From an optimization exercise on the open Yosys and OpenROAD flow, aimed at small area; shortcuts taken in it are not production practice.
Only simulation tests tie the RTL to the original design; equivalence was not proved.
Some runs may be left out. An edit can pass the tests and still lose a function that they never use.
No activity file was given, so power comes from the tool's default toggle rates.

$ cat flow/run.sh
#!/bin/bash
# synth_recipe.tcl (not shown) runs the flow's synth.tcl, then flattens the netlist and writes it again
# the make line also repeats each setting of config.mk as NAME=value (left out here)
make -C /OpenROAD-flow-scripts/flow DESIGN_CONFIG=/design/flow/config.mk WORK_HOME=/design/flow/orfs CLKGATE_MAP_FILE= SYNTH_SCRIPT=/design/flow/synth_recipe.tcl finish
$ cat flow/config.mk
export PLATFORM = sky130hd
export DESIGN_NAME = fancy_fader
export DESIGN_NICKNAME = fancy_fader
export VERILOG_FILES = /design/flow/design.v
export SDC_FILE = /design/flow/constraint.sdc
export NUM_CORES = 4
export LEC_CHECK = 0
export CAP_MARGIN = 20
export CORE_MARGIN = 2
export CORE_UTILIZATION = 40
export SLEW_MARGIN = 20
$ cat flow/constraint.sdc
create_clock -name core_clock -period 12.0 [get_ports {clk}]
set_input_delay 2.4000 -clock core_clock [delete_from_list [all_inputs] [get_ports {clk}]]
set_output_delay 2.4000 -clock core_clock [all_outputs]
set_load 0.01 [all_outputs]
$ cat flow/design.v
`default_nettype none
module ws2812_gammasight(input wire [7:0] in, output wire [7:0] out);
	assign out = in;
endmodule
`default_nettype none
module ws2812_output_shifter(input wire clk, input wire rst, input wire trigger, input wire [7:0] data_in, input wire data_valid,
		output wire data_request, output wire out);
	parameter INPUT_CLOCK = 12_000_000;
	localparam TIME_T0H   = ((INPUT_CLOCK/1000) * 350 / 1000000) - 1;
	localparam TIME_T0L   = ((INPUT_CLOCK/1000) * 1050 / 1000000) - 1;
	localparam TIME_T1H   = ((INPUT_CLOCK/1000) * 800 / 1000000) - 1;
	localparam TIME_T1L   = ((INPUT_CLOCK/1000) * 600 / 1000000) - 1;
	localparam TIME_RESET = ((INPUT_CLOCK/1000) * 60000 / 1000000) - 1;
	localparam MAXTIME_HI = (TIME_T0H > TIME_T1H) ? TIME_T0H : TIME_T1H;
	localparam MAXTIME_LO = (TIME_T0L > TIME_T1L) ? TIME_T0L : TIME_T1L;
	localparam IDLE = 0;
	localparam RECEIVE = 1;
	localparam TRANSMIT_HI = 2;
	localparam TRANSMIT_LO = 3;
	localparam TAILGUARD = 4;
	reg [$clog2(TAILGUARD):0] state;
	reg [6:0] tx_data;
	reg [$clog2(7)-1:0] tx_bits;
	reg [$clog2(MAXTIME_HI):0] timer_high;
	reg [$clog2(MAXTIME_LO):0] timer_low;
	reg [$clog2(TIME_RESET):0] timer_tail;
	assign data_request = (RECEIVE == state);
	assign out = (TRANSMIT_HI == state);
	always @ (posedge clk) begin
		if(rst) begin
			state <= TAILGUARD;
			timer_tail <= TIME_RESET;
		end else begin
			case(state)
				IDLE: begin
					if(trigger) begin
						state <= RECEIVE;
					end
				end
				RECEIVE: begin
					if(data_valid) begin
						timer_high <= (data_in[7]) ? TIME_T1H : TIME_T0H;
						timer_low  <= (data_in[7]) ? TIME_T1L : TIME_T0L;
						tx_data <= data_in[6:0];
						tx_bits <= 7;
						state <= TRANSMIT_HI;
					end else begin
						timer_tail <= TIME_RESET;
						state <= TAILGUARD;
					end
				end
				TRANSMIT_HI: begin
					if(timer_high) begin
						timer_high <= timer_high-1;
					end else begin
						state <= TRANSMIT_LO;
					end
				end
				TRANSMIT_LO: begin
					if(timer_low) begin
						timer_low <= timer_low-1;
					end else begin
						if(tx_bits) begin
							timer_high <= (tx_data[6]) ? TIME_T1H : TIME_T0H;
							timer_low  <= (tx_data[6]) ? TIME_T1L : TIME_T0L;
							tx_data <= {tx_data[5:0], 1'b0};
							tx_bits <= tx_bits-1;
							state <= TRANSMIT_HI;
						end else begin
							state <= RECEIVE;
						end
					end
				end
				TAILGUARD: begin
					if(timer_tail)
						timer_tail <= timer_tail-1;
					else
						state <= IDLE;
				end
				default: begin
					state <= TAILGUARD;
					timer_tail <= TIME_RESET;
				end
			endcase
		end
	end
endmodule
`default_nettype none
module ws2812_fancy_fader(input wire clk, input wire rst, input wire [15:0] random, input wire data_request,
		output wire trigger, output wire [7:0] color_now);
	parameter LEDS=128;
	parameter INTERPOLATIONS=16;
	parameter HOLDOFF_TIME=700000;
	localparam MILESTONES=((LEDS+INTERPOLATIONS-1)/INTERPOLATIONS) + 1;
	reg [$clog2(HOLDOFF_TIME)-1 : 0] holdoff;
	reg [7:0] milestones [MILESTONES:0][3-1:0];
	reg [$clog2(INTERPOLATIONS)-1:0] start_interpolation;
	reg [$clog2(LEDS)-1:0] current_led;
	reg [$clog2(MILESTONES)-1:0] forward_milestone;
	reg [$clog2(INTERPOLATIONS)-1:0] current_interpolation;
	reg [$clog2(3)-1:0] current_rgb;
	assign trigger = (0 == holdoff);
	wire [7:0] milestone_color_next = milestones[forward_milestone][current_rgb];
	wire [7:0] milestone_color_prev = milestones[forward_milestone+1][current_rgb];
	assign color_now =  (  milestone_color_next*(INTERPOLATIONS-current_interpolation)
				 + milestone_color_prev*current_interpolation
				) / INTERPOLATIONS;
	integer i;
	integer k;
	always @(posedge clk) begin
		if(rst) begin
			holdoff <= 0;
			for(i=0; i<MILESTONES; i=i+1)
				for(k=0; k<3; k=k+1)
					milestones[i][k] <= 0;
			start_interpolation <= 0;
			current_led <= 0;
			forward_milestone <= 0;
			current_interpolation <= 0;
			current_rgb <= 0;
		end else begin
			if(holdoff) begin
				holdoff <= holdoff-1;
			end else if(data_request) begin
				if(2 > current_rgb) begin
					current_rgb <= current_rgb+1;
				end else begin
					current_rgb <= 0;
					if(LEDS-1 > current_led) begin
						current_led <= current_led + 1;
						if(INTERPOLATIONS-1 > current_interpolation) begin
							current_interpolation <= current_interpolation+1;
						end else begin
							current_interpolation <= 0;
							forward_milestone <= forward_milestone+1;
						end
					end else begin
						holdoff <= HOLDOFF_TIME;
						current_led <= 0;
						forward_milestone <= 0;
						if(0 != start_interpolation) begin
							start_interpolation <= start_interpolation-1;
							current_interpolation <= start_interpolation-1;
						end else begin
							start_interpolation <= INTERPOLATIONS-1;
							current_interpolation <= INTERPOLATIONS-1;
							for(i=MILESTONES; i > 0; i=i-1)
								for(k=0; k<3; k=k+1)
									milestones[i][k] <= milestones[i-1][k];
							milestones[0][2] <= {random[14:10], 3'b0};
							milestones[0][1] <= {random[9:5], 3'b0};
							milestones[0][0] <= {random[4:0], 3'b0};
						end
					end
				end
			end
		end
	end
endmodule
`default_nettype none
module fancy_fader(input wire clk, input wire rst, input wire [15:0] random,
	output wire ws2812_out, output wire trigger, output wire data_request);
	wire [7:0] color_now;
	ws2812_fancy_fader #(.HOLDOFF_TIME(2000)) fader(clk, rst, random, data_request, trigger, color_now);
	wire [7:0] color_now_postgamma;
	ws2812_gammasight gammasight(color_now, color_now_postgamma);
	ws2812_output_shifter shifter(clk, rst, trigger, color_now_postgamma, trigger, data_request, ws2812_out);
endmodule
==> run summary, run 1 <==
STA:
- The count of final max-slew check failures is 0.
- The final critical path takes up 83.7% of the cycle.
- The final number of hold-violating endpoints is 0.
- The maximum clock frequency is ~100 MHz.
- Final hold analysis gives a worst-case slack of between 0.4 and 0.5 ns.
- Setup violations remaining at the end of the flow were counted as 0.
- Measured against its own limit, the worst slew margin works out to roughly a tenth.
- The total negative slack is 0 ns.
- The slew at the pin closest to its max-slew limit is roughly 1.4 ns.
- Setup repair after global routing left no endpoint under its margin.
- The routed design could run at a clock period as short as between 10 and 15 ns.
- Once routing completed, OpenROAD measured the worst setup slack at a little under 2 ns.
- Between clock sinks in the finished design, the worst skew comes to ~0.030 ns.

Power and ir drop:
- The leakage power is ~5.4 nW.
- The areal power density over the cells is about 110 nW/um^2.
- The peak supply drop is about 0.00010 V.

Place:
- Prior to clock tree synthesis, the placed netlist has a worst setup slack of roughly 1.9 ns.
- Routability-driven placement finished with a final weighted congestion of just over 0.9.
- The number of cells in the design after placement is 2056.
- The HPWL after detailed placement is approximately 27 mm.
- Port buffering added 19 buffers.
- Once placement finished, the instance area stood at 14100 um^2.

Floorplan:
- The boundary pin count is 21.
- The area inside the core boundary is between 30000 and 40000 um^2.
- The floorplan has 67 rows.
- The die area is 35400 um^2.
- The initial cell density of the core is about two fifths.
- The design received a total of 448 well taps at floorplan.
- The die is 188 um tall.
- The floorplan step set the die width to 188 um.

Critical path:
- The critical path start-end classification is reg -> reg.
- The endpoint identified for the worst register-to-register timing path is shifter.timer_high[3].
- The startpoint identified for the worst register-to-register timing path is fader.forward_milestone[1].
- The number of cells on the worst reg-to-reg path is 31.
- Data on the critical path arrives at its endpoint at 10.32 ns.
- The worst setup path is launched from a flip-flop.
- Setup slack on the worst reg-to-reg path comes out at roughly 2.0 ns.
- The largest individual stage delay along the critical path comes from the cell sky130_fd_sc_hd__a211oi_1.
- Data on the critical path is required at its endpoint by between 10 and 15 ns.
- In this design, the stage delay of the slowest critical-path cell is approximately 0.80 ns.
- Along the worst path, the maximum fanout reaches 13.
- STA classifies the critical path endpoint as a flip-flop.

Status:
- The run finished with no timing, DRC or antenna violations.

Route:
- For this run, design rule violations remaining after detail routing come to 0.
- Using the TritonRoute via totals, the vias-per-cell ratio works out to roughly 5.8.
- For this block, the initial DRC count from the detailed router was around 1300.
- After detailed routing, the wire length on met1 is around 17 mm.
- The total wire length after detailed routing is around 40 mm.
- Once detail routing completed, the nets flagged for antenna violations numbered 0.
- The first-pass iteration count of the detailed router is 5.
- Summed over all nets, wire length on met3 after detailed routing comes to approximately 2.9 mm.
- The routed length on met2 is 17.9 mm.

Global route:
- The number of antenna violations at the first check in global routing was 0.
- The total routing resource utilization after global routing is 21.9%.
- Entering global routing, the biggest net connects 90 pins.
- Summed over all layers, the global routing overflow is 0.
- The via count of the first global-routing pass came to between 10000 and 15000.
- The first global-routing pass estimated approximately 63 mm of wire.

Synthesis:
- Summing the areas of all compound-gate instances in the mapped netlist gives between 10% and 20% of the synthesized area.
- The count of cell types in the netlist is 85.
- The synthesized netlist occupies a cell area of between 10000 and 15000 um^2.
- The Yosys step of the flow raised 3 warnings.
- After synthesis, flip-flops and latches occupy about 34% of the total area.
- The share of synthesized area in the top cell type comes to about a quarter.
- Ranked by total cell area, the synthesized netlist is headed by sky130_fd_sc_hd__dfxtp_1 (27%), sky130_fd_sc_hd__nand2_1 (11%), sky130_fd_sc_hd__edfxtp_1 (7.5%), sky130_fd_sc_hd__a21oi_1 (7.1%), sky130_fd_sc_hd__ha_1 (5.0%).
- The number of flops mapped to enable cells by yosys is 34.
- In the synthesized netlist the dominant register cell turns out to be sky130_fd_sc_hd__dfxtp_1.
- By area, the combinational part of the netlist is dominated by simple AND/OR/NAND/NOR gates.
- The parity-gate share of the synthesized area counting xor and xnor cells is between 3 and 4%.
- The synthesized netlist devotes 9.71% of its cell area to adder and majority cells.
- The number of nets handed over by synthesis was around 1800.
- Summed over all instances, the cell type with the most area after synthesis is sky130_fd_sc_hd__dfxtp_1.
- The share of flip-flops with an asynchronous set or reset after synthesis is 0%.
- Counting instances in the post-synthesis netlist gives the leading cell types as sky130_fd_sc_hd__nand2_1 (391), sky130_fd_sc_hd__a21oi_1 (192), sky130_fd_sc_hd__dfxtp_1 (181).
- The count of mapped cells out of synthesis is ~1700.
- Of the total synthesized cell area, the portion taken by AND, OR, NAND and NOR gates is 22.6%.
- The portion of synthesized area spent on multiplexers is 5.85%.
- After synthesis, the mean cell area works out to approximately 8.1 um^2.
- The synthesis-stage register bit count is between 200 and 250.
- The most repeated cell in the gate-level netlist after synthesis is sky130_fd_sc_hd__nand2_1.

Min path:
- The instance count along the most critical hold path is 1.
- In this run the most critical hold path is launched from shifter.timer_tail[10].
- The tightest min-delay check is of the reg -> reg type.
- The worst min-delay path endpoint is shifter.timer_tail[10].

CTS:
- For this design, the CTS-stage hold fixing added 0 buffers.
- Post-CTS repair changed the size of 0 cells.
- CTS built an H-tree with a depth of 1.
- The clock passes through at most 3 buffers.
- The CTS tree is built.
- TritonCTS created 25 clock buffers.
- The number of clock sinks seen by CTS is 215.
- The cell at the root of the clock tree is sky130_fd_sc_hd__clkbuf_16.
- The number of buffers inserted by post-CTS setup repair is 0.
- After clock tree synthesis, the clock-pin slew on the worst setup and hold paths is 0.06 ns.
- The clock insertion delay at the later pin of the skew report is roughly 0.54 ns.

Final layout:
- The number of multi-input logic gates is around 1300.
- The dominant kind of cell by area is multi-input gates.
- The commonest non-fill, non-tap cell in the layout is sky130_fd_sc_hd__nand2_1.
- Summing all multi-input logic gate instances after layout gives 8250 um^2.
- In the final layout, the share of cells above drive strength 1 is approximately 7.8%.
- In the final layout, multi-input gates take up a little under three fifths of the cell area.
- The design has roughly 220 sequential cells.
- After layout, the inverter instance count without clock inverters stands at 69.
- Summing all non-filler instances in the final layout gives an area of around 15000 um^2.
- The non-filler instance count after layout is ~2100.
- In the layout the commonest cells are sky130_fd_sc_hd__nand2_1 (391), sky130_fd_sc_hd__a21oi_1 (192), sky130_fd_sc_hd__dfxtp_1 (181).
- The clock network takes up about 5.6% of total cell area after layout.
- The area growth from synthesis to layout is 10.1%.
- Fill cells in the final layout number ~3300.
- The layout has 39 clock buffers.
- Sequential cells make up between 30% and 40% of the cell area.
- The number of antenna diodes in the final layout is 0.
- The count of buffers not belonging to the clock network in the layout is between 40 and 50.
- Of all the cell area in the finished design, non-clock buffers hold 2.49%.
- For this run, the post-layout net count is 1739.
- The sequential cells in the finished layout cover a total of around 4600 um^2.

Job:
- Across the run, the number of max-cap violations was 0.
==> run 1: worst max path at each step <==
| stage | slack (ns) | cells after the start | from | to |
|---|---|---|---|---|
| after floorplan | 3.47 | 32 | fader.forward_milestone[1] | shifter.timer_high[3] |
| after global placement | 2.06 | 31 | fader.forward_milestone[1] | shifter.timer_high[3] |
| after detailed placement | 1.92 | 31 | fader.forward_milestone[1] | shifter.timer_high[0] |
| after CTS | 1.91 | 31 | fader.forward_milestone[1] | shifter.timer_high[0] |
| after global routing | 1.30 | 31 | fader.forward_milestone[1] | shifter.timer_high[3] |
| final | 1.95 | 31 | fader.forward_milestone[1] | shifter.timer_high[3] |
==> run 1: logic make-up (layout without fill, tap and decap cells) <==
family / count (synthesis) / in the layout
compound gates: 397 / 397
mux: 69 / 69
xor+xnor: 52 / 52
flops: 215 / 215
simple gates: 677 / 677
fa+ha+maj: 86 / 86
buf+inv: 181 / 155
==> run 1: power breakdown <==
group	total (mW)	internal, mW	switching [mW]
logic	0.149	0.0674	0.0814
registers	0.768	0.749	0.0188
clock network	0.773	0.465	0.307
total	1.69	1.28	0.408
==> run 1: stage by stage <==
| stage | util, % | total power, mW |
|---|---|---|
| final | 44.6 | 1.69 |
| after global routing | 44.6 | 1.75 |
| after CTS | 44.6 | 1.71 |
| after detailed placement | 42.1 | 0.930 |
| after global placement | 42.1 | 0.927 |
| after floorplan | - | 0.891 |
==> run 1: flip-flops by register name, indices dropped and copies added (netlist names) <==
name	flops
shifter.timer_tail	11
shifter.timer_high	4
fader.start_interpolation	4
shifter.state	3
fader.current_led	7
fader.forward_milestone	4
fader.milestones	150
shifter.tx_data	7
fader.current_interpolation	4
fader.current_rgb	2
fader.holdoff	11
shifter.tx_bits	3
shifter.timer_low	5
==> run 1: metal layers <==
layer	vias up	global-route usage (%)
li1	5791	-
met1	5739	29.5
met2	516	35.3
met3	103	3.39
met4	0	8.30
met5	-	0
==> run 1: critical path: cells and delay by family, from the launching register on <==
kind	cells	cell delay (ns)
adders and majority gates	10	4.15
AOI/OAI and AO/OA	11	2.59
xor gates and xnor gates	3	1.34
DFF	1	0.58
and+or+nand+nor	2	0.54
buffers and inverters	4	0.48
muxes	1	0.14
**Run 1: sequential cells colored by instance or generate block**

Drawn at 4 px/um. Other cells in gray.
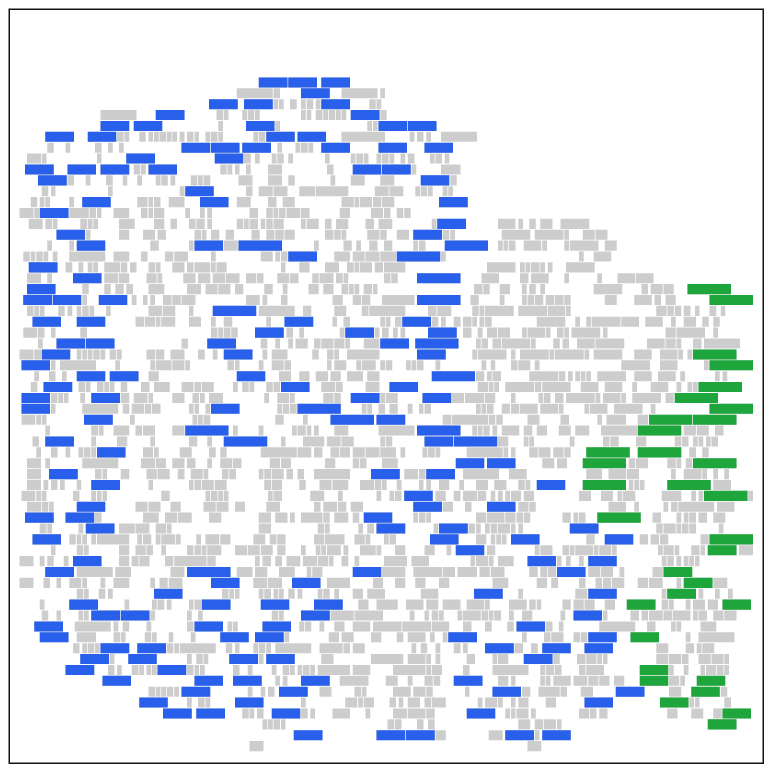
legend:
  `shifter`:
    color: green
    placed_flops: 33
  `fader`:
    color: blue
    placed_flops: 182

**Run 1: signal routing as the flow saved it**

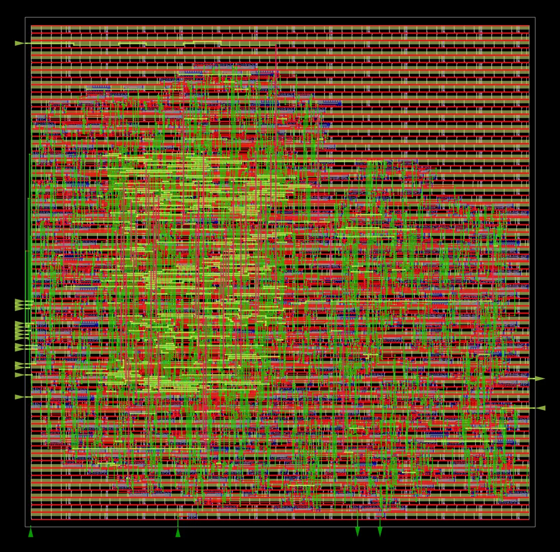
average wire per standard cell: 18.9 um
highest routed metal layer: met4
routed vias: 12100

**Run 1: cell classes on the final placement**

Drawn at 4 px/um. Fill, decap, tap and diode cells in gray.
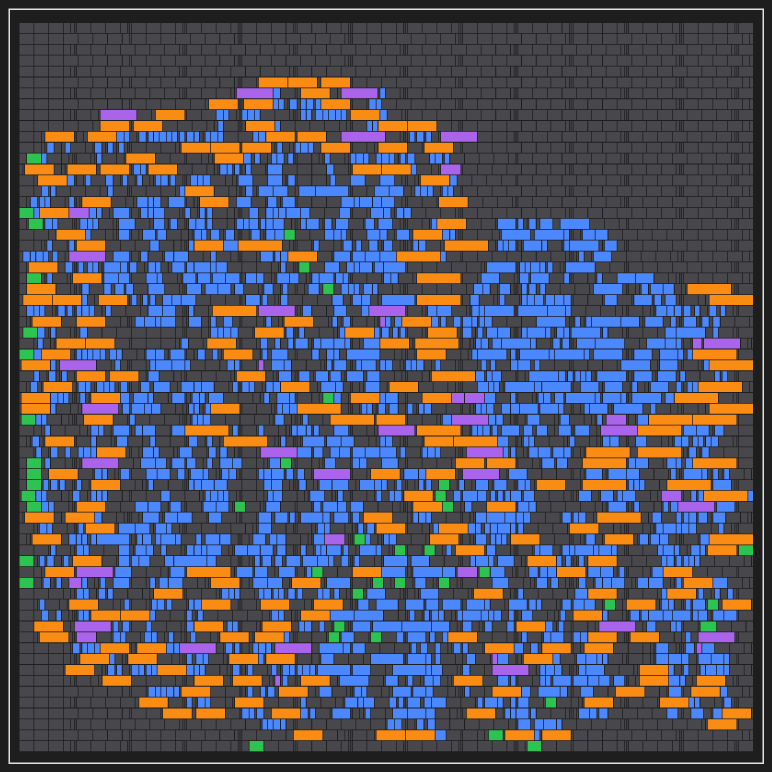
legend:
  clock drivers and dummy loads:
    color: purple
    cells: 43
    share_of_their_area: 5.8%
  remaining buffers and delay cells:
    color: green
    cells: 43
    share_of_their_area: 2.6%
  remaining logic cells:
    color: blue
    cells: 1350
    share_of_their_area: 59%
  registers:
    color: orange
    cells: 215
    share_of_their_area: 32%

==> inputs of run 2 (changes only) <==
==> flow/design.v (replaced) <==
`default_nettype none
`default_nettype none
`default_nettype none
`default_nettype none
module fancy_fader(input wire clk, input wire rst, input wire [15:0] random,
	output wire ws2812_out, output wire trigger, output wire data_request);
	reg [10:0] cnt;
	reg hold;
	reg [3:0] fm;
	reg [3:0] ci;
	reg [3:0] start;
	reg [1:0] rgb;
	reg [14:0] ring [0:9];
	reg [3:0] q;
	reg [14:0] newcol;
	reg pending;
	reg [7:0] tx;
	wire in_tx = (cnt[10:7] == 4'd0);
	wire req = (cnt == 11'd128);
	wire [7:0] led_next = {fm, ci} + 8'd1;
	wire last = (rgb == 2'd2) && (led_next == {4'd8, start});
	wire step = in_tx && (cnt[6:0] == 7'd64);
	assign data_request = req;
	assign trigger = ~hold;
	wire bit_now = tx[~cnt[6:4]];
	assign ws2812_out = in_tx && ((cnt[3:0] < 4'd4) || (bit_now && (cnt[3:0] < 4'd9)));
	always @(posedge clk) begin
		if (rst) begin
			cnt <= 11'd1280;
			hold <= 1'b0;
		end else begin
			if (req && !hold)
				cnt <= 11'd0;
			else if (cnt == 11'd2000)
				cnt <= 11'd128;
			else
				cnt <= cnt + 11'd1;
			if (req && !hold && last)
				hold <= 1'b1;
			else if (cnt == 11'd1999)
				hold <= 1'b0;
		end
	end
	always @(posedge clk) begin
		if (rst) begin
			fm <= 4'd0;
			ci <= 4'd0;
			start <= 4'd0;
			rgb <= 2'd0;
			pending <= 1'b0;
		end else begin
			if (step) begin
				if (rgb != 2'd2) begin
					rgb <= rgb + 2'd1;
				end else begin
					rgb <= 2'd0;
					if (!last) begin
						{fm, ci} <= led_next;
					end else begin
						fm <= 4'd0;
						ci <= start - 4'd1;
						start <= start - 4'd1;
						pending <= (start == 4'd0);
					end
				end
			end
			if (pending && q == 4'd8)
				pending <= 1'b0;
		end
	end
	always @(posedge clk)
		if (req && last)
			newcol <= random[14:0];
	wire clear = !hold && cnt[10] && !cnt[4];
	wire insert = pending && (q == 4'd8);
	integer i;
	always @(posedge clk) begin
		for (i = 1; i < 10; i = i + 1)
			ring[i] <= ring[i-1];
		ring[0] <= clear ? 15'd0 : insert ? newcol : ring[9];
	end
	always @(posedge clk) begin
		if (rst || q == 4'd9 || insert)
			q <= 4'd0;
		else
			q <= q + 4'd1;
	end
	wire [4:0] a = (rgb == 2'd0) ? ring[0][4:0] : (rgb == 2'd1) ? ring[0][9:5] : ring[0][14:10];
	wire [4:0] b = (rgb == 2'd0) ? ring[9][4:0] : (rgb == 2'd1) ? ring[9][9:5] : ring[9][14:10];
	wire [8:0] mix = a * (5'd16 - ci) + b * ci;
	wire load_ok = !in_tx || (cnt[6:3] == 4'hf) || (cnt[6:1] == 6'd0);
	always @(posedge clk)
		if (load_ok && q == fm)
			tx <= mix[8:1];
endmodule
==> run summary, run 2 <==
Status:
- The run finished with no timing, DRC or antenna violations.

Synthesis:
- The share of flip-flops with an asynchronous set or reset after synthesis is 0% (unchanged).
- The total number of yosys warnings is 2 (-1).
- The largest total area in the synthesized netlist belongs to sky130_fd_sc_hd__dfxtp_1.
- The post-synthesis average cell area came to 11.5 um^2 (+42%).
- The area share of the leading cell type in the synthesized netlist was 49.1% (+22 points).
- The most used flip-flop cell after synthesis is sky130_fd_sc_hd__dfxtp_1.
- The cell area after synthesis is 7380 um^2 (-46%).
- By area the synthesized netlist is led by sky130_fd_sc_hd__dfxtp_1 (49%), sky130_fd_sc_hd__edfxtp_1 (9.4%), sky130_fd_sc_hd__fa_1 (7.3%), sky130_fd_sc_hd__ha_1 (4.9%), sky130_fd_sc_hd__nand2_1 (3.1%).
- The sequential cell area fraction in the yosys report is 58.5% (+24 points).
- The number of nets produced by synthesis is 717 (-60%).
- The synthesis-stage register bit count is 204 (-5.1%).
- The count of cell types in the netlist is 52 (-39%).
- By instance count, the leading cell after synthesis is sky130_fd_sc_hd__dfxtp_1.
- The number of flops mapped to enable cells by yosys is 23 (-32%).
- The commonest cells after synthesis are sky130_fd_sc_hd__dfxtp_1 (181), sky130_fd_sc_hd__nand2_1 (61), sky130_fd_sc_hd__inv_1 (55).
- The count of mapped cells out of synthesis is 643 (-62%).

Place:
- The routability congestion estimate from global placement is 0.860 (-7.7%).
- The total of buffers placed on input and output ports is 19 (unchanged).
- The number of cells in the design after placement is 868 (-58%).
- The HPWL after detailed placement is 8.59 mm (-68%).
- The minimum setup slack after placement is 6.61 ns (+4.69 ns).

CTS:
- The number of clock sinks seen by CTS is 204 (-5.1%).
- The total clock buffers created by CTS is 21 (-16%).
- The total number of H-tree levels is 1 (unchanged).
- Clock tree synthesis selected as its root buffer the cell sky130_fd_sc_hd__clkbuf_16.
- The number of cells upsized or downsized after cts is 0 (unchanged).
- The clock insertion delay at the later pin of the skew report is 0.50 ns (-0.04 ns).
- The number of buffers inserted by post-CTS setup repair is 0 (unchanged).
- The CTS tree is built.
- The number of hold buffers added after CTS came to 0 (unchanged).
- The clock-pin slew reported for the worst setup and hold paths after clock tree synthesis is 0.06 ns (about the same).
- The maximum buffer depth of the clock tree is 3 (unchanged).

Route:
- The length of routed met3 wiring was 431 um (-85%).
- The total wire length after detailed routing is 12.3 mm (-69%).
- The remaining routing DRC violations is 0 (unchanged).
- The number of DRC markers after the initial detailed-route iteration is 131 (-90%).
- The total vias in the final route is 4286 (-65%).
- The routed length on met2 is 5.44 mm (-70%).
- The highest metal layer used by the detailed router is met4.
- The wire length on met1 is 6.08 mm (-65%).
- The first-pass iteration count of the detailed router was 4 (-1).
- The via density per instance is 4.74 (-18%).
- The post-detailed-route wirelength per cell was 13.6 um (-28%).
- The remaining antenna violation count after routing was 0 (unchanged).

Critical path:
- The critical path's most frequent cell is sky130_fd_sc_hd__fa_1.
- The reg2reg setup slack is 6.61 ns (+4.66 ns).
- The beginning of the worst register-to-register path is rgb[0].
- The biggest fanout along the worst timing path is 15 (+2).
- The buffer and inverter count on the worst path came to 3 (-1).
- The signal on the critical path passes through mux2i_1 -> o21ai_0 -> nand2_1 -> fa_1 -> fa_1 -> inv_1 -> fa_1 -> fa_1 -> inv_1 -> fa_1 -> inv_1 -> a21oi_1 -> o21bai_1 -> a21o_1 -> a21oi_1 -> xnor2_1.
- The destination of the worst register-to-register timing path is tx[7].
- The worst setup path is launched from a flip-flop.
- The arrival time at the worst endpoint came to 5.62 ns (-4.70 ns).
- Among all stages on the critical path, the largest delay is contributed by sky130_fd_sc_hd__dfxtp_1.
- The start point of the critical path is rgb[0].
- STA classifies the critical path endpoint as a flip-flop.
- The required time of the critical path is 12.23 ns (-0.04 ns).
- The cell family contributing the most delay on the critical path is adder cells.
- The peak per-stage delay on the critical path is 0.83 ns (+0.03 ns).
- The path depth of the worst reg2reg path is 16 (-48%).
- The critical path start-end classification is reg -> reg.

Min path:
- The startpoint of the tightest hold check path is ring[1][12].
- The worst min-delay path endpoint is ring[2][12].
- The instance count along the most critical hold path came to 0 (-1).
- The class of the most critical hold timing path is reg -> reg.

STA:
- The relative slew slack came to 40.6% (+31 points).
- The total setup violations reported at the end of the flow is 0 (unchanged).
- The setup clock skew after layout is 0.00973 ns (-0.0199 ns).
- Setup repair after global routing left no endpoint under its margin.
- The final critical-path setup slack is 6.61 ns (+4.66 ns).
- The maximum clock frequency is 185 MHz (+86%).
- The final number of hold-violating endpoints is 0 (unchanged).
- The smallest hold slack is 0.320 ns (-0.151 ns).
- The slew at the pin closest to its max-slew limit was 0.888 ns (-0.465 ns).
- The minimum clock period is 5.39 ns (-4.66 ns).
- The total negative slack came to 0 ns (unchanged).
- The share of the clock period used by the worst path came to 44.9% (-39 points).
- The count of final max-slew check failures is 0 (unchanged).

Final layout:
- The total area of multi-input combinational cells is 2760 um^2 (-67%).
- The number of diodes is 0 (unchanged).
- The area growth from synthesis to layout is 15.0%.
- The register area is 4310 um^2 (-7.1%).
- The filler cell count in the final layout is 1668 (-50%).
- The flip-flop count of the largest register, all copies and words added is 150 (unchanged).
- The non-filler instance count after layout is 905 (-57%).
- The number of nets in the layout came to 736 (-58%).
- The register containing the most flip-flops in the final layout is ring.
- The top cell types in the final layout, fill and taps aside, are sky130_fd_sc_hd__dfxtp_1 (181), sky130_fd_sc_hd__nand2_1 (61), sky130_fd_sc_hd__inv_1 (55).
- The share of post-route cells with drive strength above 1 is 6.36% (-1.4 points).
- The library cell used most frequently in the layout, excluding fill and tap cells, is sky130_fd_sc_hd__dfxtp_1.
- The largest registers in the layout are ring: 150 flops, newcol: 15 flops, cnt: 11 flops.

Floorplan:
- The die area is 19600 um^2 (-45%).
- The die boundary width is 140 um (-26%).
- The area inside the core boundary is 18000 um^2 (-46%).
- The height of the die came to 140 um (-26%).
- The boundary pin count is 21 (unchanged).
- The floorplan row count is 49 (-27%).
- The initial cell density of the core is 40.9% (+0.41 points).

Global route:
- The number of antenna violations at the first check in global routing is 0 (unchanged).
- The global-route wire length before repair is 21.3 mm (-66%).
- The via count of the first global-routing pass is 4395 (-62%).
- The global-route congestion overflow total is 0 (unchanged).
- The total routing resource utilization after global routing is 13.2% (-8.7 points).
- The pin count of the biggest net entering global routing came to 26 (-71%).

Power and ir drop:
- The leakage power came to 3.36 nW (-37%).
- The total chip power is 1.40 mW (-17%).
- The peak supply drop came to 0.0000996 V (-2.2%).
- The areal power density over the cells is 165 nW/um^2 (+45%).

Job:
- The max-capacitance violation count came to 0 (unchanged).
run 2: metrics by stage:
stage	instance area [um^2]	util (%)
floorplan	7380	-
global placement	7760	43.1
detailed placement	7760	43.1
CTS	8480	47.1
global route	8490	47.1
finish	8490	47.1
run 2: per-layer routing:
metal | vias to the layer above | global-route usage [%]
li1 | 2145 | -
met1 | 2060 | 18.3
met2 | 54 | 20.9
met3 | 27 | 2.79
met4 | 0 | 3.95
met5 | - | 0
run 2: logic make-up (layout without fill, tap and decap cells):
logic type               count (synthesis)  count (layout)  synth area share, %
buffers and inverters                   80             113                 4.32
flip-flops                             204             204                 58.5
XOR/XNOR                                39              39                 4.63
adder cells (fa/ha/maj)                 56              56                 12.2
multiplexers                            16              16                 2.53
AND/OR/NAND/NOR                        187             187                 13.0
AO/OA/AOI/OAI                           61              61                 4.85
run 2: final cells by class:
| class | instances | area share (%) |
|---|---|---|
| Multi-Input combinational cell | 359 | 32.5 |
| Sequential cell | 204 | 50.8 |
| Inverter | 56 | 2.48 |
| Timing Repair Buffer | 20 | 2.33 |
| Clock inverter | 9 | 1.28 |
| Clock buffer | 28 | 7.24 |
| Tap cell | 229 | 3.38 |
run 2: how the worst max path moves through the flow:
| stage | cells after the start | endpoint |
|---|---|---|
| after global routing | 16 | tx[7] |
| after floorplan | 19 | tx[7] |
| after detailed placement | 17 | tx[7] |
| after global placement | 16 | tx[7] |
| after CTS | 16 | tx[7] |
| final | 16 | tx[7] |
run 2: power by group:
group	total [mW]	switching, mW	internal, mW
sequential	0.703	0.00682	0.696
clock	0.667	0.261	0.406
combinational	0.0274	0.0133	0.0142
**Run 2: routed metal per tile**

Drawn at 3 px/um. The die is cut into 28 by 28 equal tiles; dark blue is low, red is high, scaled to the fullest tile. Values are wire area over tile area, all layers added.
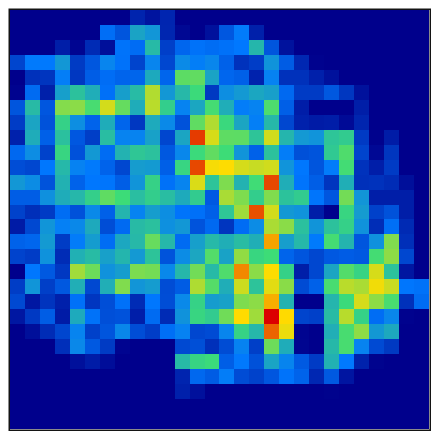
nearly empty tiles: 30%
emptiest ninth of the die: north-east
tiles over half the peak: 12%
fullest tile: 0.45

**Run 2: cell classes on the final placement**

Drawn at 6 px/um. Fill, decap, tap and diode cells in gray.
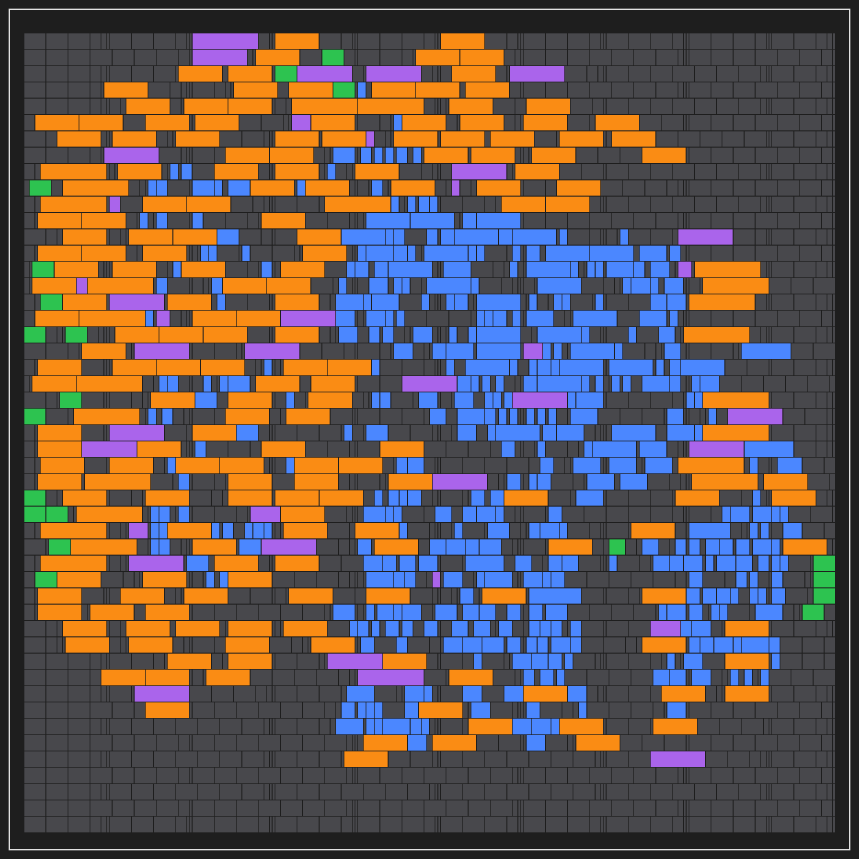
legend:
  registers:
    color: orange
    cells: 204
    share_of_their_area: 53%
  remaining buffers and delay cells:
    color: green
    cells: 20
    share_of_their_area: 2.4%
  remaining logic cells:
    color: blue
    cells: 415
    share_of_their_area: 36%
  clock drivers and dummy loads:
    color: purple
    cells: 37
    share_of_their_area: 8.8%

==> inputs of run 3 (changes only) <==
==> flow/design.v (replaced) <==
`default_nettype none
`default_nettype none
`default_nettype none
`default_nettype none
module fancy_fader(input wire clk, input wire rst, input wire [15:0] random,
	output wire ws2812_out, output wire trigger, output wire data_request);
	reg [10:0] cnt;
	reg hold;
	reg [3:0] fm;
	reg [3:0] ci;
	reg [3:0] start;
	reg [1:0] rgb;
	reg [14:0] ring [0:9];
	reg [3:0] q;
	reg curbit;
	wire in_tx = (cnt[10:7] == 4'd0);
	wire req = (cnt == 11'd128);
	wire [7:0] led_next = {fm, ci} + 8'd1;
	wire last = (rgb == 2'd2) && (led_next == {4'd8, start});
	wire step = in_tx && (cnt[6:0] == 7'd119);
	wire frame_end = step && last;
	wire renumber = frame_end && (start == 4'd0);
	wire insert = req && !hold && last && (start == 4'd0);
	assign data_request = req;
	assign trigger = ~hold;
	assign ws2812_out = in_tx && ((cnt[3:0] < 4'd4) || (curbit && (cnt[3:0] < 4'd9)));
	always @(posedge clk) begin
		if (rst) begin
			cnt <= 11'd1280;
			hold <= 1'b0;
		end else begin
			if (req && !hold)
				cnt <= 11'd0;
			else if (cnt == 11'd2000)
				cnt <= 11'd128;
			else
				cnt <= cnt + 11'd1;
			if (req && !hold && last)
				hold <= 1'b1;
			else if (cnt == 11'd1999)
				hold <= 1'b0;
		end
	end
	always @(posedge clk) begin
		if (rst) begin
			fm <= 4'd0;
			ci <= 4'd0;
			start <= 4'd0;
			rgb <= 2'd0;
		end else if (step) begin
			if (rgb != 2'd2) begin
				rgb <= rgb + 2'd1;
			end else begin
				rgb <= 2'd0;
				if (!last) begin
					{fm, ci} <= led_next;
				end else begin
					fm <= 4'd0;
					ci <= start - 4'd1;
					start <= start - 4'd1;
				end
			end
		end
	end
	wire clear = !hold && cnt[10] && !cnt[4];
	integer i;
	always @(posedge clk) begin
		for (i = 1; i < 10; i = i + 1)
			ring[i] <= ring[i-1];
		ring[0] <= clear ? 15'd0 : (insert && q[3]) ? random[14:0] : ring[9];
		ring[5] <= (insert && !q[3]) ? random[14:0] : ring[4];
	end
	wire [3:0] q_inc = renumber ? 4'd2 : 4'd1;
	wire [4:0] q_sum = q + q_inc;
	always @(posedge clk) begin
		if (rst)
			q <= 4'd0;
		else
			q <= (q_sum >= 5'd10) ? q_sum - 5'd10 : q_sum;
	end
	wire [4:0] a = (rgb == 2'd0) ? ring[0][4:0] : (rgb == 2'd1) ? ring[0][9:5] : ring[0][14:10];
	wire [4:0] b = (rgb == 2'd0) ? ring[9][4:0] : (rgb == 2'd1) ? ring[9][9:5] : ring[9][14:10];
	wire [8:0] mix = a * (5'd16 - ci) + b * ci;
	wire [2:0] bsel = in_tx ? cnt[6:4] + {2'd0, cnt[3]} : 3'd0;
	wire load_ok = !in_tx || (cnt[3:2] != 2'b01);
	wire [2:0] bpos = ~bsel;
	wire [7:0] color = mix[8:1];
	always @(posedge clk)
		if (load_ok && q == fm)
			curbit <= color[bpos];
endmodule
--- a/flow/config.mk
+++ b/flow/config.mk
@@ -8,4 +8,6 @@
 export CAP_MARGIN = 20
 export CORE_MARGIN = 2
 export CORE_UTILIZATION = 40
+export CTS_BUF_LIST = sky130_fd_sc_hd__clkbuf_8
+export CTS_CLUSTER_SIZE = 24
 export SLEW_MARGIN = 20
==> run summary, run 3 <==
Status:
- The run finished with no timing, DRC or antenna violations.

STA:
- Setup repair after global routing left no endpoint under its margin.
- The minimum clock period is 5.56 ns (+0.172 ns).
- The setup clock skew after layout is 0.0135 ns (+0.00376 ns).
- The total setup violations reported at the end of the flow is 0 (unchanged).
- The total negative slack came to 0 ns (unchanged).
- The share of the clock period used by the worst path is 46.4% (+1.4 points).
- The slew at the pin closest to its max-slew limit came to 0.941 ns (+0.0534 ns).
- The maximum clock frequency is 180 MHz (-3.1%).
- The final number of hold-violating endpoints was 0 (unchanged).
- The relative slew slack is 37.3% (-3.4 points).
- The count of final max-slew check failures is 0 (unchanged).

CTS:
- The clock-pin slew reported for the worst setup and hold paths after clock tree synthesis is 0.10 ns (+0.04 ns).
- The clock insertion delay at the later pin of the skew report is 0.44 ns (-0.06 ns).
- The number of buffers inserted by post-CTS setup repair is 0 (unchanged).
- The number of cells upsized or downsized after cts came to 0 (unchanged).
- The total number of H-tree levels is 4 (+3).
- CTS placed an instance of sky130_fd_sc_hd__clkbuf_8 at the clock tree root.
- The number of hold buffers added after CTS came to 0 (unchanged).
- TritonCTS built the clock tree.

Synthesis:
- The share of flip-flops with an asynchronous set or reset after synthesis is 0% (unchanged).
- The commonest cells after synthesis are sky130_fd_sc_hd__dfxtp_1 (180), sky130_fd_sc_hd__inv_1 (62), sky130_fd_sc_hd__nor2_1 (48).
- The number of flops mapped to enable cells by yosys is 1 (-96%).
- The count of cell types in the netlist is 61 (+17%).
- The synthesis-stage register bit count is 181 (-11%).
- The post-synthesis average cell area is 10.5 um^2 (-8.2%).
- The cell area after synthesis is 7200 um^2 (-2.4%).
- By area the synthesized netlist is led by sky130_fd_sc_hd__dfxtp_1 (50%), sky130_fd_sc_hd__fa_1 (7.8%), sky130_fd_sc_hd__ha_1 (5.6%), sky130_fd_sc_hd__inv_1 (3.2%), sky130_fd_sc_hd__xnor2_1 (2.7%).
- The sequential cell area fraction in the yosys report was 50.5% (-8.0 points).
- For this run, the leading register cell type out of synthesis is sky130_fd_sc_hd__dfxtp_1.
- Of all cell types, the one taking the most synthesized area is sky130_fd_sc_hd__dfxtp_1.
- The count of mapped cells out of synthesis came to 683 (+6.2%).
- The number of nets produced by synthesis is 761 (+6.1%).

Critical path:
- The peak per-stage delay on the critical path came to 0.77 ns (-0.06 ns).
- The type of element capturing the critical path is a flip-flop.
- The required time of the critical path is 12.20 ns (-0.03 ns).
- STA classifies the critical path startpoint as a flip-flop.
- The path depth of the worst reg2reg path is 18 (+2).
- The biggest fanout along the worst timing path is 14 (-1).
- The critical path goes through mux2i_1 -> nor2_1 -> a21oi_1 -> or2_1 -> fa_1 -> inv_1 -> fa_1 -> fa_1 -> inv_1 -> fa_1 -> inv_1 -> ha_1 -> nor2b_1 -> o31a_1 -> o21ai_0 -> a21oi_1 -> and3b_1 -> o21ai_1.
- The arrival time at the worst endpoint is 5.76 ns (+0.14 ns).
- The worst register-to-register path begins at rgb[0].
- The critical path ends at curbit.
- The number of gates on the worst path with buffers counted came to 18 (+2).
- The reg2reg setup slack is 6.44 ns (-0.17 ns).
- The worst setup path is of the reg -> reg kind.
- In this run the worst setup path begins at rgb[0].
- The critical path's most frequent cell is sky130_fd_sc_hd__fa_1.
- The cell at the slowest stage of the critical path is sky130_fd_sc_hd__dfxtp_1.
- In this run the critical register-to-register path is captured at curbit.

Place:
- The number of cells in the design after placement came to 904 (+4.1%).
- The routability congestion estimate from global placement came to 0.852 (-0.83%).
- The HPWL after detailed placement is 10.0 mm (+17%).
- The total of buffers placed on input and output ports is 19 (unchanged).

Min path:
- The instance count along the most critical hold path came to 0 (unchanged).
- The class of the most critical hold timing path is reg -> reg.
- The startpoint of the tightest hold check path is ring[3][0].

Route:
- The total wire length after detailed routing came to 13.9 mm (+13%).
- The number of DRC markers after the initial detailed-route iteration was 232 (+77%).
- The total vias in the final route came to 4636 (+8.2%).
- The post-detailed-route wirelength per cell is 14.8 um (+8.9%).
- The remaining routing DRC violations is 0 (unchanged).
- The first-pass iteration count of the detailed router was 4 (unchanged).

Floorplan:
- The die area is 19100 um^2 (-2.4%).
- The height of the die came to 138 um (-1.2%).
- The boundary pin count is 21 (unchanged).
- The initial cell density of the core is 40.4% (-0.59 points).
- The area inside the core boundary is 17800 um^2 (-1.0%).

Final layout:
- In the layout the commonest cells are sky130_fd_sc_hd__dfxtp_1 (180), sky130_fd_sc_hd__inv_1 (62), sky130_fd_sc_hd__nor2_1 (48).
- The largest registers in the layout are ring: 150 flops, cnt: 11 flops.
- The non-filler instance count after layout came to 936 (+3.4%).
- The number of diodes came to 0 (unchanged).
- The flip-flop count of the largest register, all copies and words added is 150 (unchanged).
- The share of post-route cells with drive strength above 1 is 6.22% (-0.14 points).
- The area growth from synthesis to layout is 11.2%.
- The number of nets in the layout came to 773 (+5.0%).
- Leaving out fill and tap cells, the most frequent cell in the layout is sky130_fd_sc_hd__dfxtp_1.
- The register containing the most flip-flops in the final layout is ring.

Power and ir drop:
- The total chip power came to 1.09 mW (-22%).
- The leakage power is 3.11 nW (-7.4%).
- The areal power density over the cells is 136 nW/um^2 (-17%).

Global route:
- The global-route congestion overflow total is 0 (unchanged).
- The global-route wire length before repair is 23.3 mm (+9.5%).
- The via count of the first global-routing pass came to 4697 (+6.9%).

Job:
- The max-capacitance violation count is 0 (unchanged).
## run 3: changes by cell type in the layout (fill, tap and decap cells not counted), sizes merged, moves of 7 or more
cell / change
nand2b: +7
nand2: -36
nand4: +12
nand3: +7
nor3: +9
edfxtp: -22
o21ai: +22
clkbuf: -11
mux2: +15
inv: +7
## run 3: area by class of cell
cell class,count,area [um^2]
fill,1652,9840
sequential,181,3630
multi-input combinational,410,3200
tap,229,287
inverter,63,236
clock buffer,17,234
timing repair buffer,22,213
clock inverter,14,200
## run 3: logic make-up after synthesis
logic type	synth area share [%]
compound gates	7.86
xor+xnor	4.34
fa+ha+maj	13.3
buf+inv	5.16
flops	50.5
mux	4.17
simple gates	14.7
## run 3: how the worst min path moves through the flow
stage                             end  slack [ns]
final                      ring[4][0]        0.32
after global placement    ring[7][10]        0.31
after CTS                  ring[4][0]        0.33
after floorplan            ring[2][0]        0.31
after detailed placement   ring[2][2]        0.31
after global routing       ring[4][0]        0.33
## run 3: report_power, final
part | internal (mW) | switching (mW)
Sequential | 0.604 | 0.00618
Combinational | 0.0177 | 0.0207
Clock | 0.229 | 0.212
## run 3: stage by stage
stage | hold WS, ns | worst slack (ns) | cell area [um^2]
final | 0.322 | 6.44 | 8000
after global placement | 0.310 | 6.54 | 7560
after CTS | 0.325 | 6.44 | 8000
after global routing | 0.326 | 6.18 | 8000
after floorplan | 0.310 | 6.89 | 7200
after detailed placement | 0.312 | 6.44 | 7560
## run 3: metal layers
metal	vias up	routed length, um	track usage (%)
met5	-	0	0
met2	62	6410	24.3
met4	0	190	4.94
met1	2226	6860	20.3
li1	2328	-	-
met3	20	413	3.33
**Run 3: cell classes on the final placement**

Drawn at 6 px/um. Fill, decap, tap and diode cells in gray.
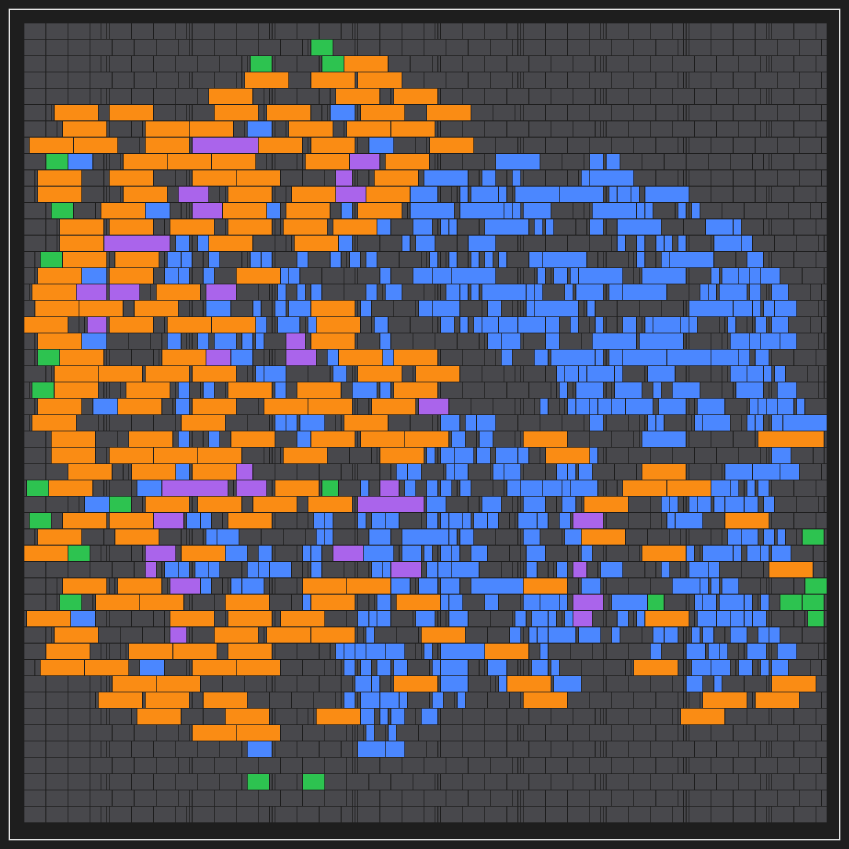
Core Rows: 49
final core utilization: 44.9%
register share of the cell area: 45.4%

**Run 3: clock wires, drivers and flops**

Drawn at 4 px/um.
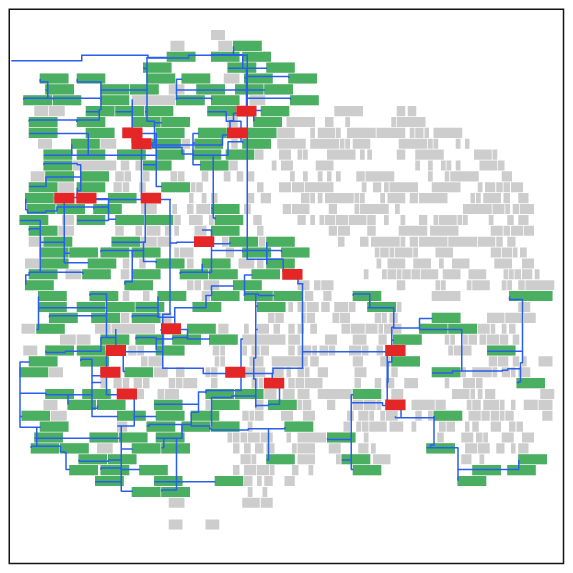
legend:
  clock wires:
    color: blue
    length: 1810 um
  flip-flops:
    color: green
    count: 181
  clock-net drivers:
    color: red
    count: 17
routed clock nets: 18

==> inputs of run 4 (changes only) <==
--- a/flow/config.mk
+++ b/flow/config.mk
@@ -8,6 +8,4 @@
 export CAP_MARGIN = 20
 export CORE_MARGIN = 2
 export CORE_UTILIZATION = 40
-export CTS_BUF_LIST = sky130_fd_sc_hd__clkbuf_8
-export CTS_CLUSTER_SIZE = 24
 export SLEW_MARGIN = 20
==> run summary, run 4 <==
Status:
- The flow ran to the end and the layout has no timing, DRC or antenna violations.

Final layout:
- The flip-flop count of the largest register, all copies and words added is 150 (unchanged).
- Leaving out fill and tap cells, the most frequent cell in the layout is sky130_fd_sc_hd__dfxtp_1.
- The total area of multi-input combinational cells is 3210 um^2 (+0.20%).
- The number of nets in the layout is 772 (-0.13%).
- The number of diodes is 0 (unchanged).
- The share of post-route cells with drive strength above 1 was 6.09% (-0.13 points).
- In the layout the commonest cells are sky130_fd_sc_hd__dfxtp_1 (180), sky130_fd_sc_hd__inv_1 (62), sky130_fd_sc_hd__nor2_1 (48).
- Ranked by flip-flop count, first place goes to ring.
- The register area is 3630 um^2 (unchanged).
- The area growth from synthesis to layout is 13.8%.
- The largest registers in the layout are ring: 150 flops, cnt: 11 flops.
- The filler cell count in the final layout is 1629 (-1.4%).

Place:
- The HPWL after detailed placement came to 10.0 mm (unchanged).
- The total of buffers placed on input and output ports came to 19 (unchanged).
- The routability congestion estimate from global placement was 0.852 (unchanged).

Route:
- The number of DRC markers after the initial detailed-route iteration is 225 (-3.0%).
- The total wire length after detailed routing is 14.1 mm (+1.5%).
- The first-pass iteration count of the detailed router is 4 (unchanged).
- The via density per instance is 4.98.
- The remaining routing DRC violations came to 0 (unchanged).
- The remaining antenna violation count after routing is 0.
- The total vias in the final route is 4653 (+0.37%).
- The post-detailed-route wirelength per cell is 15.1 um (+1.6%).

CTS:
- The total number of H-tree levels is 4 (unchanged).
- The clock insertion delay at the later pin of the skew report is 0.43 ns (about the same).
- For this design, the sink count on the clock tree is 181.
- The number of hold buffers added after CTS is 0 (unchanged).
- The clock passes through at most 2 buffers.
- The clock-pin slew reported for the worst setup and hold paths after clock tree synthesis was 0.07 ns (-0.03 ns).
- The number of buffers inserted by post-CTS setup repair was 0 (unchanged).
- The number of cells upsized or downsized after cts came to 0 (unchanged).
- The CTS tree is built.
- Counting the buffers created by CTS gives 17.
- The tree is rooted in a sky130_fd_sc_hd__clkbuf_16.

Power and ir drop:
- The total chip power is 1.23 mW (+13%).
- The sequential power share was 49.7% (-6.3 points).
- IR analysis of the VDD net gives a maximum drop of 0.000133 V.
- The switching part of the total power is 21.0% (-0.99 points).
- The reported net switching power is 258 uW (+7.8%).
- The internal power contribution is 973 uW (+14%).
- The leakage power was 3.19 nW (+2.7%).
- The share of total power in combinational logic was 3.1% (-0.4 points).
- The areal power density over the cells was 150 nW/um^2 (+10%).
- The proportion of power drawn by the clock network was 47.2% (+6.7 points).

STA:
- The smallest hold slack was 0.318 ns (-0.00471 ns).
- The minimum clock period is 5.56 ns (-0.00330 ns).
- The maximum clock frequency came to 180 MHz (about the same).
- The final number of hold-violating endpoints is 0 (unchanged).
- The slew at the pin closest to its max-slew limit is 0.980 ns (+0.0387 ns).
- The relative slew slack is 34.7% (-2.6 points).
- The total setup violations reported at the end of the flow is 0 (unchanged).
- The setup clock skew after layout is 0.0205 ns (+0.00700 ns).
- Setup repair after global routing left no endpoint under its margin.
- The count of final max-slew check failures is 0 (unchanged).
- The total negative slack is 0 ns (unchanged).
- The share of the clock period used by the worst path is 46.3% (about the same).

Critical path:
- The cell family with the largest share of critical-path delay is adder cells.
- The cell at the slowest stage of the critical path is sky130_fd_sc_hd__dfxtp_1.
- The required time of the critical path is 12.17 ns (-0.03 ns).
- The buffer and inverter count on the worst path is 3.
- The biggest fanout along the worst timing path is 14 (unchanged).
- Traced cell by cell, the critical path runs through mux2i_1 -> nor2_1 -> a21oi_1 -> or2_1 -> fa_1 -> inv_1 -> fa_1 -> fa_1 -> inv_1 -> fa_1 -> inv_1 -> ha_1 -> nor2b_1 -> o31a_1 -> o21ai_0 -> a21oi_1 -> and3b_1 -> o21ai_1.
- The type of element capturing the critical path is a flip-flop.
- STA classifies the critical path startpoint as a flip-flop.
- The arrival time at the worst endpoint came to 5.73 ns (-0.03 ns).
- The peak per-stage delay on the critical path came to 0.76 ns (about the same).
- The setup path with the least slack is of type reg -> reg.
- The most numerous cell type found on the critical path is sky130_fd_sc_hd__fa_1.

Synthesis:
- The count of cell types in the netlist was 61 (unchanged).
- The share of flip-flops with an asynchronous set or reset after synthesis is 0% (unchanged).
- Yosys printed 2 warnings.
- The count of mapped cells out of synthesis was 683 (unchanged).
- The cell area after synthesis is 7200 um^2 (unchanged).
- The number of flops mapped to enable cells by yosys came to 1 (unchanged).
- For this run, the leading register cell type out of synthesis is sky130_fd_sc_hd__dfxtp_1.
- The sequential cell area fraction in the yosys report is 50.5% (unchanged).
- The number of nets produced by synthesis is 761 (unchanged).
- Ranked by instance count, the synthesized netlist is headed by sky130_fd_sc_hd__dfxtp_1 (180), sky130_fd_sc_hd__inv_1 (62), sky130_fd_sc_hd__nor2_1 (48).
- The most area-hungry cell type in the Yosys netlist is sky130_fd_sc_hd__dfxtp_1.
- Summed over its instances, the top area cell type makes up 50.1% of the synthesized netlist area.
- The post-synthesis average cell area is 10.5 um^2 (unchanged).
- The synthesis-stage register bit count is 181 (unchanged).
- Yosys instantiated no cell more often than sky130_fd_sc_hd__dfxtp_1.
- By area the synthesized netlist is led by sky130_fd_sc_hd__dfxtp_1 (50%), sky130_fd_sc_hd__fa_1 (7.8%), sky130_fd_sc_hd__ha_1 (5.6%), sky130_fd_sc_hd__inv_1 (3.2%), sky130_fd_sc_hd__xnor2_1 (2.7%).

Job:
- The max-capacitance violation count is 0 (unchanged).

Min path:
- The tightest min-delay check is of the reg -> reg type.

Floorplan:
- The area inside the core boundary came to 17800 um^2 (unchanged).
- The floorplan row count is 49 (unchanged).
- The initial cell density of the core was 40.4% (unchanged).
- The die area is 19100 um^2 (unchanged).
- The die is between 100 and 150 um wide.
- The boundary pin count is 21 (unchanged).
- The height of the die was 138 um (unchanged).

Global route:
- The number of antenna violations at the first check in global routing is 0.
- The pin count of the biggest net entering global routing is 32.
- The global-route congestion overflow total came to 0 (unchanged).
- The global-route wire length before repair came to 23.6 mm (+1.1%).
- The via count of the first global-routing pass is 4775 (+1.7%).
- In the global route stage, overall resource usage came out at between 10% and 20%.
## run 4: cells by family (layout without fill, tap and decap cells)
family | count (synthesis) | count (layout) | synth area share, %
AOI/OAI and AO/OA | 97 | 97 | 7.86
xor gates and xnor gates | 34 | 34 | 4.34
adders and majority gates | 60 | 60 | 13.3
buffers and inverters | 92 | 115 | 5.16
DFF | 181 | 181 | 50.5
muxes | 28 | 28 | 4.17
and+or+nand+nor | 191 | 191 | 14.7
## run 4: metal layers
metal	up-vias	global-route usage [%]	wire length (um)
li1	2325	-	-
met1	2234	20.3	6840
met3	26	3.64	445
met4	0	6.23	277
met5	-	0	0
met2	68	24.5	6520
## run 4: layout make-up
class	instances	share of cell area, %
Clock inverter	14	2.44
Multi-Input combinational cell	410	39.1
Timing Repair Buffer	21	2.50
Inverter	63	2.89
Clock buffer	17	5.19
Tap cell	229	3.50
Sequential cell	181	44.3
## run 4: through the flow
| stage | area [um^2] | cells | setup slack (ns) | utilization [%] |
|---|---|---|---|---|
| after floorplan | 7200 | 683 | 6.89 | - |
| after global placement | 7560 | 904 | 6.54 | 42.4 |
| after detailed placement | 7560 | 904 | 6.44 | 42.4 |
| after CTS | 8190 | 935 | 6.44 | 45.9 |
| after global routing | 8190 | 935 | 6.19 | 45.9 |
| final | 8190 | 935 | 6.44 | 45.9 |
## run 4: power groups by stage
stage               clock [mW]  combinational, mW  sequential [mW]
floorplan                    0             0.0273            0.621
global placement             0             0.0365            0.624
detailed placement           0             0.0383            0.625
CTS                      0.593             0.0386            0.611
global route             0.619             0.0430            0.611
finish                   0.581             0.0386            0.611
## run 4: worst paths after layout
check,from,endpoint,slack (ns),depth (start not counted)
max reg2reg,rgb[0],curbit,6.44,18
min,ring[6][14],ring[7][14],0.32,0
min reg2reg,ring[6][14],ring[7][14],0.32,0
max,rgb[0],curbit,6.44,18
**Run 4: gate-type map**

Drawn at 4 px/um.
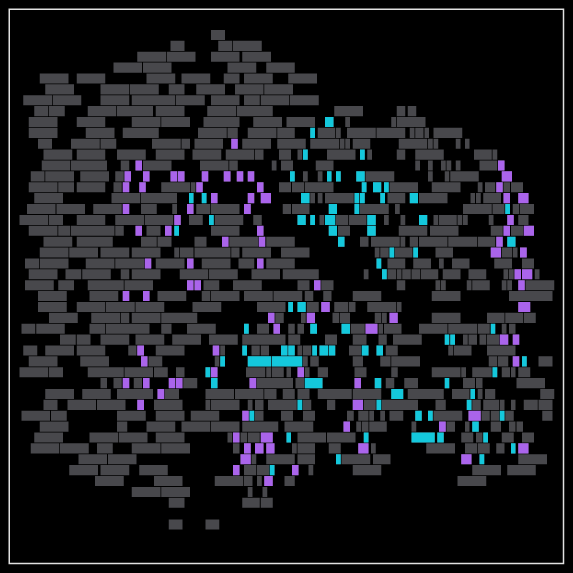
legend:
  nor cells:
    color: cyan
    cells: 81
  aoi and oai cells:
    color: purple
    cells: 88

**Run 4: clock wires, drivers and flops**

Drawn at 4 px/um.
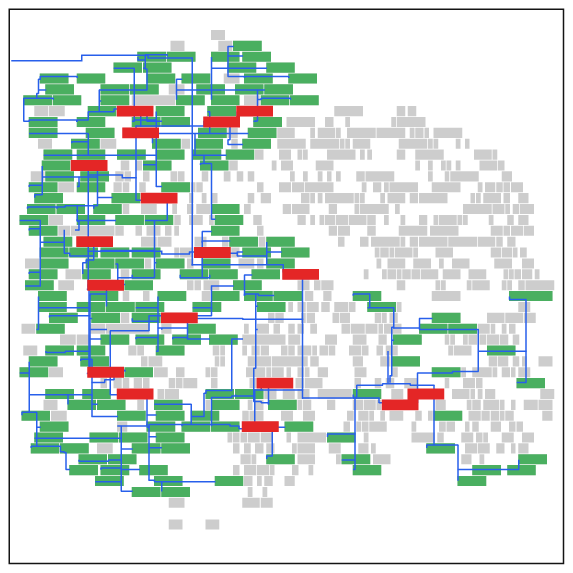
legend:
  clock wires:
    color: blue
    length: 1890 um
  flip-flops:
    color: green
    count: 181
  clock-net drivers:
    color: red
    count: 17
routed clock nets: 18

==> inputs of run 5 (changes only) <==
--- a/flow/design.v
+++ b/flow/design.v
@@ -80,7 +80,11 @@
 	end
 	wire [4:0] a = (rgb == 2'd0) ? ring[0][4:0] : (rgb == 2'd1) ? ring[0][9:5] : ring[0][14:10];
 	wire [4:0] b = (rgb == 2'd0) ? ring[9][4:0] : (rgb == 2'd1) ? ring[9][9:5] : ring[9][14:10];
-	wire [8:0] mix = a * (5'd16 - ci) + b * ci;
+	wire [4:0] m0 = ci[0] ? b : a;
+	wire [4:0] m1 = ci[1] ? b : a;
+	wire [4:0] m2 = ci[2] ? b : a;
+	wire [4:0] m3 = ci[3] ? b : a;
+	wire [8:0] mix = {4'd0, a} + {4'd0, m0} + {3'd0, m1, 1'b0} + {2'd0, m2, 2'b0} + {1'b0, m3, 3'b0};
 	wire [2:0] bsel = in_tx ? cnt[6:4] + {2'd0, cnt[3]} : 3'd0;
 	wire load_ok = !in_tx || (cnt[3:2] != 2'b01);
 	wire [2:0] bpos = ~bsel;
==> flow/flow/run.sh (new file) <==
#!/bin/bash
# own flow: the standard flow (standard.sh, unchanged synthesis) with
# extra ORFS settings: no dummy clock loads in CTS, small port buffers,
# and power recovery (downsizing of gates off the critical paths).
cat >> config.mk <<'EOC'
export CTS_ARGS = -sink_clustering_enable -repair_clock_nets -buf_list sky130_fd_sc_hd__clkbuf_8 -sink_clustering_size 24 -dont_use_dummy_load
export RECOVER_POWER = 100
EOC
bash standard.sh > standard.log 2>&1
==> flow/standard.sh (new file) <==
#!/bin/bash
# synth_recipe.tcl (not shown) runs the flow's synth.tcl, then flattens the netlist and writes it again
# the make line also repeats each setting of config.mk as NAME=value (left out here)
make -C /OpenROAD-flow-scripts/flow DESIGN_CONFIG=/design/flow/config.mk WORK_HOME=/design/flow/orfs CLKGATE_MAP_FILE= SYNTH_SCRIPT=/design/flow/synth_recipe.tcl "${@:-finish}"
--- a/flow/config.mk
+++ b/flow/config.mk
@@ -9,3 +9,5 @@
 export CORE_MARGIN = 2
 export CORE_UTILIZATION = 40
 export SLEW_MARGIN = 20
+export CTS_ARGS = -sink_clustering_enable -repair_clock_nets -buf_list sky130_fd_sc_hd__clkbuf_8 -sink_clustering_size 24 -dont_use_dummy_load
+export RECOVER_POWER = 100
removed: flow/run.sh
==> run summary, run 5 <==
Status:
- The run finished, with violations left.
- The violated checks flagged are capacitance limit, slew limit.

Min path:
- The startpoint of the tightest hold check path is ring[5][13].
- The class of the most critical hold timing path is reg -> reg.

Final layout:
- In the layout the commonest cells are sky130_fd_sc_hd__dfxtp_1 (180), sky130_fd_sc_hd__nor2_1 (61), sky130_fd_sc_hd__mux2i_1 (33).
- The flip-flop count of the largest register, all copies and words added is 150 (unchanged).
- The non-filler instance count after layout is 801 (-14%).
- The number of nets in the layout came to 640 (-17%).
- The number of diodes is 0 (unchanged).
- The largest registers in the layout are ring: 150 flops, cnt: 11 flops.
- The filler cell count in the final layout is 1477 (-9.3%).
- The register with the most flip-flops in the final layout is ring.
- The cell area after layout was 6980 um^2 (-15%).
- The final core area utilization came to 44.1% (-1.8 points).
- The area growth from synthesis to layout is 8.27%.
- The library cell used most frequently in the layout, excluding fill and tap cells, is sky130_fd_sc_hd__dfxtp_1.
- The share of post-route cells with drive strength above 1 is 6.32% (+0.23 points).

Route:
- The number of DRC markers after the initial detailed-route iteration was 292 (+30%).
- The total vias in the final route came to 3844 (-17%).
- The total wire length after detailed routing is 11.1 mm (-21%).
- The first-pass iteration count of the detailed router is 4 (unchanged).
- The remaining routing DRC violations is 0 (unchanged).
- The remaining antenna violation count after routing is 0 (unchanged).
- The post-detailed-route wirelength per cell is 13.8 um (-8.1%).

Critical path:
- The type of element capturing the critical path is a flip-flop.
- The worst setup path is launched from a flip-flop.
- The most critical setup path has its startpoint at rgb[0].
- The arrival time at the worst endpoint is 5.15 ns (-0.58 ns).
- The critical path start-end classification is reg -> reg.
- The biggest fanout along the worst timing path came to 14 (unchanged).
- The required time of the critical path was 12.17 ns (about the same).
- The startpoint identified for the worst register-to-register timing path is rgb[0].

Synthesis:
- The area share of the leading cell type in the synthesized netlist is 55.9% (+5.8 points).
- Sorting the synthesized cells by how often they occur yields sky130_fd_sc_hd__dfxtp_1 (180), sky130_fd_sc_hd__nor2_1 (61), sky130_fd_sc_hd__mux2i_1 (33).
- The prevailing post-synth register cell is sky130_fd_sc_hd__dfxtp_1.
- The most repeated cell in the gate-level netlist after synthesis is sky130_fd_sc_hd__dfxtp_1.
- The post-synthesis average cell area is 11.3 um^2 (+6.9%).
- The total number of yosys warnings is 2 (unchanged).
- The cell area after synthesis is 6450 um^2 (-10%).
- The synthesis-stage register bit count is 181 (unchanged).
- The number of nets produced by synthesis is 625 (-18%).
- The sequential cell area fraction in the yosys report is 56.4% (+5.9 points).
- Of all cell types, the one taking the most synthesized area is sky130_fd_sc_hd__dfxtp_1.
- The count of cell types in the netlist is 53 (-13%).
- The share of flip-flops with an asynchronous set or reset after synthesis is 0% (unchanged).
- After synthesis, the cell types taking the most area are sky130_fd_sc_hd__dfxtp_1 (56%), sky130_fd_sc_hd__mux2i_1 (5.1%), sky130_fd_sc_hd__ha_1 (4.9%), sky130_fd_sc_hd__nor2_1 (3.6%), sky130_fd_sc_hd__fa_1 (3.1%).
- The number of flops mapped to enable cells by yosys was 1 (unchanged).

STA:
- The final number of hold-violating endpoints is 0 (unchanged).
- The share of the clock period used by the worst path is 41.5% (-4.8 points).
- The smallest hold slack is 0.313 ns (-0.00477 ns).
- The total setup violations reported at the end of the flow was 0 (unchanged).
- The final critical-path setup slack is 7.02 ns (+0.575 ns).
- The relative slew slack was -5.08% (-40 points).
- Setup repair after global routing left no endpoint under its margin.
- The count of final max-slew check failures came to 17 (+17).
- The minimum clock period is 4.98 ns (-0.575 ns).
- The setup clock skew after layout is 0.0360 ns (+0.0155 ns).
- The maximum clock frequency is 201 MHz (+12%).
- The total negative slack is 0 ns (unchanged).
- The slew at the pin closest to its max-slew limit is 1.56 ns (+0.580 ns).

CTS:
- TritonCTS built the clock tree.
- The number of buffers inserted by post-CTS setup repair came to 0 (unchanged).
- The cell at the root of the clock tree is sky130_fd_sc_hd__clkbuf_8.
- The clock-pin slew reported for the worst setup and hold paths after clock tree synthesis is 0.09 ns (+0.02 ns).
- The total clock buffers created by CTS is 17 (unchanged).
- The total number of H-tree levels is 4 (unchanged).
- The clock insertion delay at the later pin of the skew report is 0.45 ns (+0.02 ns).
- The number of clock sinks seen by CTS is 181 (unchanged).
- The maximum buffer depth of the clock tree came to 2 (unchanged).
- The number of cells upsized or downsized after cts was 0 (unchanged).

Floorplan:
- The die area is 17200 um^2 (-10%).
- The area inside the core boundary is 15800 um^2 (-11%).
- The initial cell density of the core is 40.7% (+0.38 points).
- The floorplan row count is 46 (-6.1%).
- The die boundary width came to 131 um (-5.2%).
- The boundary pin count is 21 (unchanged).
- The height of the die is 131 um (-5.2%).

Power and ir drop:
- The peak supply drop is 0.000100 V (-25%).
- The total chip power came to 944 uW (-23%).
- The areal power density over the cells was 135 nW/um^2 (-10%).
- The leakage power came to 2.92 nW (-8.6%).

Place:
- The minimum setup slack after placement came to 6.97 ns (+0.527 ns).
- The HPWL after detailed placement is 7.40 mm (-26%).
- The total of buffers placed on input and output ports is 19 (unchanged).
- The number of cells in the design after placement is 784 (-13%).
- The placed instance area is 6800 um^2 (-10%).
- The routability congestion estimate from global placement was 0.808 (-5.3%).

Job:
- The max-capacitance violation count is 1 (+1).

Global route:
- The pin count of the biggest net entering global routing is 26 (-19%).
- The total routing resource utilization after global routing is 14.3% (-1.1 points).
- The global-route congestion overflow total is 0 (unchanged).
- The number of antenna violations at the first check in global routing is 0 (unchanged).
- The via count of the first global-routing pass is 3841 (-20%).
- The global-route wire length before repair is 18.7 mm (-21%).
[run 5: critical path: stages, from the launching register on]
cell                      delay (ns)
sky130_fd_sc_hd__dfxtp_1        0.83
sky130_fd_sc_hd__mux2i_1        0.38
sky130_fd_sc_hd__nor2_1         0.07
sky130_fd_sc_hd__a21oi_1        0.31
sky130_fd_sc_hd__mux2i_1        0.16
sky130_fd_sc_hd__fa_1           0.53
sky130_fd_sc_hd__inv_1          0.05
sky130_fd_sc_hd__fa_1           0.50
sky130_fd_sc_hd__fa_1           0.55
sky130_fd_sc_hd__inv_1          0.07
sky130_fd_sc_hd__fa_1           0.46
sky130_fd_sc_hd__a21o_1         0.17
sky130_fd_sc_hd__a21oi_1        0.16
sky130_fd_sc_hd__xor2_1         0.16
sky130_fd_sc_hd__nand3_1        0.10
sky130_fd_sc_hd__a31oi_1        0.19
sky130_fd_sc_hd__a21oi_1        0.06
[run 5: routing by layer]
layer | track usage, % | vias to the layer above | wire (um)
met3 | 3.71 | 13 | 270
met2 | 22.6 | 37 | 5210
met5 | 0 | - | 0
met1 | 18.7 | 1855 | 5440
li1 | - | 1939 | -
met4 | 5.94 | 0 | 172
[run 5: final timing paths]
kind	cells after the start	endpoint	slack, ns
worst max-delay path	16	curbit	7.02
worst min-delay path	0	ring[6][13]	0.31
worst max register to register	16	curbit	7.02
worst min register to register	0	ring[6][13]	0.31
[run 5: power by group]
group | internal (mW) | switching (mW) | total (mW) | leakage [nW]
logic | 0.0149 | 0.0148 | 0.0296 | 1.33
clock network | 0.125 | 0.177 | 0.302 | 0.122
registers | 0.605 | 0.00722 | 0.612 | 1.46
[run 5: final cells by class]
cell class | instances | area (um^2) | area share [%]
Clock buffer | 17 | 234 | 3.35
Inverter | 32 | 120 | 1.72
Multi-Input combinational cell | 334 | 2520 | 36.1
Sequential cell | 181 | 3630 | 52.1
Tap cell | 216 | 270 | 3.87
Timing Repair Buffer | 21 | 205 | 2.94
[run 5: cell families (layout without fill, tap and decap cells)]
kind of cell    after synthesis  in the layout  share of synthesized area [%]
flops                       181            181                           56.4
fa+ha+maj                    35             35                           7.96
buf+inv                      57             70                           3.71
compound gates               76             76                           7.55
xor+xnor                     32             32                           4.56
mux                          53             53                           9.20
simple gates                138            138                           10.7
**Run 5: cell classes on the final placement**

Drawn at 6 px/um. Fill, decap, tap and diode cells in gray.
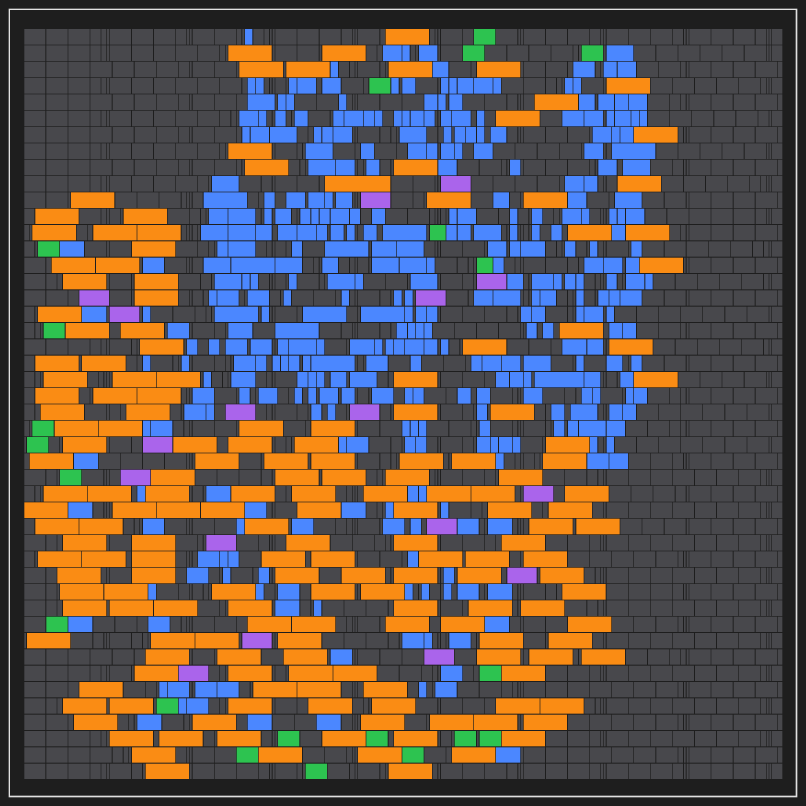
legend:
  remaining logic cells:
    color: blue
    cells: 366
    share_of_their_area: 39%
  remaining buffers and delay cells:
    color: green
    cells: 21
    share_of_their_area: 3.1%
  registers:
    color: orange
    cells: 181
    share_of_their_area: 54%
  clock-net drivers:
    color: purple
    cells: 17
    share_of_their_area: 3.5%

**Run 5: clock wires, drivers and flops**

Drawn at 4 px/um.
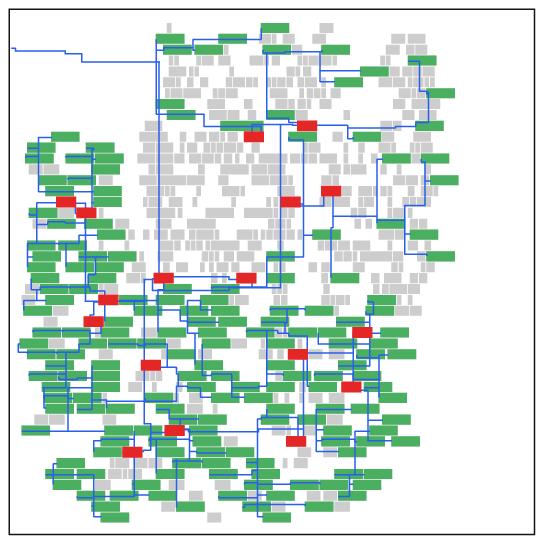
legend:
  flip-flops:
    color: green
    count: 181
  clock-net drivers:
    color: red
    count: 17
  clock wires:
    color: blue
    length: 1870 um
flops lie: spread over the die
routed clock nets: 18

==> inputs of run 6 (changes only) <==
--- a/flow/flow/run.sh
+++ b/flow/flow/run.sh
@@ -4,6 +4,6 @@
 # and power recovery (downsizing of gates off the critical paths).
 cat >> config.mk <<'EOC'
 export CTS_ARGS = -sink_clustering_enable -repair_clock_nets -buf_list sky130_fd_sc_hd__clkbuf_8 -sink_clustering_size 24 -dont_use_dummy_load
-export RECOVER_POWER = 100
+export BUFFER_PORTS_ARGS = -buffer_cell sky130_fd_sc_hd__buf_1
 EOC
 bash standard.sh > standard.log 2>&1
--- a/flow/config.mk
+++ b/flow/config.mk
@@ -10,4 +10,4 @@
 export CORE_UTILIZATION = 40
 export SLEW_MARGIN = 20
 export CTS_ARGS = -sink_clustering_enable -repair_clock_nets -buf_list sky130_fd_sc_hd__clkbuf_8 -sink_clustering_size 24 -dont_use_dummy_load
-export RECOVER_POWER = 100
+export BUFFER_PORTS_ARGS = -buffer_cell sky130_fd_sc_hd__buf_1
==> run summary, run 6 <==
Critical path:
- In this run the critical register-to-register path is launched from rgb[0].
- The reg2reg setup slack was 6.96 ns (-0.06 ns).
- The startpoint kind of the worst setup timing path is a flip-flop.
- The start point of the critical path is rgb[0].
- The worst register-to-register path ends at curbit.
- The buffer and inverter count on the worst path is 2 (unchanged).
- The biggest fanout along the worst timing path is 14 (unchanged).
- The cell at the slowest stage of the critical path is sky130_fd_sc_hd__dfxtp_1.
- The number of gates on the worst path with buffers counted is 19 (+3).
- The critical path start-end classification is reg -> reg.
- The cell family with the largest share of critical-path delay is adder cells.
- The signal on the critical path passes through mux2i_1 -> nor2_1 -> a21oi_1 -> xnor2_1 -> and2_1 -> ha_1 -> o21bai_1 -> fa_1 -> inv_1 -> fa_1 -> inv_1 -> ha_1 -> fa_1 -> a21o_1 -> a21oi_1 -> xor2_1 -> nand3_1 -> a31oi_1 -> a21oi_1.
- The path depth of the worst reg2reg path is 19 (+3).
- The worst setup path is captured at a flip-flop.
- The arrival time at the worst endpoint is 5.21 ns (+0.06 ns).
- The required time of the critical path is 12.17 ns (about the same).
- The peak per-stage delay on the critical path is 0.83 ns (about the same).

Floorplan:
- The initial cell density of the core is 40.7% (unchanged).
- The height of the die is 131 um (unchanged).
- The area inside the core boundary is 15800 um^2 (unchanged).
- The die boundary width is 131 um (unchanged).
- The floorplan row count is 46 (unchanged).
- The die area is 17200 um^2 (unchanged).
- The boundary pin count was 21 (unchanged).

Synthesis:
- The cell area after synthesis was 6450 um^2 (unchanged).
- The count of mapped cells out of synthesis is roughly 570.
- The prevailing post-synth register cell is sky130_fd_sc_hd__dfxtp_1.
- Sorting the synthesized cells by how often they occur yields sky130_fd_sc_hd__dfxtp_1 (180), sky130_fd_sc_hd__nor2_1 (61), sky130_fd_sc_hd__mux2i_1 (33).
- The share of flip-flops with an asynchronous set or reset after synthesis is 0% (unchanged).
- Ranked by total cell area, the synthesized netlist is headed by sky130_fd_sc_hd__dfxtp_1 (56%), sky130_fd_sc_hd__mux2i_1 (5.1%), sky130_fd_sc_hd__ha_1 (4.9%), sky130_fd_sc_hd__nor2_1 (3.6%), sky130_fd_sc_hd__fa_1 (3.1%).
- The number of nets produced by synthesis is 625 (unchanged).
- The number of flops mapped to enable cells by yosys is 1 (unchanged).
- The synthesis-stage register bit count is 181 (unchanged).
- The area share of the leading cell type in the synthesized netlist came to 55.9% (unchanged).
- The post-synthesis average cell area is 11.3 um^2 (unchanged).
- The most area-hungry cell type in the Yosys netlist is sky130_fd_sc_hd__dfxtp_1.
- The most repeated cell in the gate-level netlist after synthesis is sky130_fd_sc_hd__dfxtp_1.
- The total number of yosys warnings is 2 (unchanged).
- The count of cell types in the netlist is 53 (unchanged).
- The sequential cell area fraction in the yosys report is 56.4% (unchanged).

Final layout:
- The final core area utilization is 43.8% (-0.34 points).
- The library cells used most frequently in the layout, excluding fill and tap cells, are sky130_fd_sc_hd__dfxtp_1 (180), sky130_fd_sc_hd__nor2_1 (61), sky130_fd_sc_hd__mux2i_1 (33).
- Leaving out fill and tap cells, the most frequent cell in the layout is sky130_fd_sc_hd__dfxtp_1.
- The filler cell count in the final layout is 1492 (+1.0%).
- The share of post-route cells with drive strength above 1 came to 8.53% (+2.2 points).
- In the final layout, the registers with the most flip-flops are ring: 150 flops, cnt: 11 flops.
- The non-filler instance count after layout is 802 (+0.12%).
- The number of diodes came to 0 (unchanged).
- The register containing the most flip-flops in the final layout is ring.
- The number of nets in the layout is 641 (+0.16%).
- The cell area after layout is 6930 um^2 (-0.77%).
- The flip-flop count of the largest register, all copies and words added is 150 (unchanged).
- Relative to the synthesized area, the layout overhead comes to 7.43%.

Place:
- The placed instance area is 6690 um^2 (-1.6%).
- The HPWL after detailed placement was 7.46 mm (+0.85%).
- The routability congestion estimate from global placement is 0.821 (+1.6%).
- The total of buffers placed on input and output ports is 19 (unchanged).
- The minimum setup slack after placement was 6.97 ns (-0.00612 ns).
- The number of cells in the design after placement is 785 (+0.13%).

Global route:
- The via count of the first global-routing pass came to 3687 (-4.0%).
- The global-route congestion overflow total is 0 (unchanged).
- The pin count of the biggest net entering global routing is 26 (unchanged).
- The number of antenna violations at the first check in global routing came to 0 (unchanged).
- The global-route wire length before repair is 18.2 mm (-2.6%).

CTS:
- The CTS tree is built.
- The number of buffers inserted by post-CTS setup repair is 0 (unchanged).
- The total number of H-tree levels is 4 (unchanged).
- In this run the clock root is driven by a sky130_fd_sc_hd__clkbuf_8.
- The number of cells upsized or downsized after cts is 0 (unchanged).
- The number of clock sinks seen by CTS is 181 (unchanged).
- The number of hold buffers added after CTS is 0.
- The total clock buffers created by CTS is 17 (unchanged).
- The clock-pin slew reported for the worst setup and hold paths after clock tree synthesis is 0.10 ns (about the same).
- The maximum buffer depth of the clock tree is 2 (unchanged).

STA:
- The minimum clock period came to 5.04 ns (+0.0567 ns).
- The smallest hold slack is 0.312 ns (-0.000518 ns).
- The count of final max-slew check failures came to 0 (-17).
- The total setup violations reported at the end of the flow is 0 (unchanged).
- The final number of hold-violating endpoints is 0 (unchanged).
- The share of the clock period used by the worst path is 42.0% (+0.47 points).
- The slew at the pin closest to its max-slew limit came to 0.938 ns (-0.621 ns).
- The relative slew slack is 37.0% (+42 points).
- The maximum clock frequency is 198 MHz (-1.1%).
- The final critical-path setup slack is 6.96 ns (-0.0567 ns).
- The total negative slack came to 0 ns (unchanged).
- Setup repair after global routing left no endpoint under its margin.

Status:
- The flow ran to the end and the layout has no timing, DRC or antenna violations.

Route:
- The first-pass iteration count of the detailed router came to 4 (unchanged).
- The remaining antenna violation count after routing is 0 (unchanged).
- The remaining routing DRC violations is 0 (unchanged).
- The total vias in the final route was 3833 (-0.29%).
- In the routed layout, each cell is associated on average with a via count of around 4.8.
- The number of DRC markers after the initial detailed-route iteration is 198 (-32%).

Min path:
- The worst hold path terminates at ring[7][13].
- The instance count along the most critical hold path came to 0 (unchanged).
- The path class of the tightest hold or removal check is reg -> reg.
- The startpoint of the tightest hold check path is ring[6][13].

Power and ir drop:
- The reported net switching power is 199 uW (about the same).
- The switching part of the total power is 21.1% (+0.046 points).
- The leakage power is 2.95 nW (+1.2%).
- The total chip power is 942 uW (-0.21%).
- The share of total power in combinational logic came to 3.0% (about the same).
- The areal power density over the cells is 136 nW/um^2 (+0.56%).
- The peak supply drop is 0.000101 V (+0.35%).
- The internal power contribution is 743 uW (-0.27%).
- The sequential power share was 65.0% (about the same).

Job:
- The max-capacitance violation count is 0 (-1).
==> run 6: layer usage <==
layer / global-route usage (%) / up-vias / wire length [um]
li1: - / 1937 / -
met1: 17.7 / 1824 / 5240
met2: 22.5 / 51 / 5220
met3: 3.42 / 21 / 271
met4: 6.70 / 0 / 252
met5: 0 / - / 0
==> run 6: kinds of logic (layout without fill, tap and decap cells) <==
| family | count (synthesis) | count (layout) | share of synthesized area (%) |
|---|---|---|---|
| XOR/XNOR | 32 | 32 | 4.56 |
| multiplexers | 53 | 53 | 9.20 |
| AND/OR/NAND/NOR | 138 | 138 | 10.7 |
| AO/OA/AOI/OAI | 76 | 76 | 7.55 |
| flip-flops | 181 | 181 | 56.4 |
| adder cells (fa/ha/maj) | 35 | 35 | 7.96 |
| buffers and inverters | 57 | 71 | 3.71 |
==> run 6: cell type report <==
type | count | area [um^2] | share of cell area (%)
Multi-Input combinational cell | 334 | 2570 | 37.2
Inverter | 32 | 120 | 1.73
Sequential cell | 181 | 3630 | 52.5
Clock buffer | 17 | 234 | 3.38
Tap cell | 216 | 270 | 3.90
Timing Repair Buffer | 22 | 93.8 | 1.35
==> run 6: how the worst max path moves through the flow <==
stage	end
CTS	curbit
global route	curbit
floorplan	curbit
finish	curbit
detailed placement	curbit
global placement	curbit
==> run 6: power groups by stage <==
stage               sequential [mW]  combinational [mW]  clock (mW)
floorplan                     0.622              0.0226           0
global placement              0.626              0.0267           0
detailed placement            0.626              0.0283           0
CTS                           0.612              0.0284       0.313
global route                  0.613              0.0318       0.334
finish                        0.612              0.0282       0.301
**Run 6: clock wires, drivers and flops**

Drawn at 4 px/um.
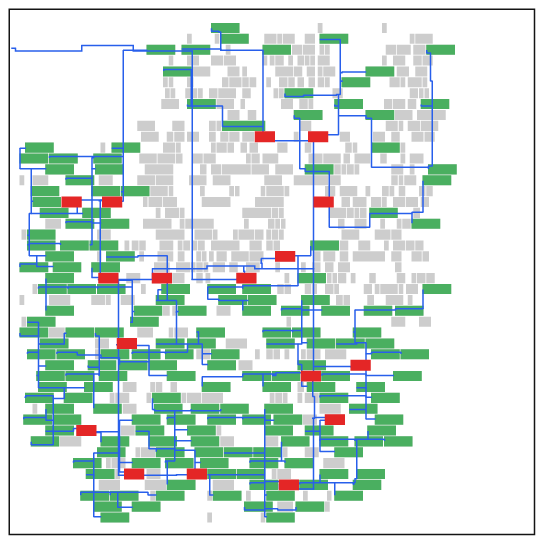
clock network power consumption: 301 uW
clock power share: 32.0%
worst skew pair latency: 0.45 ns
maximum clock skew at final layout: 0.0377 ns

**Run 6: signal routing as the flow saved it**

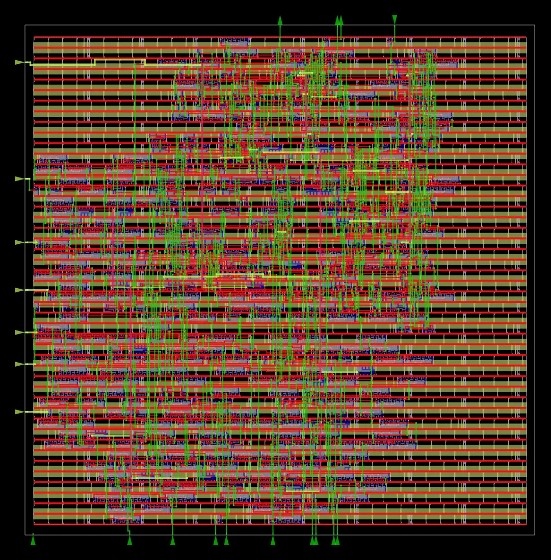
total routing resource utilization after global routing: 14.0%
average wire per standard cell: 13.7 um
Post-Route WL: 11.0 mm


==> screenshots <==
Signal routing as the flow saved it.
shot_01.png
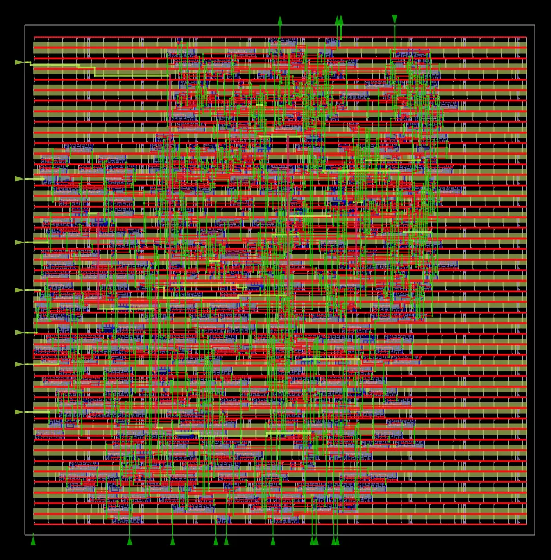
shot_02.png
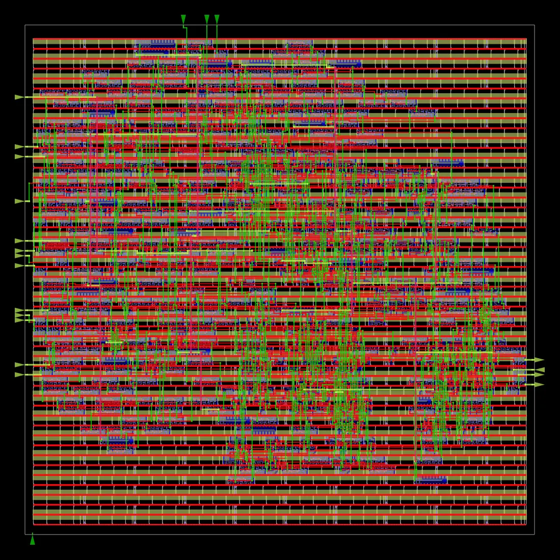
shot_01.png: run 5
shot_02.png: run 2


==> gallery <==
Gate-type map.
picture 1
Drawn at 4 px/um.
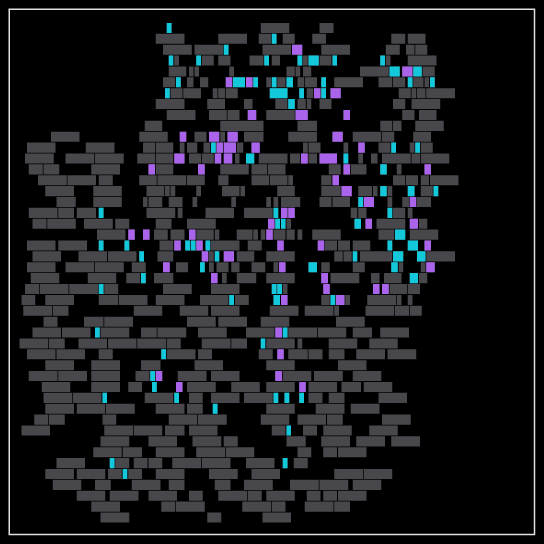
picture 2
Drawn at 4 px/um.
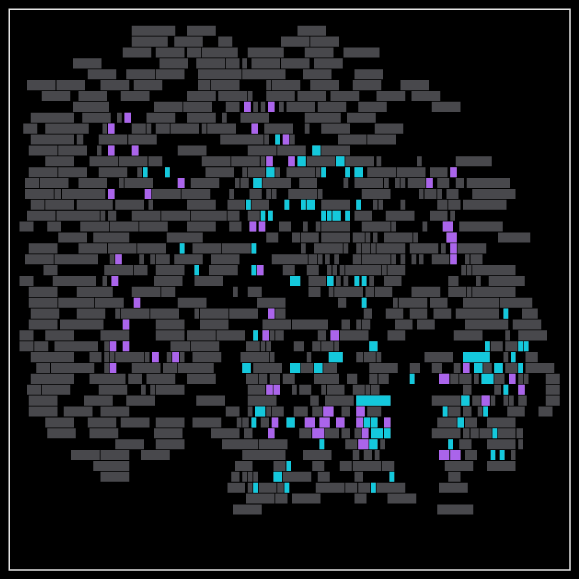
picture 3
Drawn at 3 px/um.
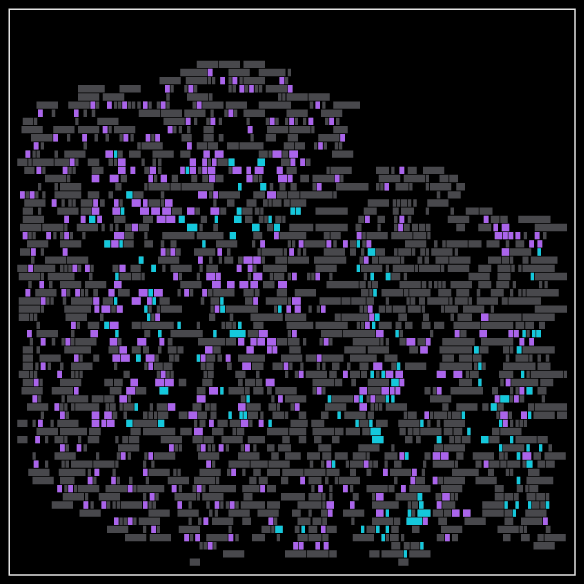
Of these, most cells: picture 3
Of these, largest die: picture 3
picture 3: run 1
picture 1: run 5
picture 2: run 2

Key to picture 3:
legend:
  nor cells:
    color: cyan
    cells: 123
  aoi and oai cells:
    color: purple
    cells: 347
    where: spread over the die

==> separate check: timing with driven ports <==
The flow's constraints put no driver on any port. The routed layouts listed below were extracted and timed again, unchanged, in two steps.
Step 1 assumes that a clkbuf_16 drives the clock port and a buf_2 every other input.
Step 2 adds t to the input delays and takes it off the output delays; t is the mean of the earliest and latest rising clock arrival at the registers after step 1. Input paths then give back, and output paths get back, about the clock's delay inside the block.
a / b / c = ideal ports / drivers / drivers and shift; a / b = the first two.
run | t (ns) | setup slack, ns | hold slack, ns | slew at the worst register clock pin (ns)
run 1 | 0.578 | 1.952 / 1.952 / 1.952 | 0.471 / 0.471 / 0.471 | 0.07 / 0.07
run 2 | 0.530 | 6.609 / 6.609 / 6.609 | 0.320 / 0.320 / 0.320 | 0.07 / 0.07
run 3 | 0.472 | 6.437 / 6.437 / 6.437 | 0.322 / 0.322 / 0.322 | 0.10 / 0.10
run 4 | 0.462 | 6.440 / 6.440 / 6.440 | 0.318 / 0.318 / 0.318 | 0.07 / 0.07
run 5 | 0.471 | 7.015 / 7.015 / 7.015 | 0.313 / 0.313 / 0.313 | 0.10 / 0.10
run 6 | 0.470 | 6.959 / 6.959 / 6.959 | 0.312 / 0.312 / 0.312 | 0.10 / 0.10
